This is an optimization exercise on Yosys and OpenROAD, whose aim is small area and a short achievable clock period, not a production implementation. At most, simulation tests tie the RTL to the original design; equivalence was not proved. Not every run is shown, and edits may drop behaviour that the tests do not exercise. Only the layout flow was run in runs 2 to 9, 11 and 12; the RTL was not checked for function there. Power is estimated from default activity; no workload was simulated.

**Run 1: M3 wires**

Bar = 50 um.
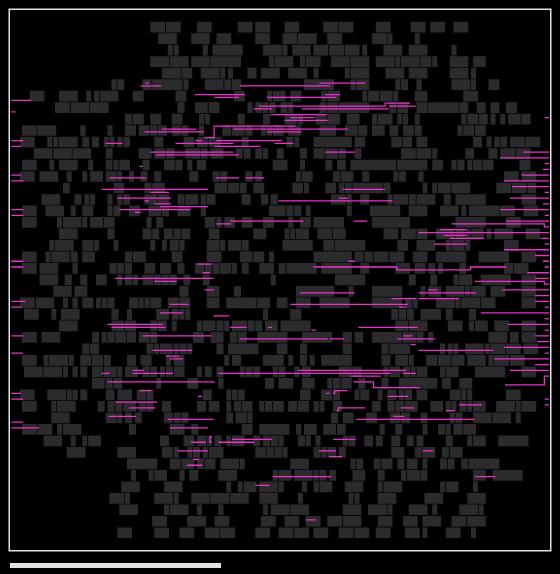
**Run 1: metal layers overlaid**

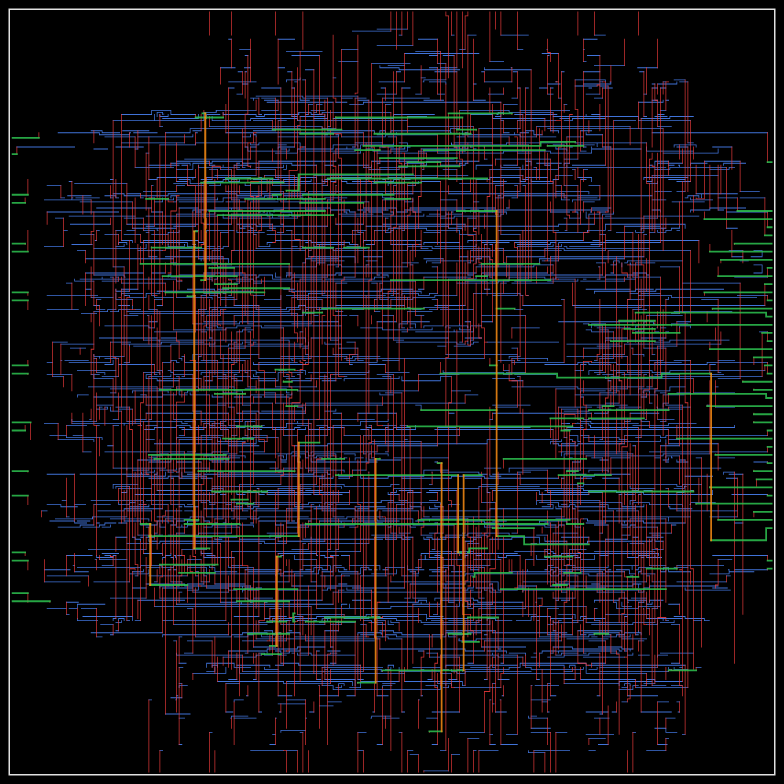
**Run 1: I/O pins on the die edge**

Bar = 50 um. Pins as bars across the die edge, other pins in grey.
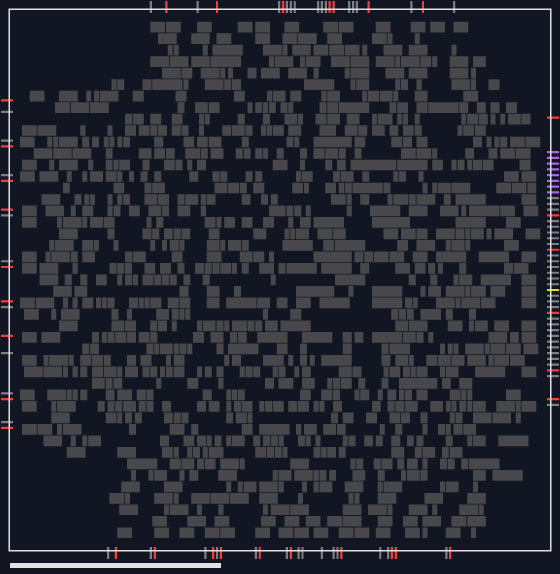
File: config.mk
export PLATFORM = sky130hd
export DESIGN_NAME = ALU
export DESIGN_NICKNAME = ALU
export VERILOG_FILES = /design/flow/design.v
export SDC_FILE = /design/flow/constraint.sdc
export NUM_CORES = 4
export LEC_CHECK = 0
export CAP_MARGIN = 20
export CORE_MARGIN = 2
export CORE_UTILIZATION = 40
export SLEW_MARGIN = 20
File: constraint.sdc
create_clock -name core_clock -period 5.0 [get_ports {clk}]
set_input_delay 1.0000 -clock core_clock [delete_from_list [all_inputs] [get_ports {clk}]]
set_output_delay 1.0000 -clock core_clock [all_outputs]
set_load 0.01 [all_outputs]
File: design.v
module ALU(clk,operand_a,operand_b,result,opcode,zero_flag);
    parameter OPERAND_SIZE=32;
    parameter OPCODE_SIZE=8;
    input clk;
    input[OPERAND_SIZE-1:0] operand_a;
    input[OPERAND_SIZE-1:0] operand_b;
    input[OPCODE_SIZE-1:0] opcode;
    output reg[OPERAND_SIZE-1:0] result;
    output reg zero_flag;
    always@(posedge clk)
    begin
        casex(opcode)
        { {(OPCODE_SIZE-3){1'b0}},1'b0,1'b0 }:begin  
            result<=operand_a+operand_b;
        end
        { {(OPCODE_SIZE-3){1'b0}},1'b0,1'b1 }:begin  
            result<=operand_a+(~operand_b+32'b1);
        end
        { {(OPCODE_SIZE-3){1'b0}},1'b1,1'b0}:begin  
            result<=operand_a & operand_b;
        end
        { {(OPCODE_SIZE-3){1'b0}},1'b1,1'b1 }:begin  
            result<=operand_a | operand_b; 
        end
        { {(OPCODE_SIZE-4){1'b0}},1'b1,1'b0,1'b0 }:begin 
            result<=~(operand_a | operand_b);
        end
        { {(OPCODE_SIZE-4){1'b0}},1'b1,1'b0,1'b1 }:begin  
            result<=operand_a ^ operand_b;
        end
        { {(OPCODE_SIZE-4){1'b0}},1'b1,1'b1,1'b0 }:begin  
            result<=( operand_a < operand_b ? {OPERAND_SIZE-1{1'b1}}:{OPERAND_SIZE-1{1'b0}} );
        end
        default: begin  
            result<={OPERAND_SIZE{1'b0}};
        end
        endcase
        if(result==0)
                zero_flag<=1'b1;
        else
            zero_flag<=1'b0;
    end
endmodule
File: run.sh
#!/bin/bash
# synth_recipe.tcl (not shown) runs the flow's synth.tcl, then flattens the netlist and writes it again
# the make line also repeats each setting of config.mk as NAME=value (left out here)
make -C /OpenROAD-flow-scripts/flow DESIGN_CONFIG=/design/flow/config.mk WORK_HOME=/design/flow/orfs CLKGATE_MAP_FILE= SYNTH_SCRIPT=/design/flow/synth_recipe.tcl finish
==> results.toml, run 1 <==
[synth]
syn_nets = 1063
avgSynthCellArea_um2 = 6.94
async_reset_ff_share_pct = 0
syn_inst = 883
ys_ff_latch = 33
netlist_area_mm2 = 0.00613
seq_area_frac_synth_pct = 10.8

[critical_path]
crit_required_ps = 5170

[route]
drc_errors = 0

[status]
outcome = "finished clean"

[global_route]
antenna_found_initial = 0
grt_max_degree = 33

[timing]
worst_slew_margin_rel_pct = 31.1
rsz0062_at_grt = "false"
setup_viol = 0
finClkSkew_ps = 5.46
fmax_mhz = 228
min_period_ps = 4390
setup_tns_ps = 0
hold_viol = 0

[layout]
final_cells = 1154
drive_gt1_share_pct = 5.38
syn_to_final_growth_pct = 23.6

[floorplanning]
die_height_um = 128
rows = 45

[power]
p_int_mw = 0.801
netSwitchingFraction_pct = 39.2
ir_worst_vdd_v = 0.000120

[place]
dp.cells = 1146

[clock_tree]
hold_buffers = 0
## Picture notes: 'M3 wires'
main direction = horizontal
nets with wire on the layer = 153

## Picture notes: 'metal layers overlaid'
met3 -> green  # wire length 1440 um
met2 -> red  # wire length 9610 um
met4 -> orange  # wire length 332 um
met1 -> blue  # wire length 10200 um

## Picture notes: 'I/O pins on the die edge'
opcode -> purple  # pins 8, direction input, edge right
zero_flag -> yellow  # pins 1, direction output, edge right
operand_a -> red  # pins 32, direction input, edge 10 bottom, 9 left, 7 top, 6 right

## run 1: worst max-delay path: stages
cell and delay, ps:
clkdlybuf4s50_1 520, inv_1 60, ha_1 450, nand4_1 200
o21bai_1 170, a21oi_2 80, or4b_4 550, a211oi_4 380
o21ai_2 160, a2111o_1 470, a21o_1 190, a311o_1 330
## run 1: routing by layer
layer  up-vias  routed length [um]
met5         -                   0
met4         0                 331
met3        26                1440
met2       292                9610
met1      3292               10200
li1       3400                   -
## run 1: kinds of logic (layout without fill, tap and decap cells)
logic type | Yosys count | in the layout | share of synthesized area, %
flops | 33 | 33 | 10.8
simple gates | 273 | 273 | 21.2
fa+ha+maj | 107 | 107 | 22.1
buf+inv | 146 | 229 | 9.10
mux | 1 | 1 | 0.163
xor+xnor | 7 | 7 | 1.00
compound gates | 316 | 316 | 35.6
## run 1: stage by stage
| step | power (mW) | hold slack (ps) | util (%) | setup slack, ps | area (um^2) |
|---|---|---|---|---|---|
| 2_1_floorplan | 0.687 | 549 | - | 1200 | 6130 |
| 3_3_place_gp | 0.927 | 539 | 49.0 | 395 | 7400 |
| 3_5_place_dp | 0.926 | 539 | 49.0 | 388 | 7400 |
| 4_1_cts | 1.31 | 549 | 50.2 | 654 | 7570 |
| 5_1_grt | 1.39 | 596 | 50.2 | 420 | 7570 |
| 6_report | 1.32 | 550 | 50.2 | 610 | 7570 |
## run 1: state kept, by name, indices dropped and copies added (netlist names)
name	flops
result	32
zero_flag	1
## run 1: power by group through the flow
stage	Sequential (mW)	Combinational [mW]	Clock (mW)
after floorplan	0.308	0.379	0
after global placement	0.305	0.622	0
after detailed placement	0.305	0.621	0
after CTS	0.300	0.624	0.384
after global routing	0.301	0.698	0.394
final	0.300	0.636	0.382
## run 1: Yosys cell counts, drive strengths merged, types with 10 or more instances
cell type	number	area [um^2]
o22ai	10	62.6
nor2	85	319
nand4	13	81.3
ha	105	1310
a221oi	30	263
nor4	16	100
a22oi	12	90.1
o2111ai	13	114
a211oi	11	95.1
o21bai	13	97.6
dfxtp	33	661
o211ai	11	87.6
clkbuf	45	169
nand3	34	170
o21ai	54	274
nor3	20	100
a21oi	77	389
nand2	63	236
o31ai	14	105
a21o	10	75.1
inv	93	349
## run 1: path summary, 6_finish.rpt
path | startpoint | end | slack [ps] | cells past startpoint
max | operand_a[9] | result[30]$_DFF_P_ | 610 | 12
min | result[27]$_DFF_P_ | zero_flag$_DFF_P_ | 550 | 3
max reg2reg | result[17]$_DFF_P_ | zero_flag$_DFF_P_ | 3700 | 3
min reg2reg | result[27]$_DFF_P_ | zero_flag$_DFF_P_ | 550 | 3
## run 1: layout make-up
cell class,count,area (um^2)
repair buffers,128,1240
inverters,93,349
clock inverters,2,37.5
fillers,1538,7510
well taps,188,235
clock buffers,6,139
flip-flops and latches,33,661
multi-input cells,704,4920
## Run 2: files that changed since run 1, shown whole
removed: run.sh
==> design.v <==
module ALU(clk,operand_a,operand_b,result,opcode,zero_flag);
    input clk;
    input [31:0] operand_a;
    input [31:0] operand_b;
    input [7:0] opcode;
    output reg [31:0] result;
    output reg zero_flag;
    wire valid = ~|opcode[7:3];
    wire [2:0] op = opcode[2:0];
    wire sub = (op == 3'd1) | (op == 3'd6);
    wire [31:0] bx = operand_b ^ {32{sub}};
    wire [31:0] p = operand_a ^ bx;
    wire [31:0] g = operand_a & bx;
    wire g0c = g[0] | (p[0] & sub);
    wire G0_1 = g[1] | (p[1] & g0c);
    wire P0_1 = p[1] & p[0];
    wire G0_3 = g[3] | (p[3] & g[2]);
    wire P0_3 = p[3] & p[2];
    wire G0_5 = g[5] | (p[5] & g[4]);
    wire P0_5 = p[5] & p[4];
    wire G0_7 = g[7] | (p[7] & g[6]);
    wire P0_7 = p[7] & p[6];
    wire G0_9 = g[9] | (p[9] & g[8]);
    wire P0_9 = p[9] & p[8];
    wire G0_11 = g[11] | (p[11] & g[10]);
    wire P0_11 = p[11] & p[10];
    wire G0_13 = g[13] | (p[13] & g[12]);
    wire P0_13 = p[13] & p[12];
    wire G0_15 = g[15] | (p[15] & g[14]);
    wire P0_15 = p[15] & p[14];
    wire G0_17 = g[17] | (p[17] & g[16]);
    wire P0_17 = p[17] & p[16];
    wire G0_19 = g[19] | (p[19] & g[18]);
    wire P0_19 = p[19] & p[18];
    wire G0_21 = g[21] | (p[21] & g[20]);
    wire P0_21 = p[21] & p[20];
    wire G0_23 = g[23] | (p[23] & g[22]);
    wire P0_23 = p[23] & p[22];
    wire G0_25 = g[25] | (p[25] & g[24]);
    wire P0_25 = p[25] & p[24];
    wire G0_27 = g[27] | (p[27] & g[26]);
    wire P0_27 = p[27] & p[26];
    wire G0_29 = g[29] | (p[29] & g[28]);
    wire P0_29 = p[29] & p[28];
    wire G0_31 = g[31] | (p[31] & g[30]);
    wire P0_31 = p[31] & p[30];
    wire G1_3 = G0_3 | (P0_3 & G0_1);
    wire P1_3 = P0_3 & P0_1;
    wire G1_5 = G0_5 | (P0_5 & G1_3);
    wire P1_5 = P0_5 & P1_3;
    wire G1_7 = G0_7 | (P0_7 & G1_5);
    wire P1_7 = P0_7 & P1_5;
    wire G1_9 = G0_9 | (P0_9 & G1_7);
    wire P1_9 = P0_9 & P1_7;
    wire G1_11 = G0_11 | (P0_11 & G1_9);
    wire P1_11 = P0_11 & P1_9;
    wire G1_13 = G0_13 | (P0_13 & G1_11);
    wire P1_13 = P0_13 & P1_11;
    wire G1_15 = G0_15 | (P0_15 & G1_13);
    wire P1_15 = P0_15 & P1_13;
    wire G1_17 = G0_17 | (P0_17 & G1_15);
    wire P1_17 = P0_17 & P1_15;
    wire G1_19 = G0_19 | (P0_19 & G1_17);
    wire P1_19 = P0_19 & P1_17;
    wire G1_21 = G0_21 | (P0_21 & G1_19);
    wire P1_21 = P0_21 & P1_19;
    wire G1_23 = G0_23 | (P0_23 & G1_21);
    wire P1_23 = P0_23 & P1_21;
    wire G1_25 = G0_25 | (P0_25 & G1_23);
    wire P1_25 = P0_25 & P1_23;
    wire G1_27 = G0_27 | (P0_27 & G1_25);
    wire P1_27 = P0_27 & P1_25;
    wire G1_29 = G0_29 | (P0_29 & G1_27);
    wire P1_29 = P0_29 & P1_27;
    wire G1_31 = G0_31 | (P0_31 & G1_29);
    wire P1_31 = P0_31 & P1_29;
    wire G2_5 = G1_5 | (P1_5 & G0_1);
    wire P2_5 = P1_5 & P0_1;
    wire G2_7 = G1_7 | (P1_7 & G1_3);
    wire P2_7 = P1_7 & P1_3;
    wire G2_9 = G1_9 | (P1_9 & G2_5);
    wire P2_9 = P1_9 & P2_5;
    wire G2_11 = G1_11 | (P1_11 & G2_7);
    wire P2_11 = P1_11 & P2_7;
    wire G2_13 = G1_13 | (P1_13 & G2_9);
    wire P2_13 = P1_13 & P2_9;
    wire G2_15 = G1_15 | (P1_15 & G2_11);
    wire P2_15 = P1_15 & P2_11;
    wire G2_17 = G1_17 | (P1_17 & G2_13);
    wire P2_17 = P1_17 & P2_13;
    wire G2_19 = G1_19 | (P1_19 & G2_15);
    wire P2_19 = P1_19 & P2_15;
    wire G2_21 = G1_21 | (P1_21 & G2_17);
    wire P2_21 = P1_21 & P2_17;
    wire G2_23 = G1_23 | (P1_23 & G2_19);
    wire P2_23 = P1_23 & P2_19;
    wire G2_25 = G1_25 | (P1_25 & G2_21);
    wire P2_25 = P1_25 & P2_21;
    wire G2_27 = G1_27 | (P1_27 & G2_23);
    wire P2_27 = P1_27 & P2_23;
    wire G2_29 = G1_29 | (P1_29 & G2_25);
    wire P2_29 = P1_29 & P2_25;
    wire G2_31 = G1_31 | (P1_31 & G2_27);
    wire P2_31 = P1_31 & P2_27;
    wire G3_9 = G2_9 | (P2_9 & G0_1);
    wire P3_9 = P2_9 & P0_1;
    wire G3_11 = G2_11 | (P2_11 & G1_3);
    wire P3_11 = P2_11 & P1_3;
    wire G3_13 = G2_13 | (P2_13 & G2_5);
    wire P3_13 = P2_13 & P2_5;
    wire G3_15 = G2_15 | (P2_15 & G2_7);
    wire P3_15 = P2_15 & P2_7;
    wire G3_17 = G2_17 | (P2_17 & G3_9);
    wire P3_17 = P2_17 & P3_9;
    wire G3_19 = G2_19 | (P2_19 & G3_11);
    wire P3_19 = P2_19 & P3_11;
    wire G3_21 = G2_21 | (P2_21 & G3_13);
    wire P3_21 = P2_21 & P3_13;
    wire G3_23 = G2_23 | (P2_23 & G3_15);
    wire P3_23 = P2_23 & P3_15;
    wire G3_25 = G2_25 | (P2_25 & G3_17);
    wire P3_25 = P2_25 & P3_17;
    wire G3_27 = G2_27 | (P2_27 & G3_19);
    wire P3_27 = P2_27 & P3_19;
    wire G3_29 = G2_29 | (P2_29 & G3_21);
    wire P3_29 = P2_29 & P3_21;
    wire G3_31 = G2_31 | (P2_31 & G3_23);
    wire P3_31 = P2_31 & P3_23;
    wire G4_17 = G3_17 | (P3_17 & G0_1);
    wire P4_17 = P3_17 & P0_1;
    wire G4_19 = G3_19 | (P3_19 & G1_3);
    wire P4_19 = P3_19 & P1_3;
    wire G4_21 = G3_21 | (P3_21 & G2_5);
    wire P4_21 = P3_21 & P2_5;
    wire G4_23 = G3_23 | (P3_23 & G2_7);
    wire P4_23 = P3_23 & P2_7;
    wire G4_25 = G3_25 | (P3_25 & G3_9);
    wire P4_25 = P3_25 & P3_9;
    wire G4_27 = G3_27 | (P3_27 & G3_11);
    wire P4_27 = P3_27 & P3_11;
    wire G4_29 = G3_29 | (P3_29 & G3_13);
    wire P4_29 = P3_29 & P3_13;
    wire G4_31 = G3_31 | (P3_31 & G3_15);
    wire P4_31 = P3_31 & P3_15;
    wire G5_2 = g[2] | (p[2] & G0_1);
    wire P5_2 = p[2] & P0_1;
    wire G5_4 = g[4] | (p[4] & G1_3);
    wire P5_4 = p[4] & P1_3;
    wire G5_6 = g[6] | (p[6] & G2_5);
    wire P5_6 = p[6] & P2_5;
    wire G5_8 = g[8] | (p[8] & G2_7);
    wire P5_8 = p[8] & P2_7;
    wire G5_10 = g[10] | (p[10] & G3_9);
    wire P5_10 = p[10] & P3_9;
    wire G5_12 = g[12] | (p[12] & G3_11);
    wire P5_12 = p[12] & P3_11;
    wire G5_14 = g[14] | (p[14] & G3_13);
    wire P5_14 = p[14] & P3_13;
    wire G5_16 = g[16] | (p[16] & G3_15);
    wire P5_16 = p[16] & P3_15;
    wire G5_18 = g[18] | (p[18] & G4_17);
    wire P5_18 = p[18] & P4_17;
    wire G5_20 = g[20] | (p[20] & G4_19);
    wire P5_20 = p[20] & P4_19;
    wire G5_22 = g[22] | (p[22] & G4_21);
    wire P5_22 = p[22] & P4_21;
    wire G5_24 = g[24] | (p[24] & G4_23);
    wire P5_24 = p[24] & P4_23;
    wire G5_26 = g[26] | (p[26] & G4_25);
    wire P5_26 = p[26] & P4_25;
    wire G5_28 = g[28] | (p[28] & G4_27);
    wire P5_28 = p[28] & P4_27;
    wire G5_30 = g[30] | (p[30] & G4_29);
    wire P5_30 = p[30] & P4_29;
    wire [32:0] c;
    assign c[0] = sub;
    assign c[1] = g0c;
    assign c[2] = G0_1;
    assign c[3] = G5_2;
    assign c[4] = G1_3;
    assign c[5] = G5_4;
    assign c[6] = G2_5;
    assign c[7] = G5_6;
    assign c[8] = G2_7;
    assign c[9] = G5_8;
    assign c[10] = G3_9;
    assign c[11] = G5_10;
    assign c[12] = G3_11;
    assign c[13] = G5_12;
    assign c[14] = G3_13;
    assign c[15] = G5_14;
    assign c[16] = G3_15;
    assign c[17] = G5_16;
    assign c[18] = G4_17;
    assign c[19] = G5_18;
    assign c[20] = G4_19;
    assign c[21] = G5_20;
    assign c[22] = G4_21;
    assign c[23] = G5_22;
    assign c[24] = G4_23;
    assign c[25] = G5_24;
    assign c[26] = G4_25;
    assign c[27] = G5_26;
    assign c[28] = G4_27;
    assign c[29] = G5_28;
    assign c[30] = G4_29;
    assign c[31] = G5_30;
    assign c[32] = G4_31;
    wire [31:0] sum = p ^ c[31:0];
    wire lt = ~c[32];
    reg [31:0] r;
    always @* begin
        case (op)
            3'd0, 3'd1: r = sum;
            3'd2: r = g;
            3'd3: r = g | p;
            3'd4: r = ~(g | p);
            3'd5: r = p;
            3'd6: r = {1'b0, {31{lt}}};
            default: r = 32'b0;
        endcase
    end
    always @(posedge clk) begin
        result <= valid ? r : 32'b0;
        zero_flag <= ~|result;
    end
endmodule
==> flow/run.sh <==
#!/bin/bash
# Standard ORFS layout, with two changes: Yosys's full/half-adder extraction is
# off (ADDER_MAP_FILE empty) so ABC maps the whole datapath, and the I/O port
# buffers use buf_1 instead of the cell buffer_ports picks by default.
set -euo pipefail
bash standard.sh ADDER_MAP_FILE= "BUFFER_PORTS_ARGS=-buffer_cell sky130_fd_sc_hd__buf_1" finish > standard_flow.log 2>&1
==> standard.sh <==
#!/bin/bash
# synth_recipe.tcl (not shown) runs the flow's synth.tcl, then flattens the netlist and writes it again
# the make line also repeats each setting of config.mk as NAME=value (left out here)
make -C /OpenROAD-flow-scripts/flow DESIGN_CONFIG=/design/flow/config.mk WORK_HOME=/design/flow/orfs CLKGATE_MAP_FILE= SYNTH_SCRIPT=/design/flow/synth_recipe.tcl "${@:-finish}"
==> config.mk <==
export PLATFORM = sky130hd
export DESIGN_NAME = ALU
export DESIGN_NICKNAME = ALU
export VERILOG_FILES = /design/flow/design.v
export SDC_FILE = /design/flow/constraint.sdc
export NUM_CORES = 4
export LEC_CHECK = 0
export ABC_AREA = 1
export CAP_MARGIN = 20
export CORE_MARGIN = 2
export CORE_UTILIZATION = 40
export SLEW_MARGIN = 20
**Run 2: M3 wires**

Bar = 20 um.
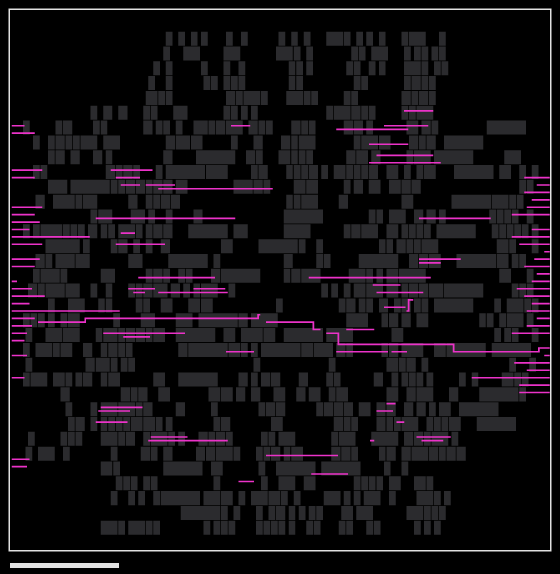
wire length on this layer = 686 um
nets with wire on the layer = 88
longest straight run = 31.7 um

**Run 2: cell outlines without signal wires**

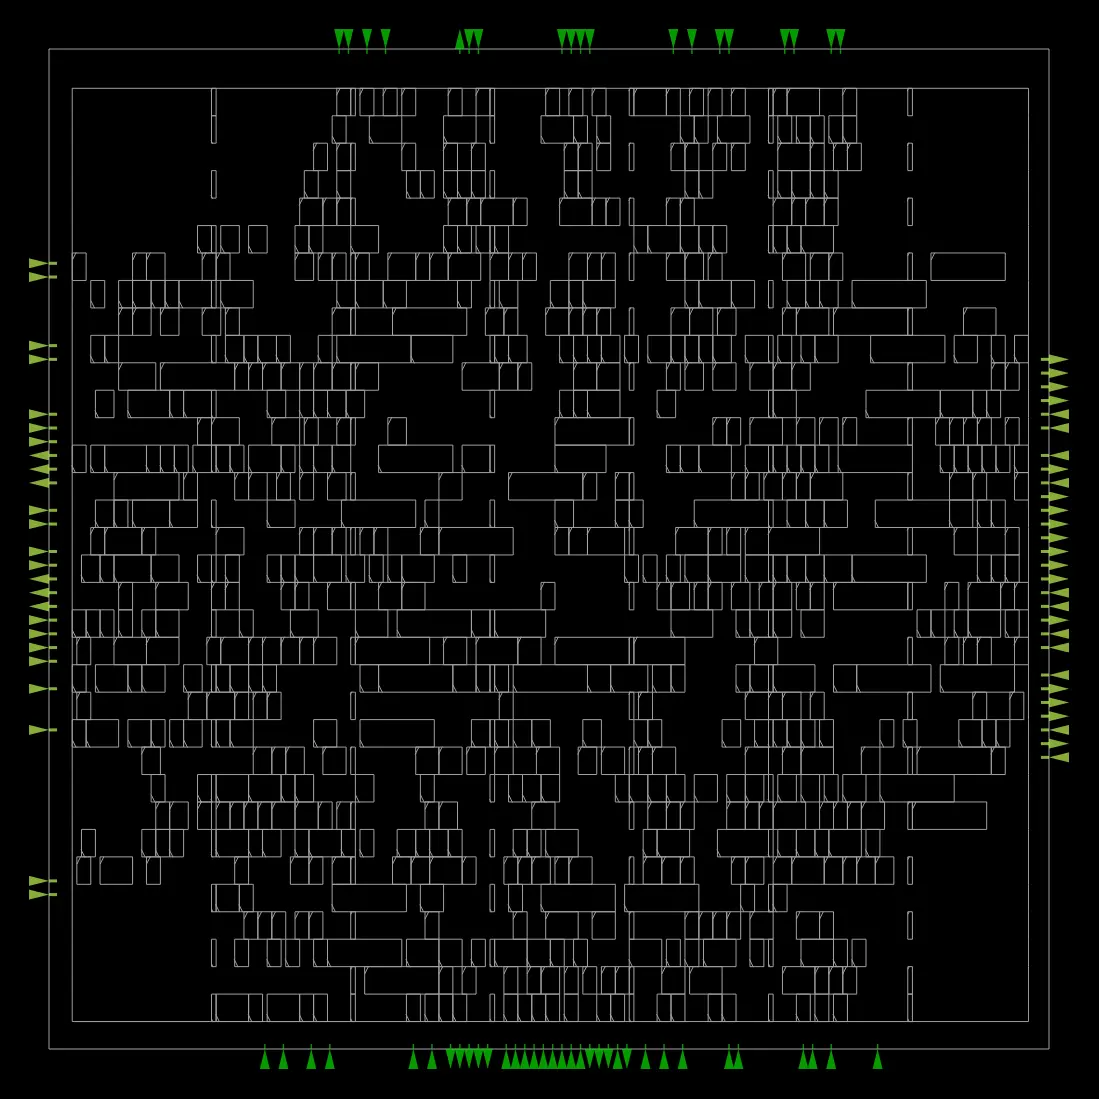
standard-cell rows: 34
Tap Cells: 108
FILL cells: 949
Seq/total area: 15.8%

==> run 2 against run 1 <==
Still clean. Sequential cell count stayed put. Via count fell by 39%. Hold slack lost 25 ps. Power is 34% lower. Clock skew up 1.3 ps. Combinational power is 37% lower. Fmax is 3.0% lower. Clock power shrank 48%. Non-clock buffer count is 16 lower. Sequential share of layout area grew 7.1 points. Area after synthesis decreased by 41%. Worst setup slack lost 130 ps. Critical path type unchanged. Critical endpoint is now result[20]$_SDFF_PP0_.
==> results.toml, run 2 <==
[status]
outcome = "finished clean"

[synth]
synthAdderAreaFrac_pct = 0
yosysTopAreaCellShare_pct = 18.3
synth_compound_area_share_pct = 23.1
synth_top_family_by_area = "simple AND/OR/NAND/NOR gates"
syn_nets = 685
synth-xor-area-share_pct = 7.99
synthTopCellsByArea = "dfxtp_1, nand2_1, inv_1"
yosysMostFrequentCell = "nand2_1"
async_reset_ff_share_pct = 0
netlist_area_mm2 = 0.00362
avgSynthCellArea_um2 = 5.91
syn_inst = 612
synth.area.mux_share_pct = 0
ys_ff_latch = 33

[critical_path]
rr_worst_depth = 3
timing.rr.start = "result[12]$_SDFF_PP0_"
crit_required_ps = 5140
timing.rr.end = "zero_flag$_DFF_P_"
critPathSlowestCell = "nand2_4"
slowest_delay_ps = 260
critPathLaunch = "opcode[0]"
reg2reg_setup_slack_ps = 3840

[hold_path]
min-delay-start = "result[21]$_SDFF_PP0_"

[layout]
largest_register = "result"
syn_to_final_growth_pct = 15.7
reg_top3 = "result x32, zero_flag x1"
utilization_pct = 47.7

[timing]
setup_viol = 0
min_period_ps = 4520
setup_tns_ps = 0
rsz0062_at_grt = "false"
worst_slew_margin_rel_pct = 53.5
fin_ws_ps = 476
fmax_mhz = 221

[global_route]
antenna_found_initial = 0

[clock_tree]
hold_buffers = 0

[route]
dr.max_layer_used = "met4"
wl_met3_um = 685
drc_errors = 0

[place]
dp_slack_ps = 46.7
**Run 2: I/O pins on the die edge**

Bar = 20 um. Pins as bars across the die edge, other pins in grey.
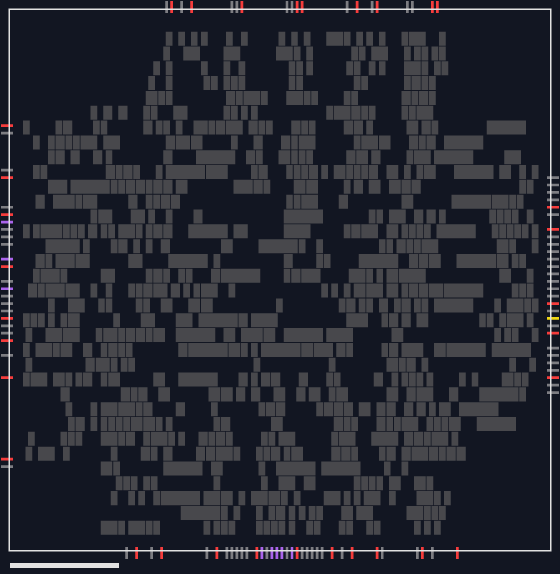
zero_flag -> yellow  # pins 1, direction output, edge right
operand_a -> red  # pins 32, direction input, edge 10 bottom, 9 top, 8 left, 5 right
opcode -> purple  # pins 8, direction input, edge 5 bottom, 3 left

-- run 2: changes by cell type after synthesis, moves of 32 or more --
| cell | change |
|---|---|
| ha_1 | -105 |
| xor2_1 | +32 |
| nand2_1 | +67 |
| clkbuf_1 | -32 |
| a21oi_1 | -35 |
-- run 2: per-layer routing --
metal | vias up | GRT usage [%]
met5 | - | 0
met4 | 0 | 4.74
met3 | 7 | 3.09
met2 | 154 | 36.9
met1 | 1905 | 28.1
li1 | 2230 | -
-- run 2: through the flow --
stage	area, um^2	hold WS [ps]	std cells	power, mW
global placement	4100	524	812	0.666
finish	4180	525	820	0.869
floorplan	3620	549	612	0.584
global route	4180	571	820	0.939
CTS	4180	531	820	0.871
detailed placement	4100	528	812	0.672
-- run 2: how the worst max path moves through the flow --
stage                                       end  depth (start not counted)
after floorplan           result[29]$_SDFF_PP0_                         40
after global placement    result[16]$_SDFF_PP0_                         39
after detailed placement  result[16]$_SDFF_PP0_                         39
after CTS                 result[22]$_SDFF_PP0_                         39
after global routing      result[30]$_SDFF_PP0_                         41
final                     result[20]$_SDFF_PP0_                         40
-- run 2: logic make-up (layout without fill, tap and decap cells) --
logic type | after synthesis | in the layout
compound gates | 135 | 135
xor+xnor | 33 | 33
buf+inv | 116 | 216
flops | 33 | 33
simple gates | 295 | 295
-- run 2: where the power goes --
group,switching (mW),internal (mW),total (mW),leakage [nW]
clock network,0.101,0.0965,0.198,0.0450
logic,0.262,0.139,0.401,1.70
registers,0.00255,0.268,0.271,0.267
total,0.365,0.504,0.869,2.01
-- run 2: layout make-up --
| class | count | area (um^2) | area share, % |
|---|---|---|---|
| well taps | 108 | 135 | 3.23 |
| multi-input cells | 463 | 2490 | 59.6 |
| repair buffers | 112 | 450 | 10.8 |
| clock buffers | 6 | 72.6 | 1.73 |
| clock inverters | 2 | 10.0 | 0.239 |
| flip-flops and latches | 33 | 661 | 15.8 |
| inverters | 96 | 360 | 8.61 |
-- run 2: worst max-delay path: cells and delay by family --
family / cells / cell delay (ps)
AO/OA/AOI/OAI: 1 / 80
buffers and inverters: 3 / 480
AND/OR/NAND/NOR: 36 / 3090
==> run 2 -> run 3 <==
--- a/config.mk
+++ b/config.mk
@@ -6,6 +6,7 @@
 export NUM_CORES = 4
 export LEC_CHECK = 0
 export ABC_AREA = 1
+export ABC_CLOCK_PERIOD_IN_PS = 2500
 export CAP_MARGIN = 20
 export CORE_MARGIN = 2
 export CORE_UTILIZATION = 40
**Run 3: metal layers overlaid**

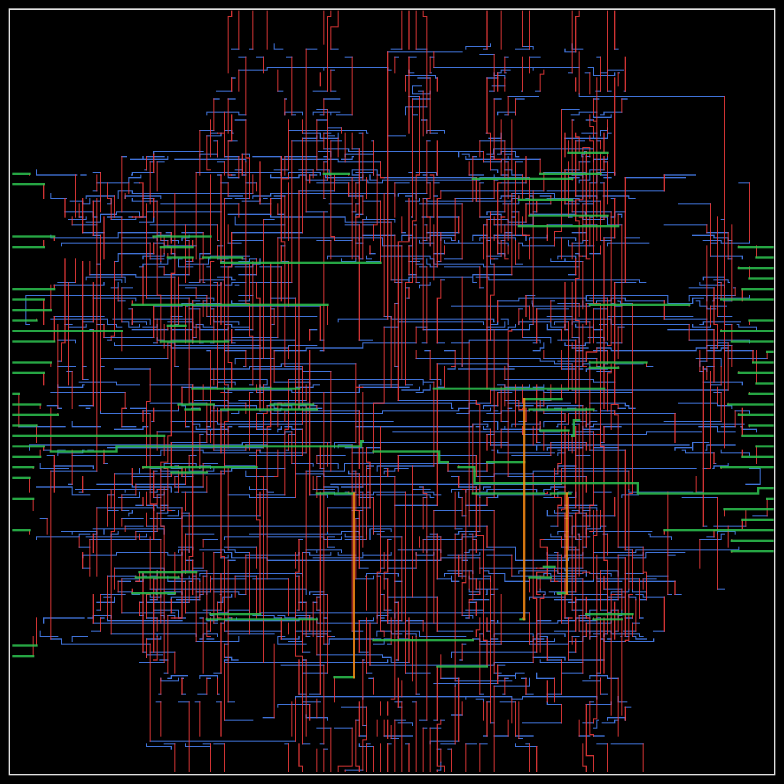
routed length per placed instance: 13.1 um
gr usage total: 21.3%

==> run 3 against run 2 <==
Global-route usage stayed put. Count of clock-buffer cells in the layout did not move. Area after synthesis unchanged. Non-clock buffer count did not move.
==> results.toml, run 3 <==
[floorplanning]
die_height_um = 99.1
rows = 34

[synth]
ys_ff_latch = 33
yosysTopAreaCellShare_pct = 18.3
yosysMostFrequentCell = "nand2_1"
avgSynthCellArea_um2 = 5.91
netlist_area_mm2 = 0.00362
async_reset_ff_share_pct = 0
syn_inst = 612
syn_nets = 685

[timing]
worst_slew_margin_rel_pct = 53.5
setup_tns_ps = 0
min_period_ps = 4520
fmax_mhz = 221
period_share_pct = 90.5
setup_viol = 0
rsz0062_at_grt = "false"

[place]
dpl_cell_area_mm2 = 0.00410
port_buffers = 105

[critical_path]
critPathSlowestCell = "nand2_4"
rr_worst_depth = 3
timing.rr.start = "result[12]$_SDFF_PP0_"
timing.rr.end = "zero_flag$_DFF_P_"

[global_route]
antenna_found_initial = 0

[layout]
largest_register = "result"
reg_top3 = "result x32, zero_flag x1"
syn_to_final_growth_pct = 15.7

[job]
cap_violations = 0

[status]
outcome = "finished clean"

[hold_path]
min-delay-start = "result[21]$_SDFF_PP0_"
**Run 3: close-up of the layout**

Bar = 5 um. Window x 40 to 60, y 59 to 79 um. Cells in grey, sequential cells in the stronger grey; small squares are vias.
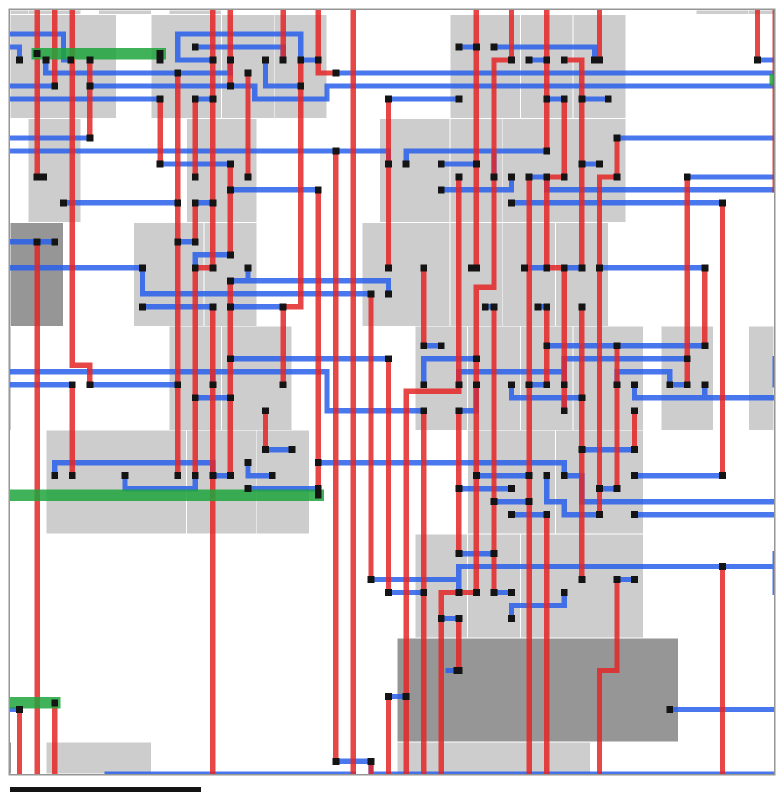
met2 -> red
met1 -> blue
met3 -> green
most frequent = nand2_1 (11), inv_1 (5)
netlist names of flops here include = result (1)
cells with their middle in the window = 34
sequential cells in the window = 1

[run 3: metal layers]
layer	vias up	share of wire (%)	global-route usage, %
met5	-	0	0
met4	0	0.61	4.74
met3	7	6.4	3.09
met2	154	48	36.9
met1	1905	45	28.1
li1	2230	-	-
[run 3: layout make-up]
class	instances	area (um^2)
multi-input combinational	463	2490
inverter	96	360
tap	108	135
clock buffer	6	72.6
clock inverter	2	10.0
sequential	33	661
fill	949	4580
timing repair buffer	112	450
[run 3: worst max-delay path by stage]
stage,startpoint,endpoint,slack [ps],cells past startpoint
finish,opcode[0],result[20]$_SDFF_PP0_,480,40
floorplan,opcode[2],result[29]$_SDFF_PP0_,890,40
CTS,opcode[2],result[22]$_SDFF_PP0_,350,39
global placement,opcode[2],result[16]$_SDFF_PP0_,190,39
detailed placement,opcode[2],result[16]$_SDFF_PP0_,50,39
global route,opcode[0],result[30]$_SDFF_PP0_,30,41
[run 3: critical path: cells and delay by family]
family	cells	cell delay [ps]
and+or+nand+nor	36	3090
buffers and inverters	3	480
AOI/OAI and AO/OA	1	80
[run 3: timing repair]
action	CTS	global route
gates resized for setup	0	3
endpoints found under the setup margin	0	10
hold buffers	0	0
buffers inserted	0	0
[run 3: cells by family after synthesis]
logic type | synth area share [%]
AO/OA/AOI/OAI | 23.1
buffers and inverters | 13.4
flip-flops | 18.3
AND/OR/NAND/NOR | 37.2
XOR/XNOR | 7.99
[run 3: per-stage QoR]
| step | setup slack, ps | utilization, % | power (mW) | hold slack, ps | std cells |
|---|---|---|---|---|---|
| finish | 476 | 47.7 | 0.869 | 525 | 820 |
| global route | 33.7 | 47.7 | 0.939 | 571 | 820 |
| CTS | 347 | 47.7 | 0.871 | 531 | 820 |
| detailed placement | 46.7 | 46.7 | 0.672 | 528 | 812 |
| global placement | 191 | 46.7 | 0.666 | 524 | 812 |
| floorplan | 893 | - | 0.584 | 549 | 612 |
[run 3: report_power, final]
part	total, mW	leakage, nW	internal [mW]	switching, mW
combinational	0.401	1.70	0.139	0.262
sequential	0.271	0.267	0.268	0.00255
clock	0.198	0.0450	0.0965	0.101
total	0.869	2.01	0.504	0.365
==> run 3 -> run 4 <==
--- a/config.mk
+++ b/config.mk
@@ -6,7 +6,7 @@
 export NUM_CORES = 4
 export LEC_CHECK = 0
 export ABC_AREA = 1
-export ABC_CLOCK_PERIOD_IN_PS = 2500
+export ABC_CLOCK_PERIOD_IN_PS = 1500
 export CAP_MARGIN = 20
 export CORE_MARGIN = 2
 export CORE_UTILIZATION = 40
==> run 4 against run 3 <==
Worst setup slack is the same. Final area is the same. Utilization is the same. Via count is the same. Routed wire length is the same. Register-to-register slack is essentially flat. Non-clock buffer count is the same.
==> results.toml, run 4 <==
[timing]
worst_slew_margin_rel_pct = 53.5
period_share_pct = 90.5
setup_tns_ps = 0
min_period_ps = 4520

[place]
dp_slack_ps = 46.7
dpl_cell_area_mm2 = 0.00410
port_buffers = 105

[hold_path]
min-delay-start = "result[21]$_SDFF_PP0_"

[critical_path]
crit_buf_inv = 3
timing.rr.end = "zero_flag$_DFF_P_"
critPathLaunch = "opcode[0]"
critPathSlowestCell = "nand2_4"

[route]
wl_per_cell_um = 13.1
wl_met3_um = 685

[clock_tree]
post_cts_buffers = 0
postCtsResizedCells = 0

[power]
p_seq_share_pct = 31.1
netSwitchingFraction_pct = 42.0
p_total_mw = 0.869
comb_power_share_pct = 46.1
p_int_mw = 0.504

[layout]
largest_register = "result"
multiInputGateArea_mm2 = 0.00249
final_cells = 820
seqCellArea_um2 = 661
fillCellCount = 949

[job]
cap_violations = 0

[synth]
yosysMostFrequentCell = "nand2_1"

[status]
outcome = "finished clean"
run 4: cell counts after synthesis:
Identical to the previous run, type by type.
run 4: area by class of cell:
cell class | instances | share of cell area, %
Sequential cell | 33 | 15.8
Clock inverter | 2 | 0.239
Multi-Input combinational cell | 463 | 59.6
Timing Repair Buffer | 112 | 10.8
Tap cell | 108 | 3.23
Inverter | 96 | 8.61
Clock buffer | 6 | 1.73
run 4: power groups by stage:
| stage | logic, mW | registers [mW] | clock network, mW |
|---|---|---|---|
| 2_1_floorplan | 0.306 | 0.279 | 0 |
| 3_3_place_gp | 0.390 | 0.277 | 0 |
| 3_5_place_dp | 0.395 | 0.277 | 0 |
| 4_1_cts | 0.398 | 0.271 | 0.203 |
| 5_1_grt | 0.456 | 0.271 | 0.212 |
| 6_report | 0.401 | 0.271 | 0.198 |
run 4: worst max path at each step:
stage / to / slack (ps)
after global routing: result[30]$_SDFF_PP0_ / 30
after floorplan: result[29]$_SDFF_PP0_ / 890
after global placement: result[16]$_SDFF_PP0_ / 190
final: result[20]$_SDFF_PP0_ / 480
after detailed placement: result[16]$_SDFF_PP0_ / 50
after CTS: result[22]$_SDFF_PP0_ / 350
run 4: kinds of logic after synthesis:
logic type,Yosys count,synth area share (%)
XOR/XNOR,33,7.99
AND/OR/NAND/NOR,295,37.2
buffers and inverters,116,13.4
flip-flops,33,18.3
AO/OA/AOI/OAI,135,23.1
run 4: worst register-to-register path, cell delays in order (launching register included):
cell and delay [ps]:
dfxtp_1 330, nor4_1 410, nand4_1 240, nor2_1 120
run 4: layer usage:
layer	vias up	track usage [%]
met5	-	0
met4	0	4.74
met1	1905	28.1
li1	2230	-
met2	154	36.9
met3	7	3.09
==> run 4 -> run 5 <==
--- a/config.mk
+++ b/config.mk
@@ -5,8 +5,7 @@
 export SDC_FILE = /design/flow/constraint.sdc
 export NUM_CORES = 4
 export LEC_CHECK = 0
-export ABC_AREA = 1
-export ABC_CLOCK_PERIOD_IN_PS = 1500
+export ABC_AREA = 0
 export CAP_MARGIN = 20
 export CORE_MARGIN = 2
 export CORE_UTILIZATION = 40
**Run 5: metal layers overlaid**

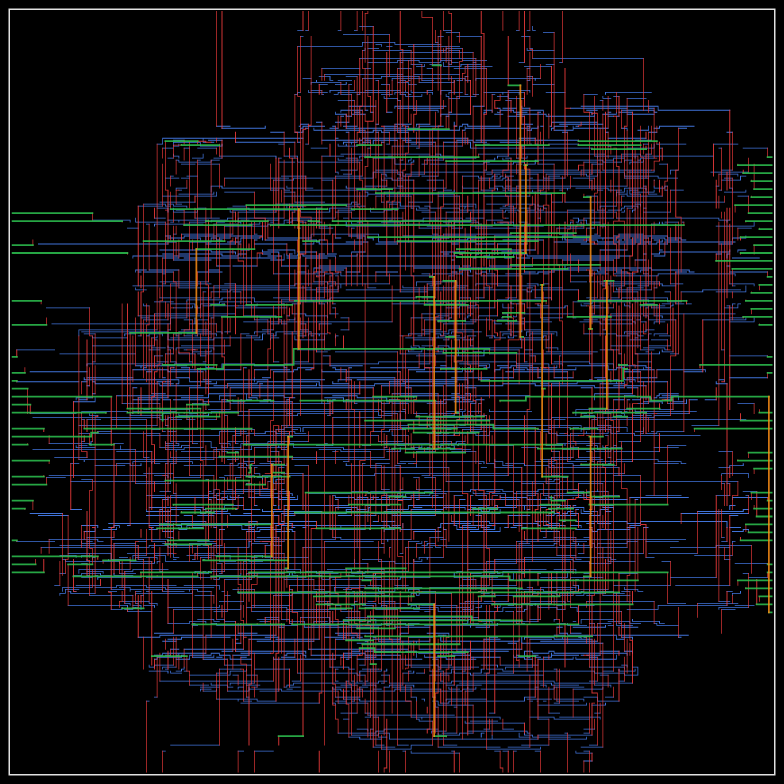
met3 -> green  # wire length 2310 um
met1 -> blue  # wire length 10300 um
met4 -> orange  # wire length 345 um
met2 -> red  # wire length 9510 um

**Run 5: I/O pins on the die edge**

Bar = 50 um. Pins as bars across the die edge, other pins in grey.
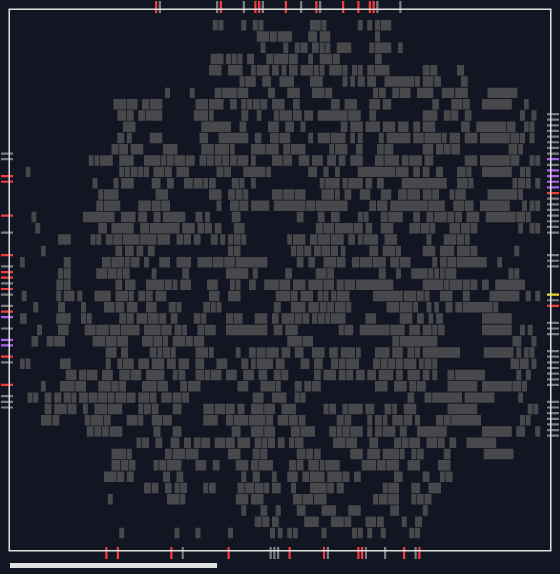
operand_a -> red  # pins 32, direction input, edge 10 left, 10 bottom, 10 top, 2 right
zero_flag -> yellow  # pins 1, direction output, edge right
opcode -> purple  # pins 8, direction input, edge 5 right, 3 left

==> run 5 against run 4 <==
Final area increased by 68%. Sequential share of layout area is 6.4 points lower. Via count is 78% higher. Largest cell class unchanged. Critical endpoint is now result[23]$_SDFF_PP0_. Utilization shrank 2.9 points.
==> results.toml, run 5 <==
[place]
port_buffers = 105
dp_slack_ps = 336
dpl_cell_area_mm2 = 0.00687

[floorplanning]
die_height_um = 130

[timing]
min_period_ps = 4450
worst_slew_margin_rel_pct = 40.4
setup_viol = 0
setup_tns_ps = 0
period_share_pct = 89.0
fmax_mhz = 225

[status]
outcome = "finished clean"

[route]
wl_per_cell_um = 18.4
drc_errors = 0

[critical_path]
rr_worst_depth = 3
cp_max_fo = 13

[clock_tree]
post_cts_buffers = 0
postCtsResizedCells = 0
clk-insertion-delay-late_ps = 280

[power]
p_total_mw = 1.35

[synth]
yosysMostFrequentCell = "o21ai_0"

[job]
cap_violations = 0

[layout]
largest_reg_flops = 32
final_cells = 1221
largest_register = "result"
fillCellCount = 1667
**Run 5: M3 wires**

Bar = 50 um.
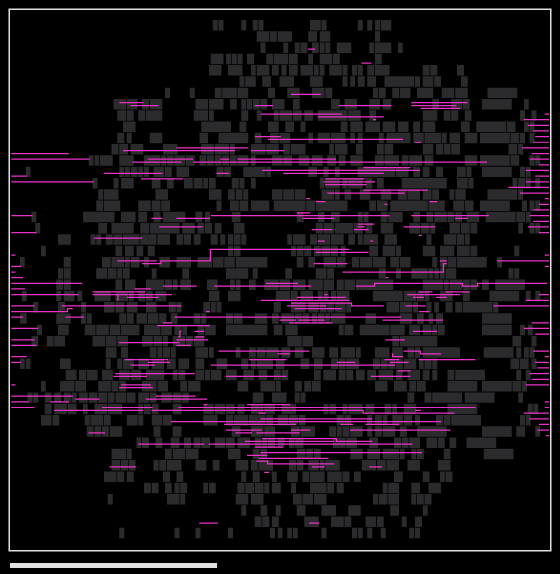
drt total wl: 22500 um
DR vias: 7663
met3 usage: 5.29%

==> run 5: cell count changes after synthesis, moves of 21 or more <==
cell,before,now
a21oi_1,41,89
nand2_1,130,75
nand3_1,45,23
nand2_2,22,1
mux2i_1,0,21
inv_1,94,16
xnor2_1,1,29
nor3_1,8,42
clkbuf_1,13,76
o21ai_0,35,107
==> run 5: kinds of logic after synthesis <==
| family | Yosys count | synth area share [%] |
|---|---|---|
| flip-flops | 33 | 10.4 |
| AO/OA/AOI/OAI | 399 | 42.4 |
| buffers and inverters | 128 | 8.87 |
| AND/OR/NAND/NOR | 304 | 24.1 |
| XOR/XNOR | 48 | 6.61 |
| multiplexers | 27 | 4.42 |
| adder cells (fa/ha/maj) | 20 | 3.20 |
==> run 5: cell type report <==
cell class	count	area (um^2)	area share (%)
timing repair buffer	149	728	10.3
tap	216	270	3.83
sequential	33	661	9.37
clock buffer	6	139	1.97
inverter	17	63.8	0.905
clock inverter	2	37.5	0.532
multi-input combinational	798	5150	73.1
==> run 5: per-layer routing <==
layer / global-route usage, % / vias to the layer above / share of wire (%)
li1: - / 3710 / -
met1: 38.7 / 3530 / 46
met2: 37.7 / 392 / 42
met3: 5.29 / 31 / 10
met4: 6.64 / 0 / 1.5
met5: 0 / - / 0
==> run 5: worst paths after layout <==
kind	from	slack (ps)	endpoint
worst min-delay path	result[2]$_SDFF_PP0_	550	zero_flag$_DFF_P_
worst min register to register	result[2]$_SDFF_PP0_	550	zero_flag$_DFF_P_
worst max-delay path	opcode[1]	550	result[23]$_SDFF_PP0_
worst max register to register	result[20]$_SDFF_PP0_	4020	zero_flag$_DFF_P_
==> run 5: critical path, cell delays in order <==
cell	delay, ps
clkbuf_2	190
or3b_1	530
buf_4	210
a21oi_1	220
nand4_1	120
o21ai_1	230
nand4_1	290
a31oi_4	420
o21ai_1	180
o22ai_1	460
o21ai_1	200
a221oi_1	300
nand4bb_1	170
a22o_1	130
==> run 5: power breakdown <==
group	internal, mW	leakage [nW]	total, mW	switching, mW
Sequential	0.268	0.266	0.270	0.00231
Combinational	0.272	2.04	0.712	0.441
Clock	0.249	0.0831	0.368	0.119
Total	0.789	2.39	1.35	0.562
==> run 5: metrics by stage <==
stage / util, % / hold slack, ps
2_1_floorplan: - / 549
3_3_place_gp: 43.7 / 535
3_5_place_dp: 43.7 / 554
4_1_cts: 44.9 / 562
5_1_grt: 44.9 / 569
6_report: 44.9 / 546
## Run 6: files that changed since run 5, shown whole
==> design.v <==
module ALU(clk,operand_a,operand_b,result,opcode,zero_flag);
    input clk;
    input [31:0] operand_a;
    input [31:0] operand_b;
    input [7:0] opcode;
    output reg [31:0] result;
    output reg zero_flag;
    wire valid = ~|opcode[7:3];
    wire [2:0] op = opcode[2:0];
    wire sub = (op == 3'd1) | (op == 3'd6);
    wire [31:0] bx = operand_b ^ {32{sub}};
    wire [31:0] p = operand_a ^ bx;
    wire [31:0] g = operand_a & bx;
    wire g0c = g[0] | (p[0] & sub);
    wire G0_1 = g[1] | (p[1] & g0c);
    wire P0_1 = p[1] & p[0];
    wire G0_3 = g[3] | (p[3] & g[2]);
    wire P0_3 = p[3] & p[2];
    wire G0_5 = g[5] | (p[5] & g[4]);
    wire P0_5 = p[5] & p[4];
    wire G0_7 = g[7] | (p[7] & g[6]);
    wire P0_7 = p[7] & p[6];
    wire G0_9 = g[9] | (p[9] & g[8]);
    wire P0_9 = p[9] & p[8];
    wire G0_11 = g[11] | (p[11] & g[10]);
    wire P0_11 = p[11] & p[10];
    wire G0_13 = g[13] | (p[13] & g[12]);
    wire P0_13 = p[13] & p[12];
    wire G0_15 = g[15] | (p[15] & g[14]);
    wire P0_15 = p[15] & p[14];
    wire G0_17 = g[17] | (p[17] & g[16]);
    wire P0_17 = p[17] & p[16];
    wire G0_19 = g[19] | (p[19] & g[18]);
    wire P0_19 = p[19] & p[18];
    wire G0_21 = g[21] | (p[21] & g[20]);
    wire P0_21 = p[21] & p[20];
    wire G0_23 = g[23] | (p[23] & g[22]);
    wire P0_23 = p[23] & p[22];
    wire G0_25 = g[25] | (p[25] & g[24]);
    wire P0_25 = p[25] & p[24];
    wire G0_27 = g[27] | (p[27] & g[26]);
    wire P0_27 = p[27] & p[26];
    wire G0_29 = g[29] | (p[29] & g[28]);
    wire P0_29 = p[29] & p[28];
    wire G0_31 = g[31] | (p[31] & g[30]);
    wire P0_31 = p[31] & p[30];
    wire G1_3 = G0_3 | (P0_3 & G0_1);
    wire P1_3 = P0_3 & P0_1;
    wire G1_7 = G0_7 | (P0_7 & G0_5);
    wire P1_7 = P0_7 & P0_5;
    wire G1_11 = G0_11 | (P0_11 & G0_9);
    wire P1_11 = P0_11 & P0_9;
    wire G1_15 = G0_15 | (P0_15 & G0_13);
    wire P1_15 = P0_15 & P0_13;
    wire G1_19 = G0_19 | (P0_19 & G0_17);
    wire P1_19 = P0_19 & P0_17;
    wire G1_23 = G0_23 | (P0_23 & G0_21);
    wire P1_23 = P0_23 & P0_21;
    wire G1_27 = G0_27 | (P0_27 & G0_25);
    wire P1_27 = P0_27 & P0_25;
    wire G1_31 = G0_31 | (P0_31 & G0_29);
    wire P1_31 = P0_31 & P0_29;
    wire G2_7 = G1_7 | (P1_7 & G1_3);
    wire P2_7 = P1_7 & P1_3;
    wire G2_15 = G1_15 | (P1_15 & G1_11);
    wire P2_15 = P1_15 & P1_11;
    wire G2_23 = G1_23 | (P1_23 & G1_19);
    wire P2_23 = P1_23 & P1_19;
    wire G2_31 = G1_31 | (P1_31 & G1_27);
    wire P2_31 = P1_31 & P1_27;
    wire G3_15 = G2_15 | (P2_15 & G2_7);
    wire P3_15 = P2_15 & P2_7;
    wire G3_31 = G2_31 | (P2_31 & G2_23);
    wire P3_31 = P2_31 & P2_23;
    wire G4_31 = G3_31 | (P3_31 & G3_15);
    wire P4_31 = P3_31 & P3_15;
    wire G5_23 = G2_23 | (P2_23 & G3_15);
    wire P5_23 = P2_23 & P3_15;
    wire G6_11 = G1_11 | (P1_11 & G2_7);
    wire P6_11 = P1_11 & P2_7;
    wire G6_19 = G1_19 | (P1_19 & G3_15);
    wire P6_19 = P1_19 & P3_15;
    wire G6_27 = G1_27 | (P1_27 & G5_23);
    wire P6_27 = P1_27 & P5_23;
    wire G7_5 = G0_5 | (P0_5 & G1_3);
    wire P7_5 = P0_5 & P1_3;
    wire G7_9 = G0_9 | (P0_9 & G2_7);
    wire P7_9 = P0_9 & P2_7;
    wire G7_13 = G0_13 | (P0_13 & G6_11);
    wire P7_13 = P0_13 & P6_11;
    wire G7_17 = G0_17 | (P0_17 & G3_15);
    wire P7_17 = P0_17 & P3_15;
    wire G7_21 = G0_21 | (P0_21 & G6_19);
    wire P7_21 = P0_21 & P6_19;
    wire G7_25 = G0_25 | (P0_25 & G5_23);
    wire P7_25 = P0_25 & P5_23;
    wire G7_29 = G0_29 | (P0_29 & G6_27);
    wire P7_29 = P0_29 & P6_27;
    wire G8_2 = g[2] | (p[2] & G0_1);
    wire P8_2 = p[2] & P0_1;
    wire G8_4 = g[4] | (p[4] & G1_3);
    wire P8_4 = p[4] & P1_3;
    wire G8_6 = g[6] | (p[6] & G7_5);
    wire P8_6 = p[6] & P7_5;
    wire G8_8 = g[8] | (p[8] & G2_7);
    wire P8_8 = p[8] & P2_7;
    wire G8_10 = g[10] | (p[10] & G7_9);
    wire P8_10 = p[10] & P7_9;
    wire G8_12 = g[12] | (p[12] & G6_11);
    wire P8_12 = p[12] & P6_11;
    wire G8_14 = g[14] | (p[14] & G7_13);
    wire P8_14 = p[14] & P7_13;
    wire G8_16 = g[16] | (p[16] & G3_15);
    wire P8_16 = p[16] & P3_15;
    wire G8_18 = g[18] | (p[18] & G7_17);
    wire P8_18 = p[18] & P7_17;
    wire G8_20 = g[20] | (p[20] & G6_19);
    wire P8_20 = p[20] & P6_19;
    wire G8_22 = g[22] | (p[22] & G7_21);
    wire P8_22 = p[22] & P7_21;
    wire G8_24 = g[24] | (p[24] & G5_23);
    wire P8_24 = p[24] & P5_23;
    wire G8_26 = g[26] | (p[26] & G7_25);
    wire P8_26 = p[26] & P7_25;
    wire G8_28 = g[28] | (p[28] & G6_27);
    wire P8_28 = p[28] & P6_27;
    wire G8_30 = g[30] | (p[30] & G7_29);
    wire P8_30 = p[30] & P7_29;
    wire [32:0] c;
    assign c[0] = sub;
    assign c[1] = g0c;
    assign c[2] = G0_1;
    assign c[3] = G8_2;
    assign c[4] = G1_3;
    assign c[5] = G8_4;
    assign c[6] = G7_5;
    assign c[7] = G8_6;
    assign c[8] = G2_7;
    assign c[9] = G8_8;
    assign c[10] = G7_9;
    assign c[11] = G8_10;
    assign c[12] = G6_11;
    assign c[13] = G8_12;
    assign c[14] = G7_13;
    assign c[15] = G8_14;
    assign c[16] = G3_15;
    assign c[17] = G8_16;
    assign c[18] = G7_17;
    assign c[19] = G8_18;
    assign c[20] = G6_19;
    assign c[21] = G8_20;
    assign c[22] = G7_21;
    assign c[23] = G8_22;
    assign c[24] = G5_23;
    assign c[25] = G8_24;
    assign c[26] = G7_25;
    assign c[27] = G8_26;
    assign c[28] = G6_27;
    assign c[29] = G8_28;
    assign c[30] = G7_29;
    assign c[31] = G8_30;
    assign c[32] = G4_31;
    wire [31:0] sum = p ^ c[31:0];
    wire lt = ~c[32];
    reg [31:0] r;
    always @* begin
        case (op)
            3'd0, 3'd1: r = sum;
            3'd2: r = g;
            3'd3: r = g | p;
            3'd4: r = ~(g | p);
            3'd5: r = p;
            3'd6: r = {1'b0, {31{lt}}};
            default: r = 32'b0;
        endcase
    end
    always @(posedge clk) begin
        result <= valid ? r : 32'b0;
        zero_flag <= ~|result;
    end
endmodule
==> config.mk <==
export PLATFORM = sky130hd
export DESIGN_NAME = ALU
export DESIGN_NICKNAME = ALU
export VERILOG_FILES = /design/flow/design.v
export SDC_FILE = /design/flow/constraint.sdc
export NUM_CORES = 4
export LEC_CHECK = 0
export ABC_AREA = 1
export CAP_MARGIN = 20
export CORE_MARGIN = 2
export CORE_UTILIZATION = 40
export SLEW_MARGIN = 20
**Run 6: M3 wires**

Bar = 20 um.
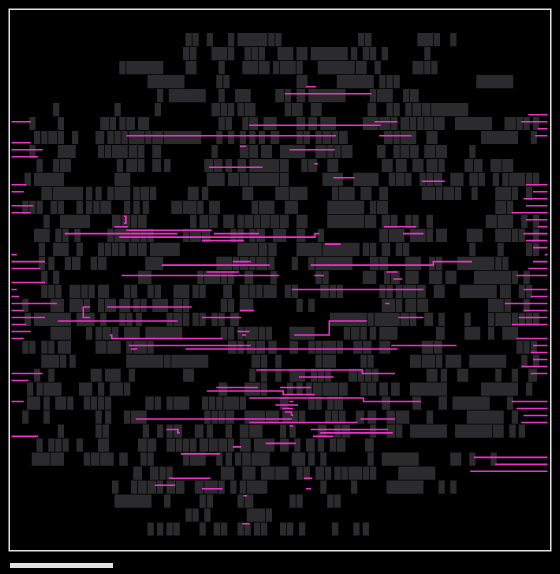
main direction = horizontal
nets with wire on the layer = 107
share of all routed wire = 7.9%
wire length on this layer = 1030 um
longest straight run = 40.9 um

**Run 6: metal layers overlaid**

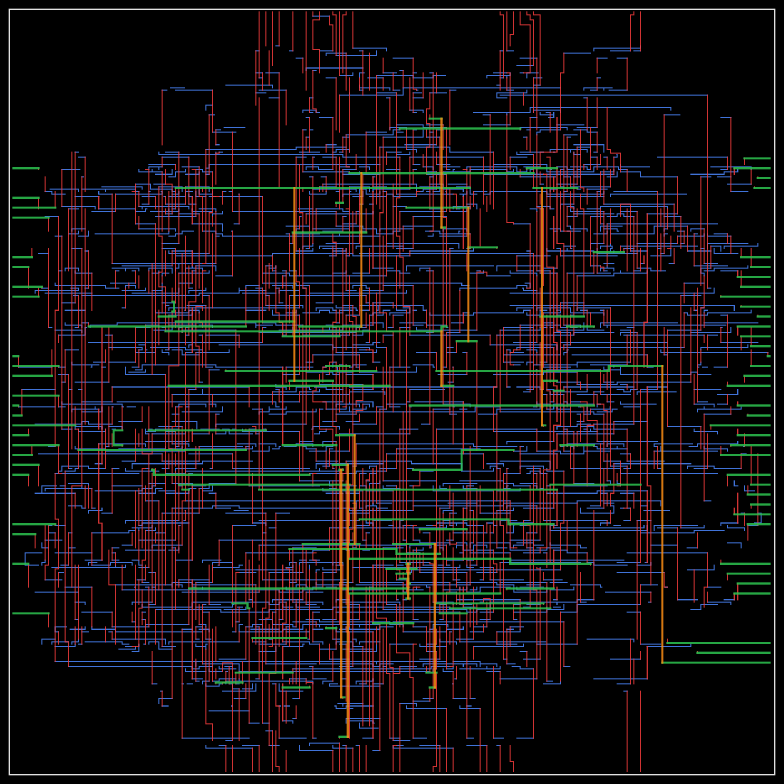
met1 -> blue  # wire length 5810 um
met3 -> green  # wire length 1030 um
met2 -> red  # wire length 5990 um
met4 -> orange  # wire length 270 um

==> run 6 against run 5 <==
Still clean. Utilization is 2.3 points higher. Fmax rose by 21%. Count of clock-buffer cells in the layout stayed put. Critical path type unchanged. Largest power group unchanged.
==> results.toml, run 6 <==
[power]
p_int_mw = 0.519
p_per_area_mw_per_mm2 = 198
p_total_mw = 0.922
comb_power_share_pct = 48.5
p_seq_share_pct = 29.2
ir_worst_vdd_v = 0.000100
netSwitchingFraction_pct = 43.7
p_sw_mw = 0.403

[critical_path]
cp_max_fo = 24
crit_buf_inv = 5
critPathSlowestCell = "nand2_4"
rr_worst_depth = 3
slowest_delay_ps = 340
timing.rr.end = "zero_flag$_DFF_P_"
critPathTopFamily = "simple AND/OR/NAND/NOR gates"
worstPathCellList = "buf_1 -> nand3_2 -> nand2_4 -> buf_12 -> xor2_1 -> nor2_1 -> inv_1 -> nand2_1 -> nor3_4 -> and2_4 -> nand3_1 -> nand3_2 -> buf_4 -> o21ai_0 -> o31ai_1 -> inv_1"
reg2reg_setup_slack_ps = 3580
timing.rr.start = "result[13]$_SDFF_PP0_"

[route]
drt_wl_total_um = 13100
wl_per_cell_um = 14.3

[timing]
setup_tns_ps = 0
worst_slew_margin_rel_pct = 39.9
period_share_pct = 73.5
fmax_mhz = 272
min_period_ps = 3680
setup_viol = 0

[clock_tree]
postCtsResizedCells = 0
cts.reportedPaths.clkPinSlew_ps = 70
clk-insertion-delay-late_ps = 290
post_cts_buffers = 0

[hold_path]
worstHoldEndpoint = "zero_flag$_DFF_P_"

[status]
outcome = "finished clean"

[synth]
seq_area_frac_synth_pct = 16.2
avgSynthCellArea_um2 = 5.94
yosysTopAreaCell = "nand2_1"
yosysMostFrequentCell = "nand2_1"

[floorplanning]
rows = 36
die_height_um = 105

[job]
cap_violations = 0

[place]
dp_slack_ps = 1060
port_buffers = 105
dpl_cell_area_mm2 = 0.00457

[global_route]
grt_overflow = 0

[layout]
largest_register = "result"
fillCellCount = 1081
utilization_pct = 47.2
largest_reg_flops = 32
layout.nets = 858
**Run 6: I/O pins on the die edge**

Bar = 20 um. Pins as bars across the die edge, other pins in grey.
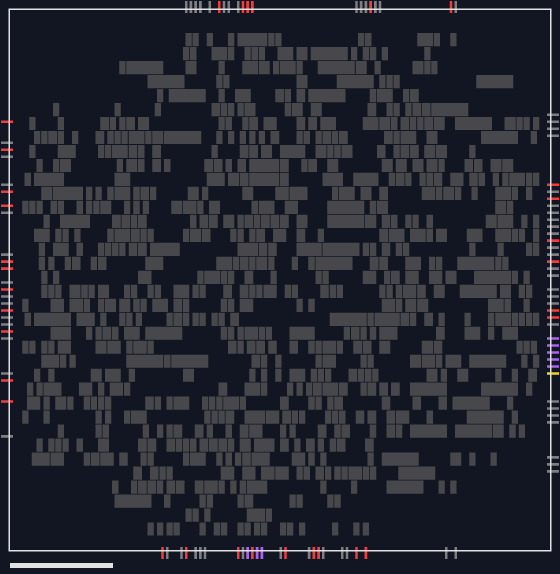
operand_a -> red  # pins 32, direction input, edge 11 left, 9 bottom, 6 top, 6 right
zero_flag -> yellow  # pins 1, direction output, edge right
opcode -> purple  # pins 8, direction input, edge 5 right, 3 bottom
all pins by edge = 37 right, 25 bottom, 24 left, 20 top

-- run 6: power groups by stage --
| stage | registers [mW] | clock network [mW] | logic (mW) |
|---|---|---|---|
| 2_1_floorplan | 0.278 | 0 | 0.337 |
| 3_3_place_gp | 0.276 | 0 | 0.432 |
| 3_5_place_dp | 0.276 | 0 | 0.440 |
| 4_1_cts | 0.270 | 0.212 | 0.442 |
| 5_1_grt | 0.270 | 0.223 | 0.505 |
| 6_report | 0.270 | 0.205 | 0.447 |
-- run 6: worst max-delay path by stage --
stage,start,to,depth (start not counted)
after detailed placement,opcode[2],result[20]$_SDFF_PP0_,16
after CTS,opcode[2],result[20]$_SDFF_PP0_,16
after global placement,opcode[2],result[20]$_SDFF_PP0_,16
final,opcode[2],result[20]$_SDFF_PP0_,16
after global routing,opcode[2],result[20]$_SDFF_PP0_,16
after floorplan,opcode[2],result[10]$_SDFF_PP0_,18
-- run 6: layout make-up --
type	instances	area, um^2	share of cell area [%]
multi-input cells	526	2870	61.6
flip-flops and latches	33	661	14.2
repair buffers	116	489	10.5
inverters	103	388	8.34
well taps	133	166	3.58
clock buffers	6	72.6	1.56
clock inverters	2	10.0	0.215
-- run 6: per-stage QoR --
| stage | std cells | hold WS, ps |
|---|---|---|
| after floorplan | 688 | 549 |
| after global placement | 911 | 512 |
| after detailed placement | 911 | 518 |
| after CTS | 919 | 528 |
| after global routing | 919 | 570 |
| final | 919 | 520 |
-- run 6: logic make-up after synthesis --
| logic type | share of synthesized area [%] |
|---|---|
| simple gates | 41.9 |
| compound gates | 22.5 |
| buf+inv | 13.8 |
| flops | 16.2 |
| xor+xnor | 5.67 |
-- run 6: worst register-to-register path: stages (launching register included) --
cell	delay [ps]
dfxtp_1	310
nor4_1	760
nand4_1	180
nor2_1	110
-- run 6: per-layer routing --
| layer | track usage (%) | up-vias | wire, um |
|---|---|---|---|
| li1 | - | 2478 | - |
| met2 | 41.2 | 198 | 5990 |
| met3 | 2.81 | 27 | 1030 |
| met4 | 7.71 | 0 | 269 |
| met1 | 31.4 | 2146 | 5810 |
| met5 | 0 | - | 0 |
==> run 6 -> run 7 <==
--- a/design.v
+++ b/design.v
@@ -7,10 +7,17 @@
     output reg zero_flag;
     wire valid = ~|opcode[7:3];
     wire [2:0] op = opcode[2:0];
-    wire sub = (op == 3'd1) | (op == 3'd6);
-    wire [31:0] bx = operand_b ^ {32{sub}};
-    wire [31:0] p = operand_a ^ bx;
-    wire [31:0] g = operand_a & bx;
+    wire sub = op[0] | op[1];
+    wire arith = valid & (op[2:1] == 2'b00);
+    wire slt = valid & (op == 3'd6);
+    wire kp = valid & ((op == 3'd0) | (op == 3'd3) | (op == 3'd5));
+    wire kg = valid & ((op == 3'd1) | (op == 3'd2) | (op == 3'd3));
+    wire k0 = valid & ((op == 3'd1) | (op == 3'd4));
+    wire [31:0] t = operand_a ^ operand_b;
+    wire [31:0] ab = operand_a & operand_b;
+    wire [31:0] l = (t & {32{kp}}) | (ab & {32{kg}}) | (~t & ~ab & {32{k0}});
+    wire [31:0] p = t ^ {32{sub}};
+    wire [31:0] g = operand_a & ~p;
     wire g0c = g[0] | (p[0] & sub);
     wire G0_1 = g[1] | (p[1] & g0c);
     wire P0_1 = p[1] & p[0];
@@ -160,22 +167,10 @@
     assign c[30] = G7_29;
     assign c[31] = G8_30;
     assign c[32] = G4_31;
-    wire [31:0] sum = p ^ c[31:0];
     wire lt = ~c[32];
-    reg [31:0] r;
-    always @* begin
-        case (op)
-            3'd0, 3'd1: r = sum;
-            3'd2: r = g;
-            3'd3: r = g | p;
-            3'd4: r = ~(g | p);
-            3'd5: r = p;
-            3'd6: r = {1'b0, {31{lt}}};
-            default: r = 32'b0;
-        endcase
-    end
+    wire [31:0] x = arith ? c[31:0] : {1'b0, {31{slt & lt}}};
     always @(posedge clk) begin
-        result <= valid ? r : 32'b0;
+        result <= l ^ x;
         zero_flag <= ~|result;
     end
 endmodule
**Run 7: M3 wires**

Bar = 20 um.
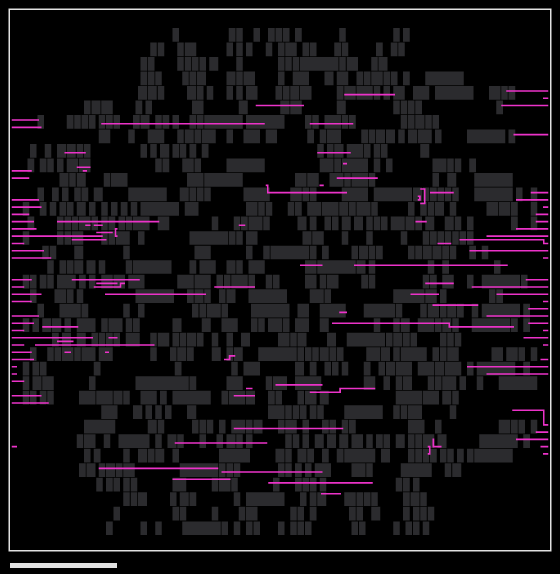
met3 usage: 3.45%
DR vias: 4588
drt total wl: 11400 um

**Run 7: I/O pins on the die edge**

Bar = 20 um. Pins as bars across the die edge, other pins in grey.
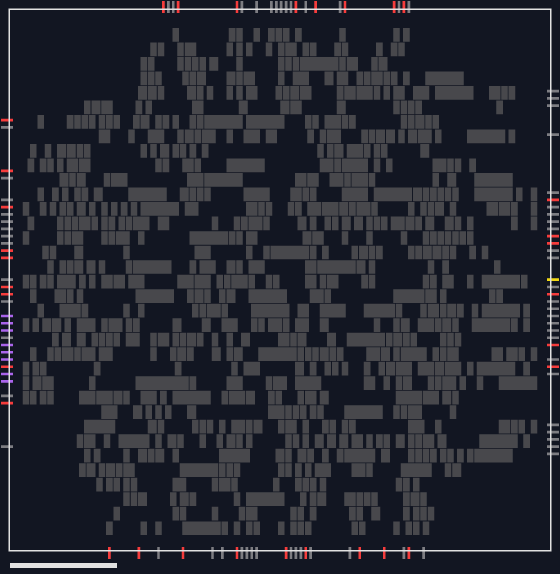
opcode -> purple  # pins 8, direction input, edge left
operand_a -> red  # pins 32, direction input, edge 9 left, 9 bottom, 8 top, 6 right
zero_flag -> yellow  # pins 1, direction output, edge right
all pins by edge = 32 right, 30 left, 23 bottom, 21 top

==> run 7 against run 6 <==
Worst setup slack improved by 110 ps. Combinational power fell by 37%. Area after synthesis fell by 7.4%. Clock skew fell by 1.1 ps. Utilization rose by 0.24 points. Final area fell by 6.3%. Routed wire length fell by 13%. Final cell count fell by 3.4%. Synthesized cell count fell by 1.6%. First-iteration DRC count fell by 53%.
==> results.toml, run 7 <==
[status]
outcome = "finished clean"

[power]
p_int_mw = 0.490
p_sw_mw = 0.294
comb_power_share_pct = 35.7
p_total_mw = 0.784
p_per_area_mw_per_mm2 = 180
p_seq_share_pct = 35.0
netSwitchingFraction_pct = 37.5
ir_worst_vdd_v = 0.0000843

[synth]
async_reset_ff_share_pct = 0
synth_top_family_by_area = "simple AND/OR/NAND/NOR gates"
yosysMostFrequentCell = "nand2_1"
synth.area.mux_share_pct = 0
yosys.area_share.simple_pct = 48.1
synthAdderAreaFrac_pct = 0
avgSynthCellArea_um2 = 5.58
seq_area_frac_synth_pct = 17.5
yosysTopAreaCell = "nand2_1"
yosysTopAreaCellShare_pct = 24.0

[clock_tree]
cts_buffer_depth = 2
post_cts_buffers = 0
cts.reportedPaths.clkPinSlew_ps = 70
clk-insertion-delay-late_ps = 290

[timing]
min_period_ps = 3570
fin_ws_ps = 1430
period_share_pct = 71.3
setup_tns_ps = 0
worst_slew_margin_rel_pct = 47.1
fin_hold_ws_ps = 518
fmax_mhz = 280

[place]
dpl_cell_area_mm2 = 0.00423
port_buffers = 105
dp_slack_ps = 1260
dp.cells = 879

[critical_path]
critPathLaunch = "opcode[1]"
timing.rr.start = "result[1]$_DFF_P_"
crit_path_end = "result[12]$_DFF_P_"
timing.rr.end = "zero_flag$_DFF_P_"
crit_path_start_kind = "primary input"
rr_worst_depth = 3
path_class = "in -> reg"

[floorplanning]
rows = 35
die_height_um = 101

[global_route]
grt-busiest-layer = "met2"
grt_overflow = 0
use_met2_pct = 38.0
met1_usage_pct = 29.4

[layout]
utilization_pct = 47.4
layout.nets = 849
largest_reg_flops = 32
final_cells = 888
design_area_mm2 = 0.00436

[route]
drt_iter0_drc = 147

[job]
cap_violations = 0
**Run 7: metal layers overlaid**

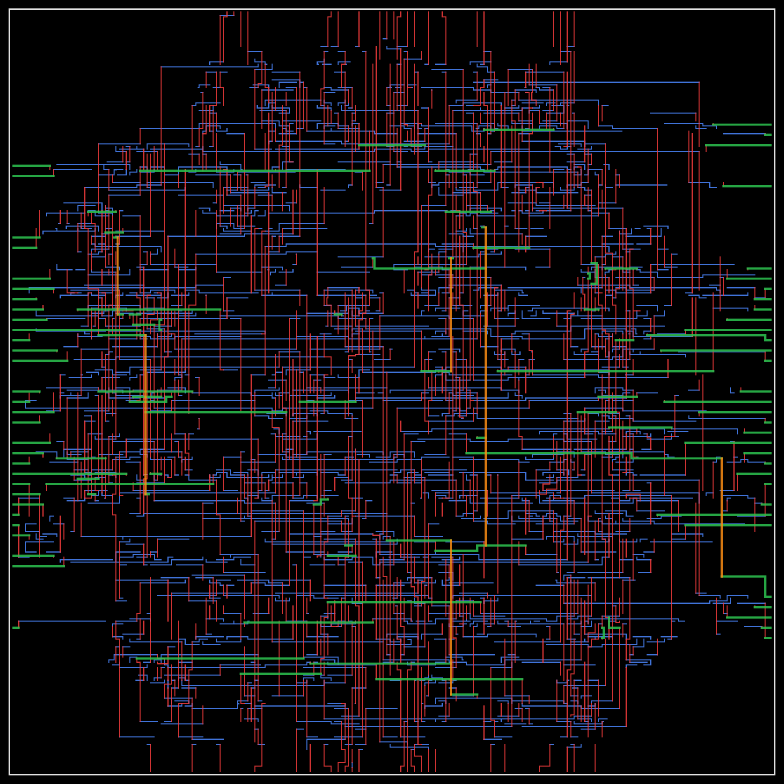
routed length per placed instance: 12.9 um
gr usage total: 22.1%

## run 7: cell types whose count changed after synthesis, sizes merged, moves of 6 or more
cell	change
or2	+6
a221oi	-8
inv	-16
nor3	+14
a21oi	-29
nand3	-7
xnor2	-7
nand2	+36
o21ai	-21
o211ai	+9
a211oi	-9
nor2	+21
xor2	+19
## run 7: area by class of cell
| cell class | instances | area, um^2 |
|---|---|---|
| inverters | 87 | 327 |
| multi-input cells | 537 | 2650 |
| well taps | 111 | 139 |
| repair buffers | 112 | 479 |
| flip-flops and latches | 33 | 661 |
| clock inverters | 1 | 5.00 |
| clock buffers | 7 | 96.3 |
| fillers | 999 | 4840 |
## run 7: worst min path at each step
stage,from,to,cells after the start
final,result[22]$_DFF_P_,zero_flag$_DFF_P_,3
after global routing,result[22]$_DFF_P_,zero_flag$_DFF_P_,3
after CTS,result[22]$_DFF_P_,zero_flag$_DFF_P_,3
after detailed placement,result[22]$_DFF_P_,zero_flag$_DFF_P_,3
after global placement,result[22]$_DFF_P_,zero_flag$_DFF_P_,3
after floorplan,result[6]$_DFF_P_,zero_flag$_DFF_P_,3
## run 7: cell families (layout without fill, tap and decap cells)
logic type / Yosys count / in the layout
compound gates: 74 / 74
xor+xnor: 35 / 35
buf+inv: 107 / 207
flops: 33 / 33
simple gates: 428 / 428
## run 7: routing by layer
metal | vias to the layer above | share of wire [%] | wire [um]
met3 | 16 | 6.7 | 770
met1 | 2033 | 47 | 5350
met5 | - | 0 | 0
met2 | 165 | 45 | 5200
li1 | 2374 | - | -
met4 | 0 | 1.1 | 124
## run 7: critical path, cell delays in order
cell and delay, ps:
buf_1 130, nor2_2 590, buf_12 270, o21ai_0 100, nor2_1 250, clkinv_1 500, buf_16 350, o22ai_1 160
a31oi_1 90, nand3b_1 180, nand2_1 90, inv_1 40
## run 7: power groups by stage
| stage | clock network, mW | logic [mW] | registers (mW) |
|---|---|---|---|
| 2_1_floorplan | 0 | 0.196 | 0.283 |
| 3_3_place_gp | 0 | 0.271 | 0.280 |
| 3_5_place_dp | 0 | 0.277 | 0.280 |
| 4_1_cts | 0.238 | 0.278 | 0.274 |
| 5_1_grt | 0.246 | 0.319 | 0.275 |
| 6_report | 0.230 | 0.280 | 0.274 |
==> run 7 -> run 8 <==
--- a/config.mk
+++ b/config.mk
@@ -9,4 +9,5 @@
 export CAP_MARGIN = 20
 export CORE_MARGIN = 2
 export CORE_UTILIZATION = 40
+export SETUP_SLACK_MARGIN = 2.3
 export SLEW_MARGIN = 20
**Run 8: I/O pins on the die edge**

Bar = 20 um. Pins as bars across the die edge, other pins in grey.
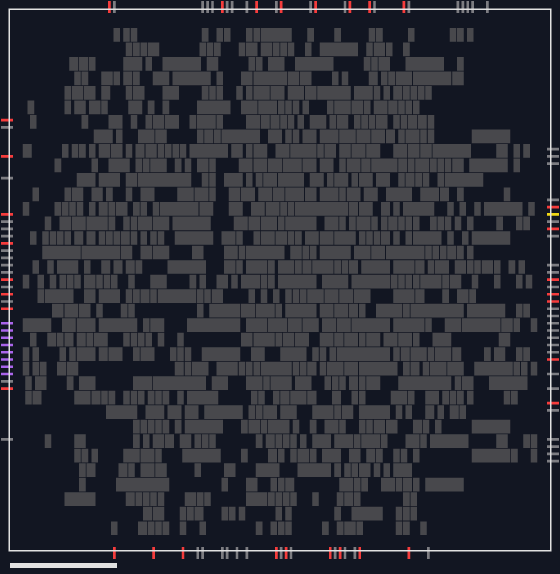
operand_a -> red  # pins 32, direction input, edge 9 bottom, 8 left, 8 top, 7 right
opcode -> purple  # pins 8, direction input, edge left
zero_flag -> yellow  # pins 1, direction output, edge right
all pins by edge = 31 right, 29 left, 25 top, 21 bottom

**Run 8: M3 wires**

Bar = 20 um.
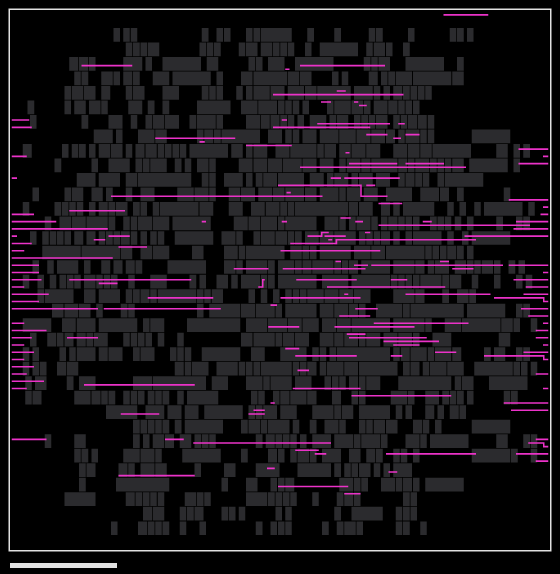
nets with wire on the layer = 130
main direction = horizontal
share of all routed wire = 7.6%
wire length on this layer = 1090 um
longest straight run = 39.3 um

==> run 8 against run 7 <==
Die area unchanged. Worst setup slack better by 600 ps. Via count up 12%. Highest routed layer unchanged.
==> results.toml, run 8 <==
[layout]
multiInputGateArea_mm2 = 0.00314
largest_reg_flops = 32

[hold_path]
worstHoldEndpoint = "zero_flag$_DFF_P_"
min-delay-start = "result[22]$_DFF_P_"

[floorplanning]
die_height_um = 101

[critical_path]
crit_path_start_kind = "primary input"
worstPathCellList = "buf_8 -> nor2_4 -> buf_6 -> buf_12 -> nand3_2 -> nand2_2 -> inv_1 -> nor2_2 -> nand3_2 -> nor2_2 -> nand2_2 -> nand2_2 -> nand3_2 -> nand4_1 -> nand2_4 -> buf_12 -> buf_16 -> o211ai_1 -> nand2_1"
slowest_delay_ps = 160
critPathLaunch = "opcode[1]"
crit_buf_inv = 6
critPathSlowestCell = "nor2_4"
critPathTopFamily = "simple AND/OR/NAND/NOR gates"

[synth]
yosysTopAreaCell = "nand2_1"
avgSynthCellArea_um2 = 5.58
async_reset_ff_share_pct = 0
yosysMostFrequentCell = "nand2_1"
seq_area_frac_synth_pct = 17.5

[place]
port_buffers = 105

[power]
p_total_mw = 0.970
p_per_area_mw_per_mm2 = 173

[route]
wl_met3_um = 1090
m1WireLength_um = 6010
dr.max_layer_used = "met4"

[status]
outcome = "finished clean"

[global_route]
grt_overflow = 0
groute.usage.overall_pct = 26.6

[clock_tree]
cts.reportedPaths.clkPinSlew_ps = 70
clk-insertion-delay-late_ps = 300

[timing]
fmax_mhz = 337
period_share_pct = 59.3
worst_slew_margin_rel_pct = 45.2

[job]
cap_violations = 0
**Run 8: cell outlines without signal wires**

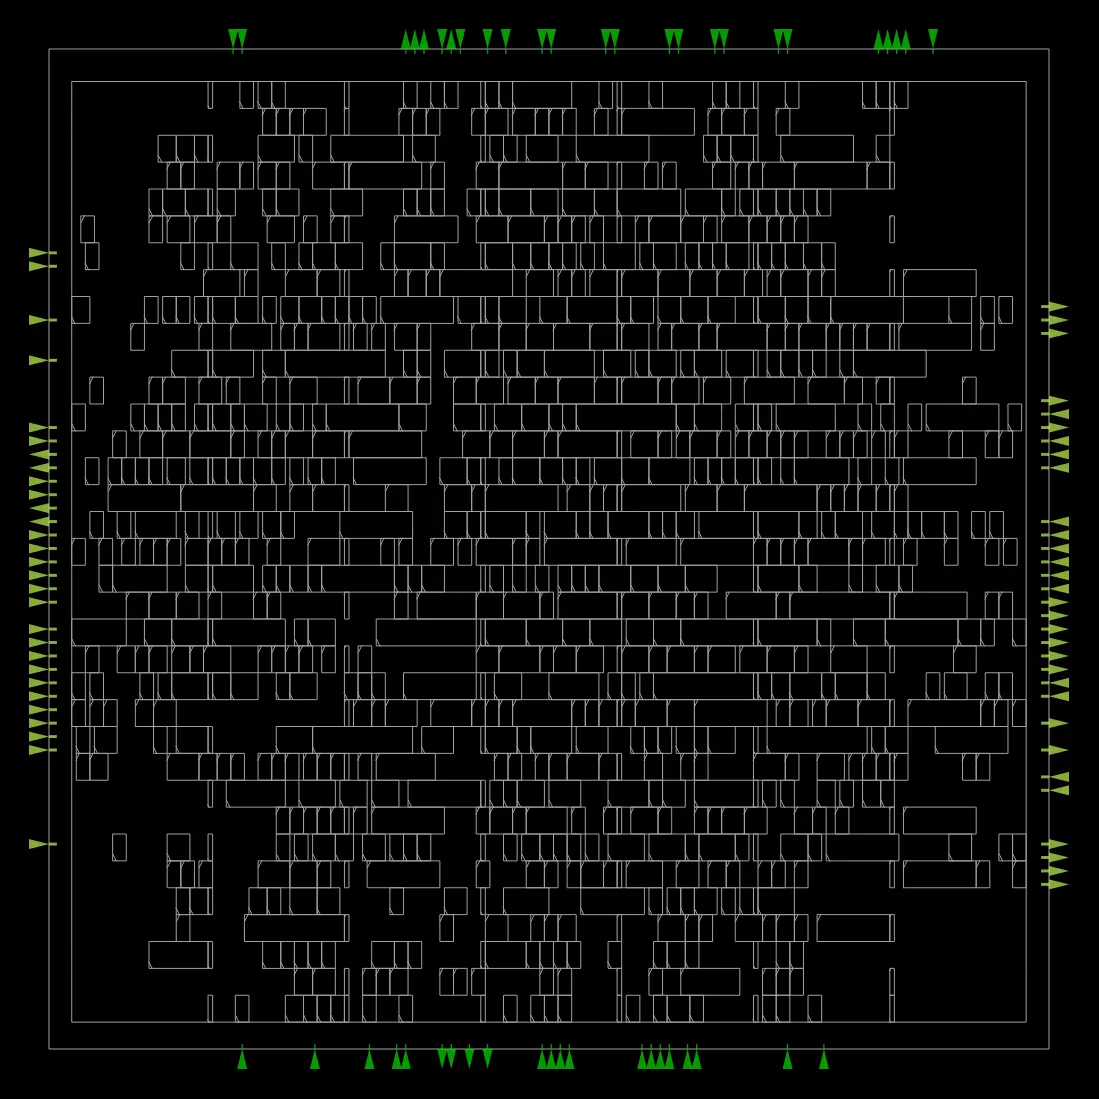
Core Area: 0.00920 mm^2
FILL cells: 829
Seq Cell Count: 33

==> run 8: cell counts after synthesis <==
No cell type changed its count.
==> run 8: layout make-up <==
cell class | instances | area share, %
clock inverter | 1 | 0.0891
clock buffer | 7 | 1.72
timing repair buffer | 187 | 22.0
tap | 111 | 2.47
inverter | 87 | 5.93
sequential | 33 | 11.8
multi-input combinational | 538 | 56.0
==> run 8: logic make-up after synthesis <==
family / synth area share [%]
compound gates: 12.5
buf+inv: 12.4
xor+xnor: 9.50
simple gates: 48.1
flops: 17.5
==> run 8: worst max-delay path by stage <==
stage	to	depth (start not counted)	slack, ps
floorplan	result[12]$_DFF_P_	19	2310
global placement	result[25]$_DFF_P_	16	1320
detailed placement	result[25]$_DFF_P_	18	1240
CTS	result[20]$_DFF_P_	18	2180
global route	result[12]$_DFF_P_	17	1940
finish	result[18]$_DFF_P_	19	2030
==> run 8: tightest hold or removal path, stage by stage (launching register included) <==
cell     delay [ps]
dfxtp_1         330
nor4_1           40
nand4_1          80
nor2_1           50
==> run 8: timing repair <==
item,CTS,global route
buffers inserted,58,11
gates cloned,6,0
endpoints found under the setup margin,32,32
endpoints found under the hold margin,0,0
pin swaps,18,40
gates resized for setup,91,51
==> run 8: per-stage QoR <==
step | setup WS, ps | hold slack (ps) | cell area, um^2
CTS | 2180 | 547 | 5330
global route | 1940 | 561 | 5620
floorplan | 2310 | 549 | 3810
finish | 2030 | 539 | 5620
detailed placement | 1240 | 538 | 4260
global placement | 1320 | 538 | 4260
==> run 8: metal layers <==
layer,global-route usage (%),vias up
met1,34.1,2327
met3,4.21,35
li1,-,2526
met2,45.4,231
met4,9.04,0
met5,0,-
==> run 8: power by group through the flow <==
stage	registers, mW	logic [mW]	clock network (mW)
floorplan	0.283	0.199	0
global placement	0.280	0.275	0
detailed placement	0.280	0.281	0
CTS	0.274	0.390	0.231
global route	0.275	0.500	0.243
finish	0.274	0.462	0.234
==> run 8 -> run 9 <==
--- a/config.mk
+++ b/config.mk
@@ -9,5 +9,5 @@
 export CAP_MARGIN = 20
 export CORE_MARGIN = 2
 export CORE_UTILIZATION = 40
-export SETUP_SLACK_MARGIN = 2.3
+export SETUP_SLACK_MARGIN = 1.5
 export SLEW_MARGIN = 20
**Run 9: metal layers overlaid**

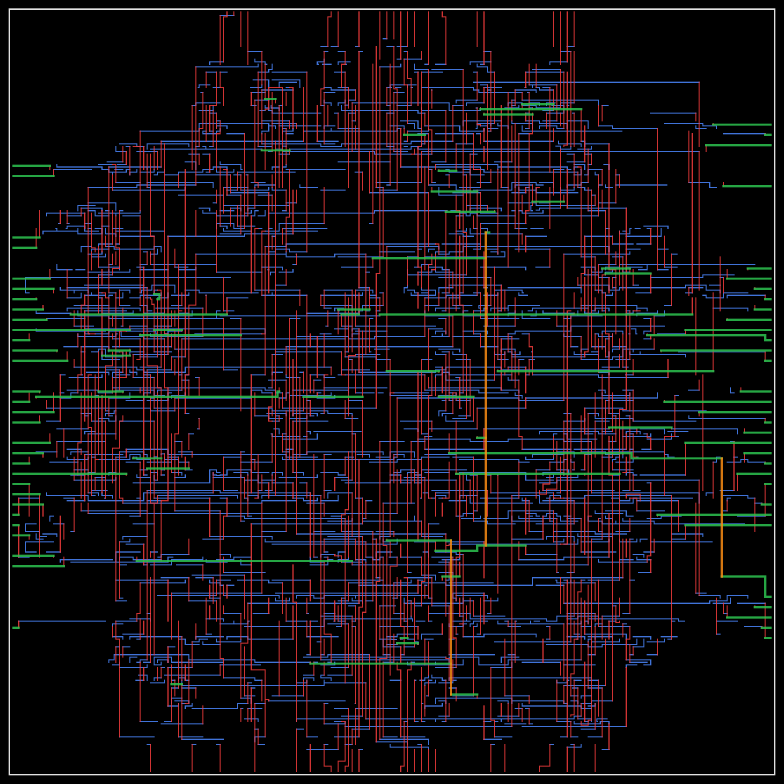
met2 -> red  # wire length 5280 um
met1 -> blue  # wire length 5500 um
met3 -> green  # wire length 727 um
met4 -> orange  # wire length 77.5 um

**Run 9: I/O pins on the die edge**

Bar = 20 um. Pins as bars across the die edge, other pins in grey.
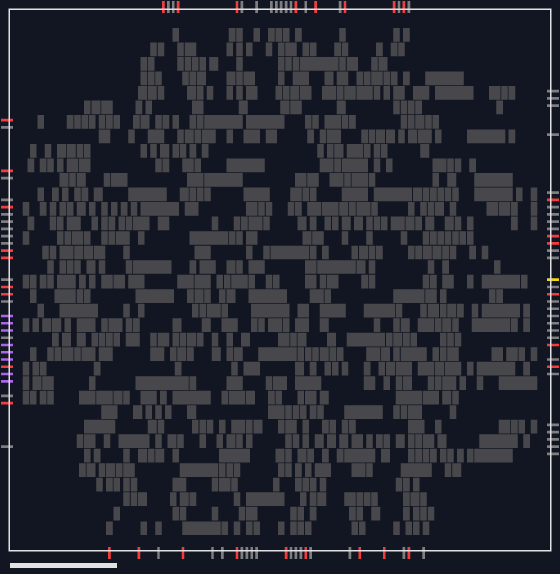
opcode -> purple  # pins 8, direction input, edge left
zero_flag -> yellow  # pins 1, direction output, edge right
operand_a -> red  # pins 32, direction input, edge 9 left, 9 bottom, 8 top, 6 right

==> run 9 against run 8 <==
Sequential power about the same. Critical path depth decreased by 8. Die area unchanged. Via count decreased by 11%. Largest cell class unchanged. Clock power about the same. Routed wire length decreased by 19%. Synthesized cell count unchanged. Final area decreased by 22%. Global-route usage decreased by 4.4 points. Power decreased by 19%. Count of clock-buffer cells in the layout unchanged.
==> results.toml, run 9 <==
[status]
outcome = "finished clean"

[critical_path]
critPathSlowestCell = "clkinv_1"
worstPathCellList = "buf_1 -> nor3_1 -> and2_1 -> inv_2 -> nor3_2 -> buf_4 -> clkinv_1 -> nand2_1 -> buf_4 -> nand2_1 -> xor2_1"
slowest_delay_ps = 580
path_class = "in -> reg"
crit_path_start_kind = "primary input"

[clock_tree]
ctsRootBufferMaster = "clkbuf_8"
clk-insertion-delay-late_ps = 290
cts_tree = "done"
cts.reportedPaths.clkPinSlew_ps = 70

[place]
port_buffers = 105

[floorplanning]
core_mm2 = 0.00920
die_height_um = 101

[power]
p_per_area_mw_per_mm2 = 179
p_total_mw = 0.789

[synth]
synth.area.mux_share_pct = 0
seq_area_frac_synth_pct = 17.5
synth_compound_area_share_pct = 12.5
synthAdderAreaFrac_pct = 0
yosysTopAreaCell = "nand2_1"
yosysMostFrequentCell = "nand2_1"
synth-xor-area-share_pct = 9.50
avgSynthCellArea_um2 = 5.58

[route]
drt_wl_total_um = 11600

[timing]
period_share_pct = 63.1
finClkSkew_ps = 6.00
fmax_mhz = 317
worst_slew_margin_rel_pct = 44.5
fin_hold_ws_ps = 518

[global_route]
groute.usage.overall_pct = 22.1
grt_pass1_wl_um = 18300

[layout]
largest_reg_flops = 32
largest_register = "result"
**Run 9: close-up of the layout**

Bar = 5 um. Window x 41 to 61, y 61 to 81 um. Cells in grey, sequential cells in the stronger grey; small squares are vias.
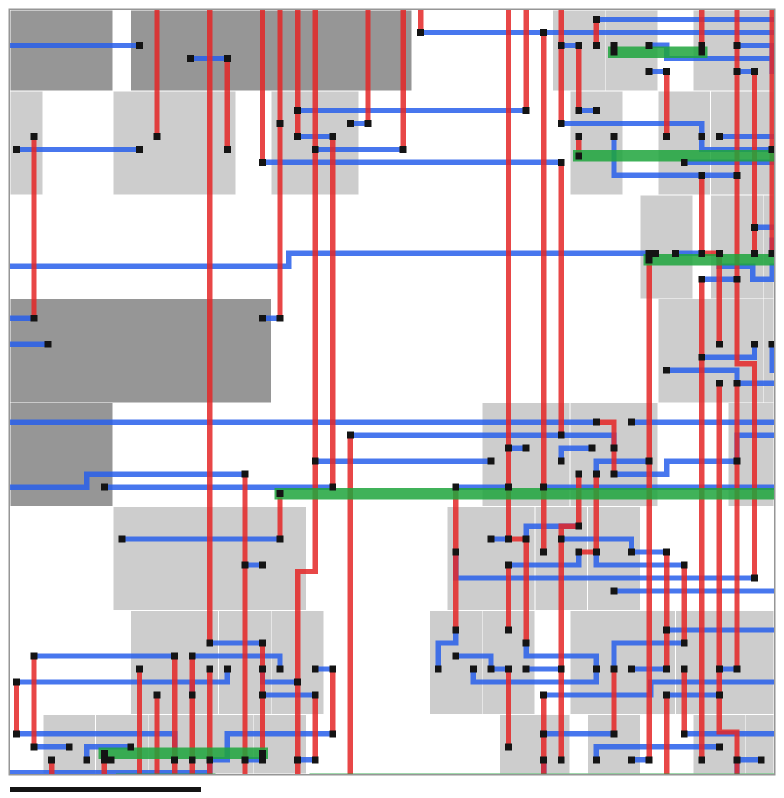

==> run 9: path summary, 6_finish.rpt <==
check                          start           endpoint  slack (ps)
setup / recovery           opcode[7]  result[9]$_DFF_P_        1850
setup reg to reg  result[25]$_DFF_P_  zero_flag$_DFF_P_        3720
hold reg to reg   result[22]$_DFF_P_  zero_flag$_DFF_P_         520
hold / removal    result[22]$_DFF_P_  zero_flag$_DFF_P_         520
==> run 9: logic make-up after synthesis <==
family,after synthesis
flip-flops,33
AND/OR/NAND/NOR,428
buffers and inverters,107
XOR/XNOR,35
AO/OA/AOI/OAI,74
==> run 9: critical path, delay by kind of cell <==
| kind | cells | cell delay [ps] |
|---|---|---|
| xor+xnor | 1 | 160 |
| simple gates | 5 | 820 |
| buf+inv | 5 | 1360 |
==> run 9: power groups by stage <==
stage          Sequential [mW]  Combinational [mW]  Clock (mW)
6_report                 0.274               0.284       0.231
5_1_grt                  0.275               0.323       0.246
4_1_cts                  0.274               0.278       0.238
3_5_place_dp             0.280               0.277           0
3_3_place_gp             0.280               0.271           0
2_1_floorplan            0.283               0.196           0
==> run 9: through the flow <==
stage                     area [um^2]  setup WS, ps
after floorplan                  3780          2250
after global placement           4230          1390
after detailed placement         4230          1260
after CTS                        4330          1570
after global routing             4400          1560
final                            4400          1850
==> run 9: layout make-up <==
type | instances | area, um^2
tap | 111 | 139
clock buffer | 7 | 96.3
timing repair buffer | 115 | 502
sequential | 33 | 661
fill | 994 | 4800
inverter | 87 | 330
clock inverter | 1 | 5.00
multi-input combinational | 537 | 2670
==> run 9: timing repair <==
item,in CTS,in global routing
gates resized for setup,0,3
endpoints found under the setup margin,0,32
hold buffers,0,0
buffers inserted,0,3
==> run 9: routing by layer <==
| metal | routed length, um | GRT usage (%) | part of all wire [%] |
|---|---|---|---|
| met4 | 77 | 4.89 | 0.66 |
| met5 | 0 | 0 | 0 |
| met2 | 5280 | 38.0 | 46 |
| met1 | 5500 | 29.4 | 47 |
| met3 | 726 | 3.45 | 6.3 |
==> run 9 -> run 10 <==
--- a/design.v
+++ b/design.v
@@ -10,14 +10,14 @@
     wire sub = op[0] | op[1];
     wire arith = valid & (op[2:1] == 2'b00);
     wire slt = valid & (op == 3'd6);
+    wire [31:0] t = operand_a ^ operand_b;
+    wire [31:0] ab = operand_a & operand_b;
+    wire [31:0] p = t ^ {32{sub}};
+    wire [31:0] g = operand_a & ~p;
     wire kp = valid & ((op == 3'd0) | (op == 3'd3) | (op == 3'd5));
     wire kg = valid & ((op == 3'd1) | (op == 3'd2) | (op == 3'd3));
     wire k0 = valid & ((op == 3'd1) | (op == 3'd4));
-    wire [31:0] t = operand_a ^ operand_b;
-    wire [31:0] ab = operand_a & operand_b;
     wire [31:0] l = (t & {32{kp}}) | (ab & {32{kg}}) | (~t & ~ab & {32{k0}});
-    wire [31:0] p = t ^ {32{sub}};
-    wire [31:0] g = operand_a & ~p;
     wire g0c = g[0] | (p[0] & sub);
     wire G0_1 = g[1] | (p[1] & g0c);
     wire P0_1 = p[1] & p[0];
--- a/config.mk
+++ b/config.mk
@@ -9,5 +9,4 @@
 export CAP_MARGIN = 20
 export CORE_MARGIN = 2
 export CORE_UTILIZATION = 40
-export SETUP_SLACK_MARGIN = 1.5
 export SLEW_MARGIN = 20
**Run 10: close-up of the layout**

Bar = 5 um. Window x 41 to 61, y 61 to 81 um. Cells in grey, sequential cells in the stronger grey; small squares are vias.
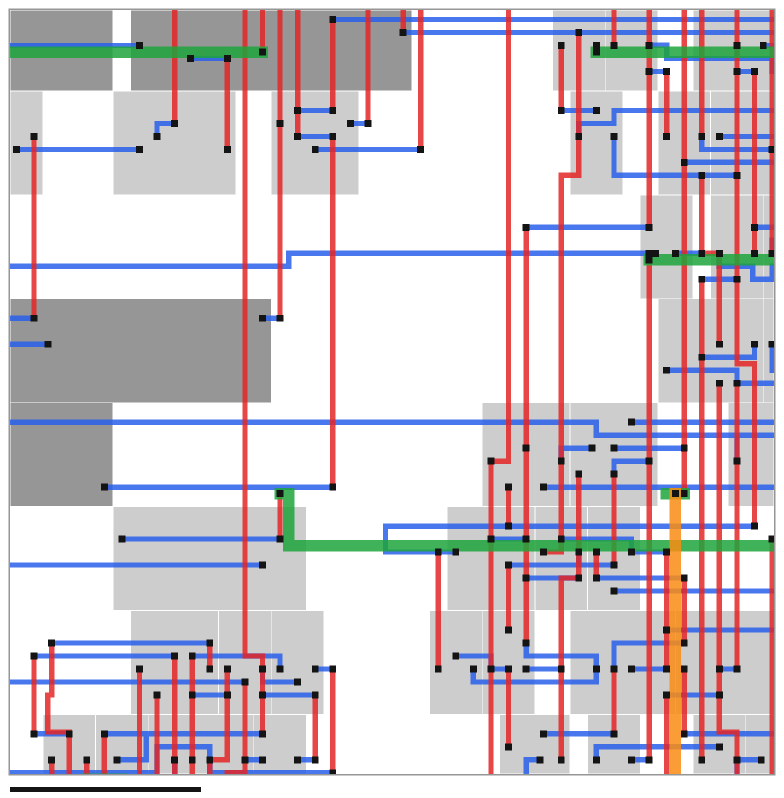
met1 -> blue
met4 -> orange
met3 -> green
met2 -> red
cells with their middle in the window = 35
netlist names of flops here include = result (2)
sequential cells in the window = 2
most frequent = nand2_1 (15), inv_1 (3)

==> run 10 against run 9 <==
Sequential share of layout area rose by 0.14 points. Routed wire length fell by 1.2%. Critical path depth rose by 1. Utilization fell by 0.44 points. Power fell by 0.67%. Fmax fell by 12%. Still clean. Non-clock buffer count fell by 3. Final area fell by 0.91%. Via count rose by 0.37%. Combinational power fell by 1%. Area after synthesis did not move. Global-route usage did not move.
==> results.toml, run 10 <==
[route]
drt_wl_total_um = 11400
ant_nets = 0
drtPass1Iterations = 8

[clock_tree]
hold_buffers = 0
ctsRootBufferMaster = "clkbuf_8"
cts_buffer_depth = 2
clk-insertion-delay-late_ps = 290
cts.reportedPaths.clkPinSlew_ps = 70
cts_tree = "done"
postCtsResizedCells = 0
post_cts_buffers = 0

[power]
p_total_mw = 0.784
p_per_area_mw_per_mm2 = 180

[place]
port_buffers = 105
gp_congestion = 0.876

[synth]
yosysTopAreaCell = "nand2_1"
synth_cell_type_count = 39
yosys_warnings = 1
seq_area_frac_synth_pct = 17.5
yosysMostFrequentCell = "nand2_1"

[critical_path]
crit_path_start_kind = "primary input"
reg2reg_setup_slack_ps = 3710
timing.rr.end = "zero_flag$_DFF_P_"
timing.rr.start = "result[1]$_DFF_P_"
path_class = "in -> reg"

[global_route]
grt_pass1_wl_um = 18300
groute.usage.overall_pct = 22.1

[hold_path]
min-delay-start = "result[22]$_DFF_P_"
worstHoldEndpoint = "zero_flag$_DFF_P_"
hold_path_class = "reg -> reg"

[status]
outcome = "finished clean"

[floorplanning]
die_height_um = 101

[timing]
period_share_pct = 71.3
rsz0062_at_grt = "false"
fmax_mhz = 280
slew_viol_final = 0

[layout]
antenna-diode-count = 0
largest_reg_flops = 32
largest_register = "result"
**Run 10: cell outlines without signal wires**

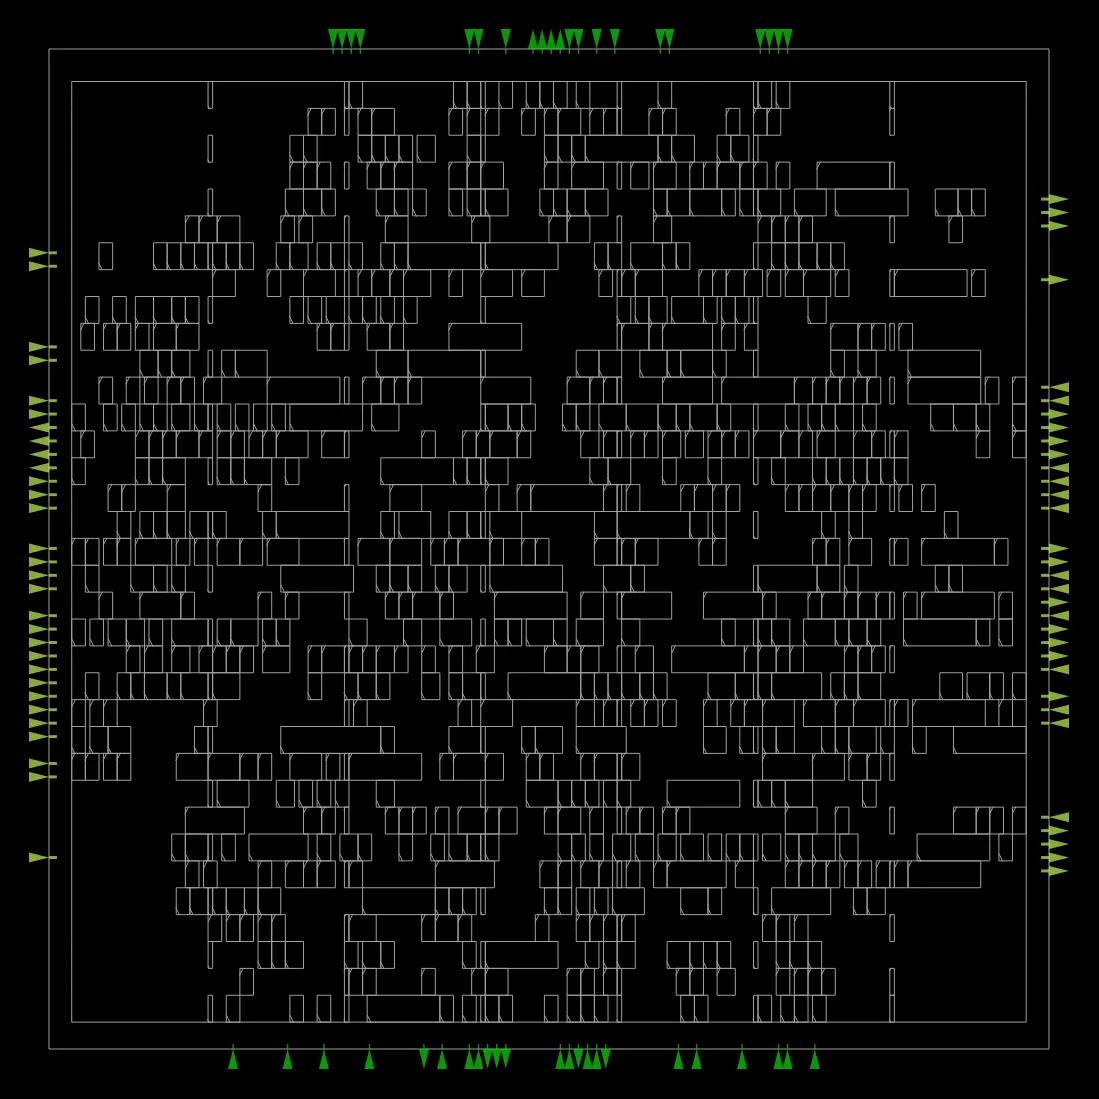
Seq/total area: 15.2%
final core occ: 47.4%
Final Non-Filler Cells: 888
standard-cell rows: 35
FILL cells: 999

run 10: cell counts after synthesis:
Identical to the previous run, type by type.
run 10: worst max-delay path by stage:
stage	cells after the start	slack [ps]	end	from
floorplan	18	2250	result[16]$_DFF_P_	opcode[1]
global placement	16	1390	result[9]$_DFF_P_	opcode[1]
detailed placement	11	1260	result[12]$_DFF_P_	opcode[1]
CTS	11	1570	result[12]$_DFF_P_	opcode[1]
global route	12	1160	result[12]$_DFF_P_	opcode[1]
finish	12	1430	result[12]$_DFF_P_	opcode[1]
run 10: routing by layer:
layer	wire length, um	vias to the layer above	global-route usage [%]
met5	0	-	0
met4	124	0	4.89
met3	770	16	3.45
met2	5200	165	38.0
met1	5350	2033	29.4
li1	-	2374	-
run 10: logic make-up (layout without fill, tap and decap cells):
| group | count (synthesis) | after routing | share of synthesized area (%) |
|---|---|---|---|
| xor gates and xnor gates | 35 | 35 | 9.50 |
| and+or+nand+nor | 428 | 428 | 48.1 |
| DFF | 33 | 33 | 17.5 |
| AOI/OAI and AO/OA | 74 | 74 | 12.5 |
| buffers and inverters | 107 | 207 | 12.4 |
run 10: power by group:
group,total (mW),internal [mW],switching (mW),leakage (nW)
clock network,0.230,0.125,0.105,0.0542
registers,0.274,0.270,0.00370,0.267
logic,0.280,0.0948,0.185,1.84
total,0.784,0.490,0.294,2.16
run 10: critical path: stages:
cell and delay (ps):
buf_1 130, nor2_2 590, buf_12 270, o21ai_0 100, nor2_1 250, clkinv_1 500, buf_16 350, o22ai_1 160
a31oi_1 90, nand3b_1 180, nand2_1 90, inv_1 40
run 10: area by class of cell:
cell class | instances | area, um^2 | share of cell area, %
clock buffers | 7 | 96.3 | 2.21
flip-flops and latches | 33 | 661 | 15.2
well taps | 111 | 139 | 3.19
inverters | 87 | 327 | 7.49
clock inverters | 1 | 5.00 | 0.115
multi-input cells | 537 | 2650 | 60.9
repair buffers | 112 | 479 | 11.0
run 10: per-stage QoR:
step | setup slack [ps] | cell area, um^2 | hold slack [ps] | cells
after global placement | 1390 | 4230 | 524 | 879
after global routing | 1160 | 4360 | 559 | 888
after CTS | 1570 | 4330 | 534 | 887
after detailed placement | 1260 | 4230 | 524 | 879
after floorplan | 2250 | 3780 | 549 | 677
final | 1430 | 4360 | 518 | 888
==> run 10 -> run 11 <==
--- a/design.v
+++ b/design.v
@@ -10,14 +10,14 @@
     wire sub = op[0] | op[1];
     wire arith = valid & (op[2:1] == 2'b00);
     wire slt = valid & (op == 3'd6);
-    wire [31:0] t = operand_a ^ operand_b;
-    wire [31:0] ab = operand_a & operand_b;
-    wire [31:0] p = t ^ {32{sub}};
-    wire [31:0] g = operand_a & ~p;
     wire kp = valid & ((op == 3'd0) | (op == 3'd3) | (op == 3'd5));
     wire kg = valid & ((op == 3'd1) | (op == 3'd2) | (op == 3'd3));
     wire k0 = valid & ((op == 3'd1) | (op == 3'd4));
+    wire [31:0] t = operand_a ^ operand_b;
+    wire [31:0] ab = operand_a & operand_b;
     wire [31:0] l = (t & {32{kp}}) | (ab & {32{kg}}) | (~t & ~ab & {32{k0}});
+    wire [31:0] p = t ^ {32{sub}};
+    wire [31:0] g = operand_a & ~p;
     wire g0c = g[0] | (p[0] & sub);
     wire G0_1 = g[1] | (p[1] & g0c);
     wire P0_1 = p[1] & p[0];
--- a/config.mk
+++ b/config.mk
@@ -9,4 +9,5 @@
 export CAP_MARGIN = 20
 export CORE_MARGIN = 2
 export CORE_UTILIZATION = 40
+export SETUP_SLACK_MARGIN = 2.0
 export SLEW_MARGIN = 20
**Run 11: M3 wires**

Bar = 20 um.
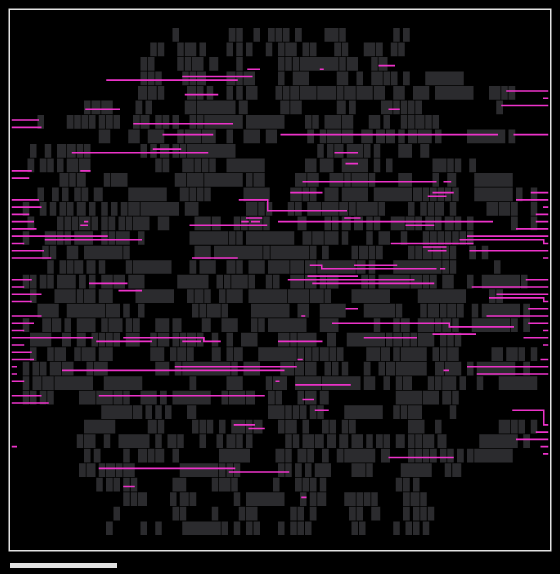
longest straight run = 41.4 um
wire length on this layer = 1040 um
share of all routed wire = 8.2%
nets with wire on the layer = 107
main direction = horizontal

**Run 11: metal layers overlaid**

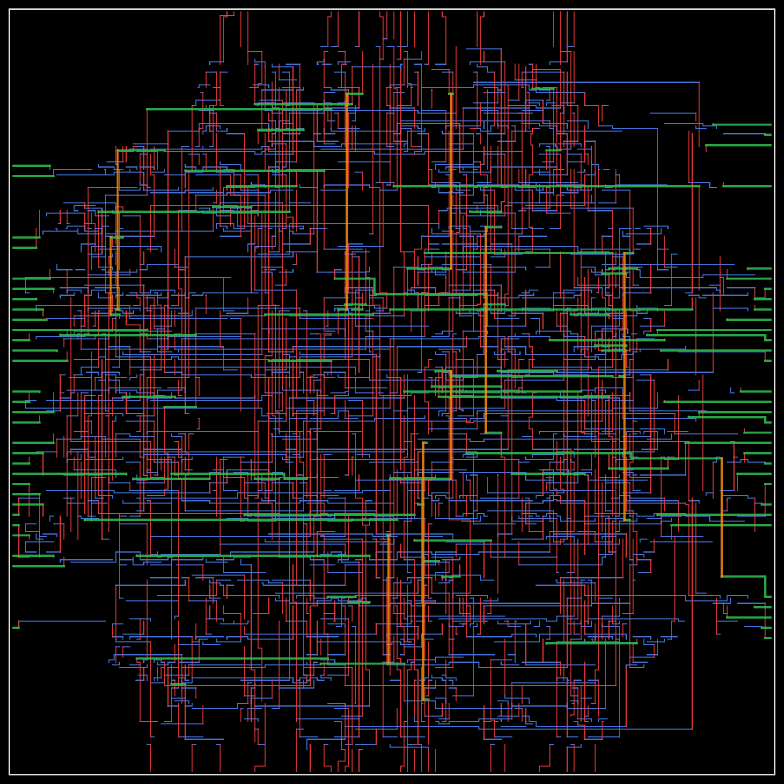
met2 -> red  # wire length 5780 um
met3 -> green  # wire length 1040 um
met4 -> orange  # wire length 226 um
met1 -> blue  # wire length 5620 um

==> run 11 against run 10 <==
Final area rose by 12%. Worst setup slack improved by 630 ps. Synthesized cell count did not move. Global-route usage rose by 0.88 points. Routed wire length rose by 11%. Fmax rose by 21%. Final cell count rose by 2.6%. Sequential share of layout area fell by 1.6 points. Count of clock-buffer cells in the layout did not move. Combinational power rose by 16%. Via count rose by 3.7%. Sequential power barely moved. Critical endpoint is now result[3]$_DFF_P_.
==> results.toml, run 11 <==
[status]
outcome = "finished clean"

[timing]
rsz0062_at_grt = "false"
fmax_mhz = 340
fin_hold_ws_ps = 517
slew_viol_final = 0

[critical_path]
path_class = "in -> reg"
timing.rr.start = "result[25]$_DFF_P_"
reg2reg_setup_slack_ps = 3710

[layout]
multiInputGateArea_mm2 = 0.00279
largest_reg_flops = 32
fillCellCount = 944
utilization_pct = 52.9
seqCellArea_um2 = 661
largest_register = "result"
design_area_mm2 = 0.00486
antenna-diode-count = 0

[power]
p_total_mw = 0.831

[synth]
yosysTopAreaCell = "nand2_1"

[place]
dpl_cell_area_mm2 = 0.00423
gp_congestion = 0.876
dp.cells = 879
port_buffers = 105

[floorplanning]
rows = 35

[clock_tree]
hold_buffers = 0
cts_tree = "done"
cts_buffer_depth = 2
ctsRootBufferMaster = "clkbuf_8"

[global_route]
grt_pass1_wl_um = 18800
groute.usage.overall_pct = 23.0

[route]
drt_wl_total_um = 12700

[hold_path]
worstHoldEndpoint = "zero_flag$_DFF_P_"
**Run 11: cell outlines without signal wires**

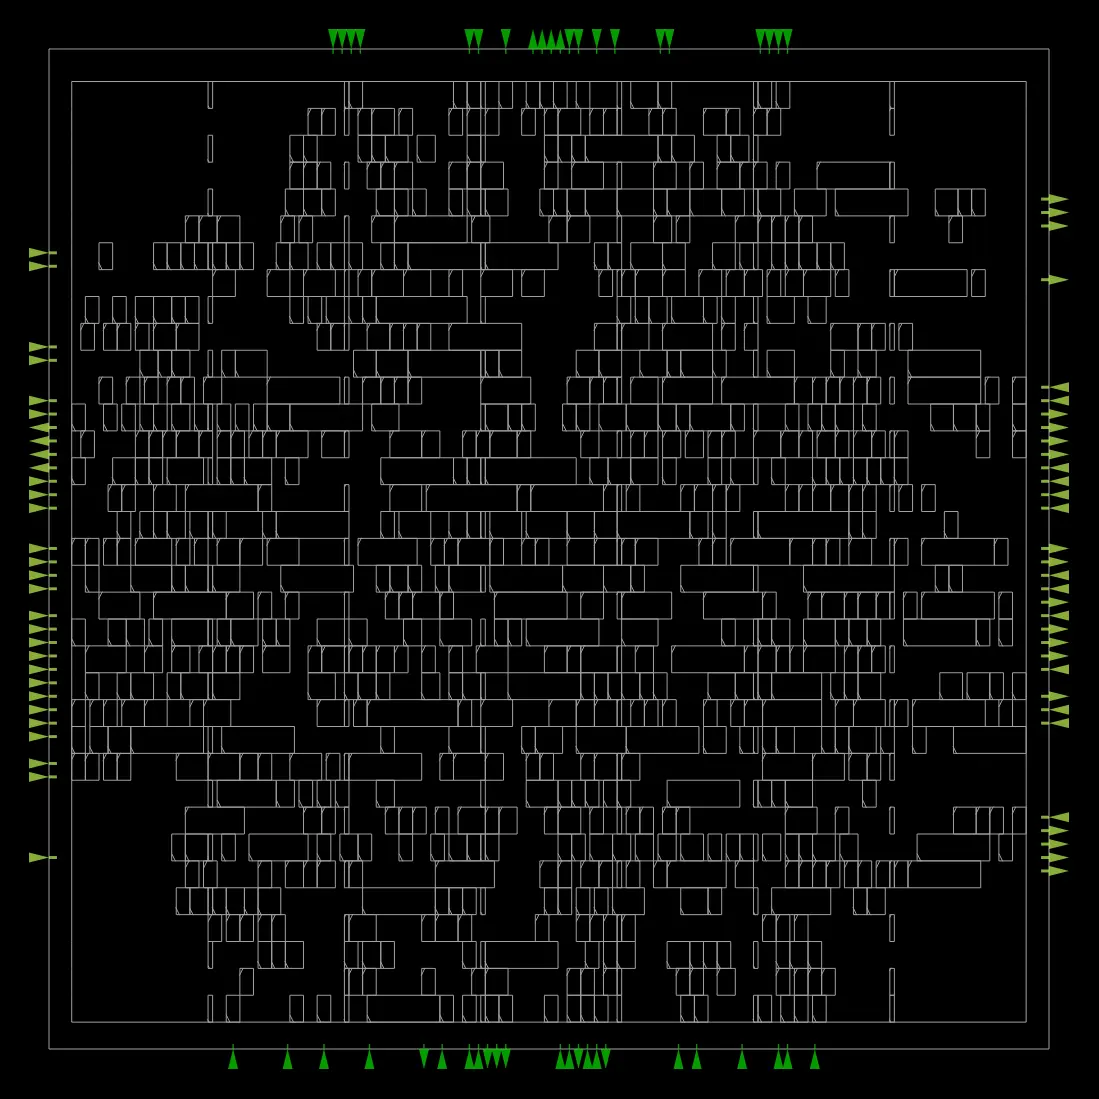
Tap Cells: 111
Final Non-Filler Cells: 911
Seq/total area: 13.6%

[run 11: worst max path at each step]
stage          startpoint                  to  slack, ps  depth (start not counted)
6_report        opcode[1]   result[3]$_DFF_P_       2060                         18
5_1_grt         opcode[1]  result[16]$_DFF_P_       1910                         20
4_1_cts         opcode[1]  result[21]$_DFF_P_       2060                         17
3_5_place_dp    opcode[1]  result[12]$_DFF_P_       1260                         11
3_3_place_gp    opcode[1]   result[9]$_DFF_P_       1390                         16
2_1_floorplan   opcode[1]  result[16]$_DFF_P_       2250                         18
[run 11: worst max-delay path, stage by stage]
cell and delay, ps:
buf_6 110, nor2_4 120, buf_12 140, clkbuf_16 140
buf_4 110, nand2_1 60, nand2_2 90, nor2_1 60
nand3_1 80, nand2_2 70, a21oi_2 170, nand2_2 100
nand3_2 70, nand4_1 160, nand2_4 250, clkbuf_16 190
nand2_1 60, xor2_1 130
[run 11: cells by family after synthesis]
family                 after synthesis  share of synthesized area, %
XOR/XNOR                            35                          9.50
AO/OA/AOI/OAI                       74                          12.5
AND/OR/NAND/NOR                    428                          48.1
flip-flops                          33                          17.5
buffers and inverters              107                          12.4
[run 11: where the power goes]
part / switching (mW) / internal (mW)
registers: 0.00375 / 0.270
logic: 0.204 / 0.121
clock network: 0.108 / 0.125
[run 11: area by class of cell]
type	instances	area share, %
Clock inverter	1	0.103
Timing Repair inverter	1	0.154
Sequential cell	33	13.6
Inverter	87	7.00
Tap cell	111	2.86
Clock buffer	7	1.98
Multi-Input combinational cell	538	57.4
Timing Repair Buffer	133	17.0
[run 11: routing by layer]
| metal | routed length, um | GRT usage [%] |
|---|---|---|
| met2 | 5780 | 39.3 |
| met1 | 5620 | 30.3 |
| met3 | 1040 | 4.14 |
| met5 | 0 | 0 |
| met4 | 226 | 5.30 |
[run 11: repair_timing]
item,4_1_cts,5_1_grt
setup buffers,8,8
setup endpoints to repair,32,32
pin swaps,2,10
gates resized for setup,8,45
cloned,2,6
==> run 11 -> run 12 <==
--- a/config.mk
+++ b/config.mk
@@ -9,5 +9,5 @@
 export CAP_MARGIN = 20
 export CORE_MARGIN = 2
 export CORE_UTILIZATION = 40
-export SETUP_SLACK_MARGIN = 2.0
+export SETUP_SLACK_MARGIN = 1.8
 export SLEW_MARGIN = 20
**Run 12: metal layers overlaid**

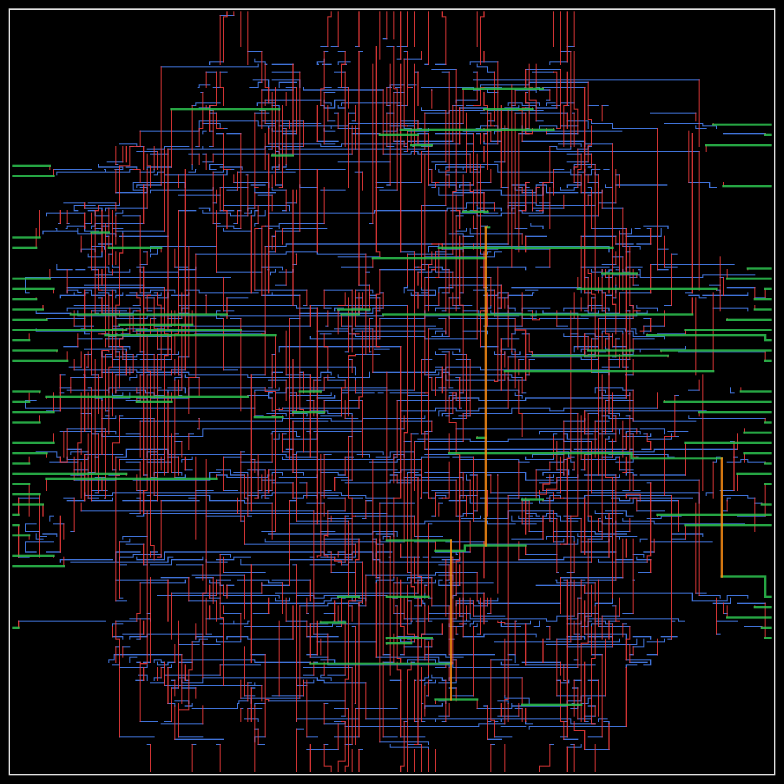
met3 -> green  # wire length 799 um
met1 -> blue  # wire length 5460 um
met2 -> red  # wire length 5310 um
met4 -> orange  # wire length 78.9 um

**Run 12: M3 wires**

Bar = 20 um.
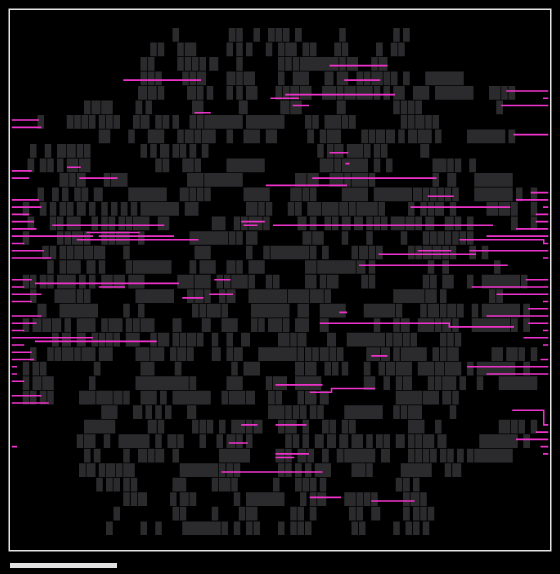
main direction = horizontal
nets with wire on the layer = 95
wire length on this layer = 799 um
share of all routed wire = 6.9%
longest straight run = 40.9 um

==> run 12 against run 11 <==
Register-to-register slack improved by 20 ps. First-iteration DRC count down 3.4%. Global-route usage shrank 0.83 points. Non-clock buffer count shrank 15. Sequential power is essentially flat. Via count fell by 3.6%. Hold slack improved by 0.54 ps. Synthesized cell count did not move. Largest power group unchanged.
==> results.toml, run 12 <==
[place]
port_buffers = 105
gp_congestion = 0.876
dp.cells = 879

[hold_path]
worstHoldEndpoint = "zero_flag$_DFF_P_"

[layout]
flops_and_latches = 33
largest_class = "multi-input combinational cells"
antenna-diode-count = 0
clk_share_pct = 2.28
largest_reg_flops = 32
nClkBuffers = 7

[critical_path]
timing.rr.start = "result[25]$_DFF_P_"
reg2reg_setup_slack_ps = 3730
critPathLaunch = "opcode[0]"
crit_buf_inv = 3
cp_common_cell = "nand2_1"

[timing]
fmax_mhz = 335
fin_hold_ws_ps = 518

[floorplanning]
n_tap_cell = 111

[power]
p_clk_share_pct = 29.0
p_total_mw = 0.790
p_int_mw = 0.493

[clock_tree]
cts_buffer_depth = 2
cts_tree = "done"

[status]
outcome = "finished clean"

[global_route]
groute.usage.overall_pct = 22.2
**Run 12: cell outlines without signal wires**

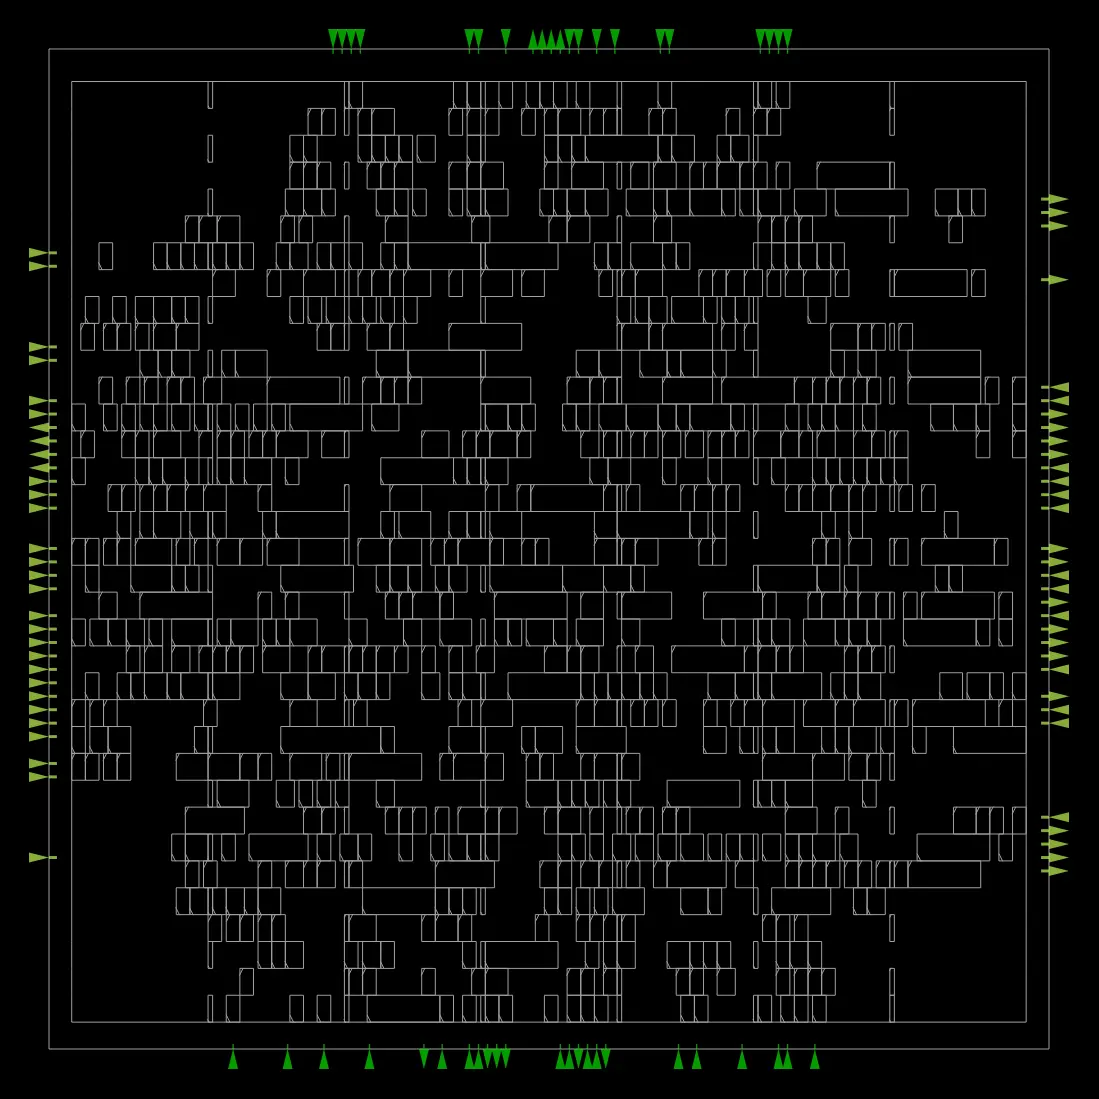
Seq/total area: 14.9%
final core occ: 48.4%

==> run 12: cell count changes in the layout (fill, tap and decap cells not counted), moves of 3 or more <==
cell and delta:
nand2_2 -13, nor2_2 -3, nor2_1 +3, clkbuf_16 -6, nand3_1 +3, nand2_1 +14, buf_12 -7, nand3_2 -3
buf_4 -3
==> run 12: layer usage <==
layer	global-route usage [%]	wire, um
met5	0	0
met4	4.89	78
met3	3.45	798
met2	38.1	5310
met1	29.4	5460
==> run 12: power groups by stage <==
stage	combinational (mW)	clock [mW]	sequential, mW
4_1_cts	0.279	0.238	0.274
3_5_place_dp	0.277	0	0.280
6_report	0.287	0.229	0.274
5_1_grt	0.327	0.246	0.275
2_1_floorplan	0.196	0	0.283
3_3_place_gp	0.271	0	0.280
==> run 12: cells by family after synthesis <==
logic type,synth area share (%)
simple gates,48.1
buf+inv,12.4
compound gates,12.5
xor+xnor,9.50
flops,17.5
==> run 12: timing repair <==
action / CTS / global route
pin swaps: 0 / 2
setup buffers: 0 / 6
setup endpoints to repair: 32 / 32
gates resized for setup: 2 / 6
gates cloned: 0 / 1

==> gallery <==
Close-up of the layout.
Plate I
Bar = 5 um. Window x 55 to 75, y 81 to 101 um. Cells in grey, sequential cells in the stronger grey; small squares are vias.
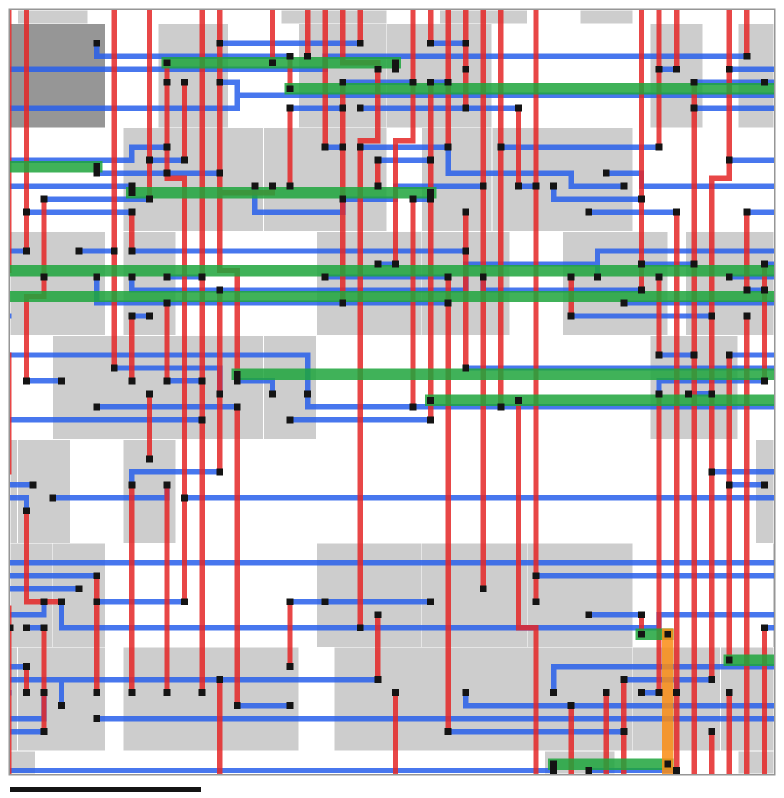
Plate II
Bar = 5 um. Window x 43 to 63, y 64 to 84 um. Cells in grey, sequential cells in the stronger grey; small squares are vias.
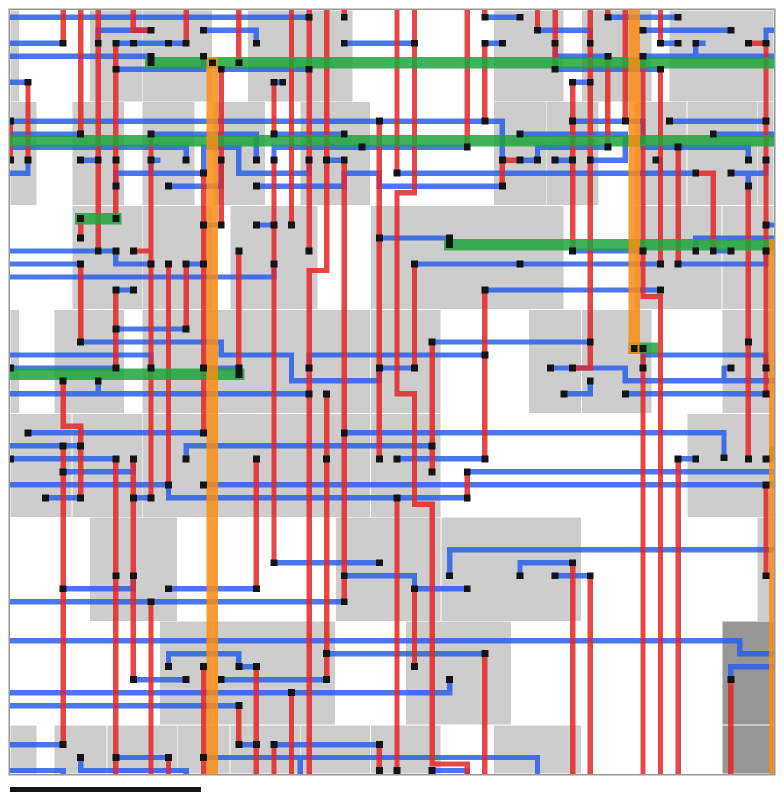
Plate III
Bar = 5 um. Window x 41 to 61, y 61 to 81 um. Cells in grey, sequential cells in the stronger grey; small squares are vias.
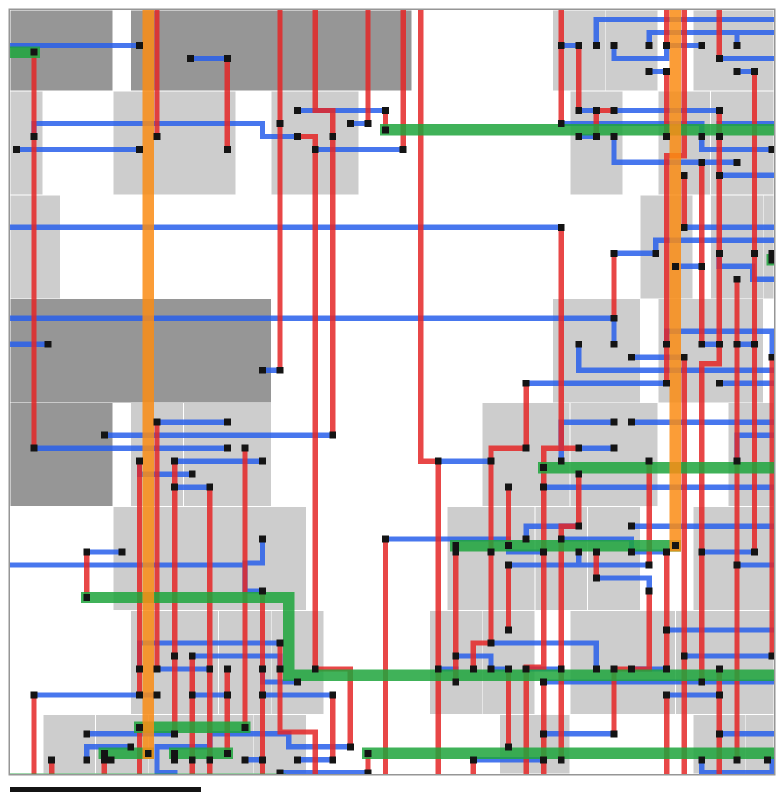
Plate IV
Bar = 5 um. Window x 41 to 61, y 61 to 81 um. Cells in grey, sequential cells in the stronger grey; small squares are vias.
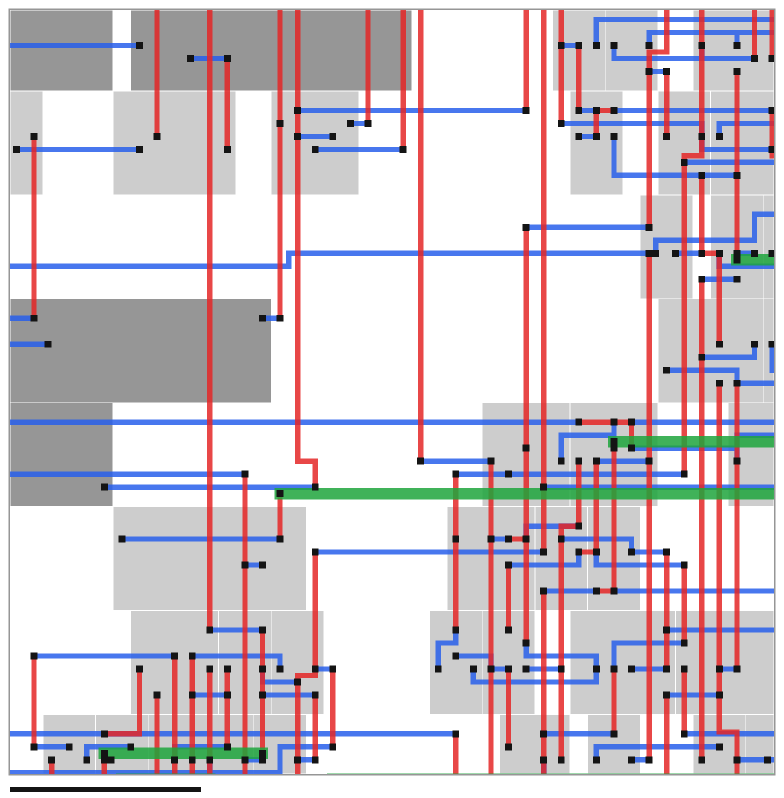
The one with the largest die is Plate I.
- Plate III = run 11
- Plate II = run 6
- Plate IV = run 12
- Plate I = run 5

Key to Plate I:
met4 -> orange
met3 -> green
met2 -> red
met1 -> blue
sequential cells in the window = 0
cells with their middle in the window = 28
most frequent = buf_4 (4)

afterwards: timing with drivers on the ports:
Ports are ideal in the flow. The routed layouts listed here were re-timed in OpenROAD.
Step 1 assumes that a clkbuf_16 drives the clock port and a buf_2 every other input.
Step 2 also shifts input and output timing later by t, the mid clock arrival at the registers, as if the neighbouring blocks saw the same clock.
a / b / c = no drivers / after step 1 / after step 2; a / b = the first two.
run	t, ns	slack for setup (ns)
run 1	0.321	0.610 / 0.625 / 0.304
run 2	0.307	0.476 / 0.477 / 0.170
run 3	0.307	0.476 / 0.477 / 0.170
run 4	0.307	0.476 / 0.477 / 0.170
run 5	0.310	0.549 / 0.564 / 0.254
run 6	0.318	1.324 / 1.335 / 1.018
run 7	0.315	1.434 / 1.441 / 1.127
run 8	0.326	2.034 / 2.025 / 1.700
run 9	0.316	1.845 / 1.852 / 1.537
run 10	0.315	1.434 / 1.441 / 1.127
run 11	0.319	2.061 / 2.057 / 1.738
run 12	0.317	2.014 / 2.021 / 1.704
After both steps every run listed still meets setup and hold.
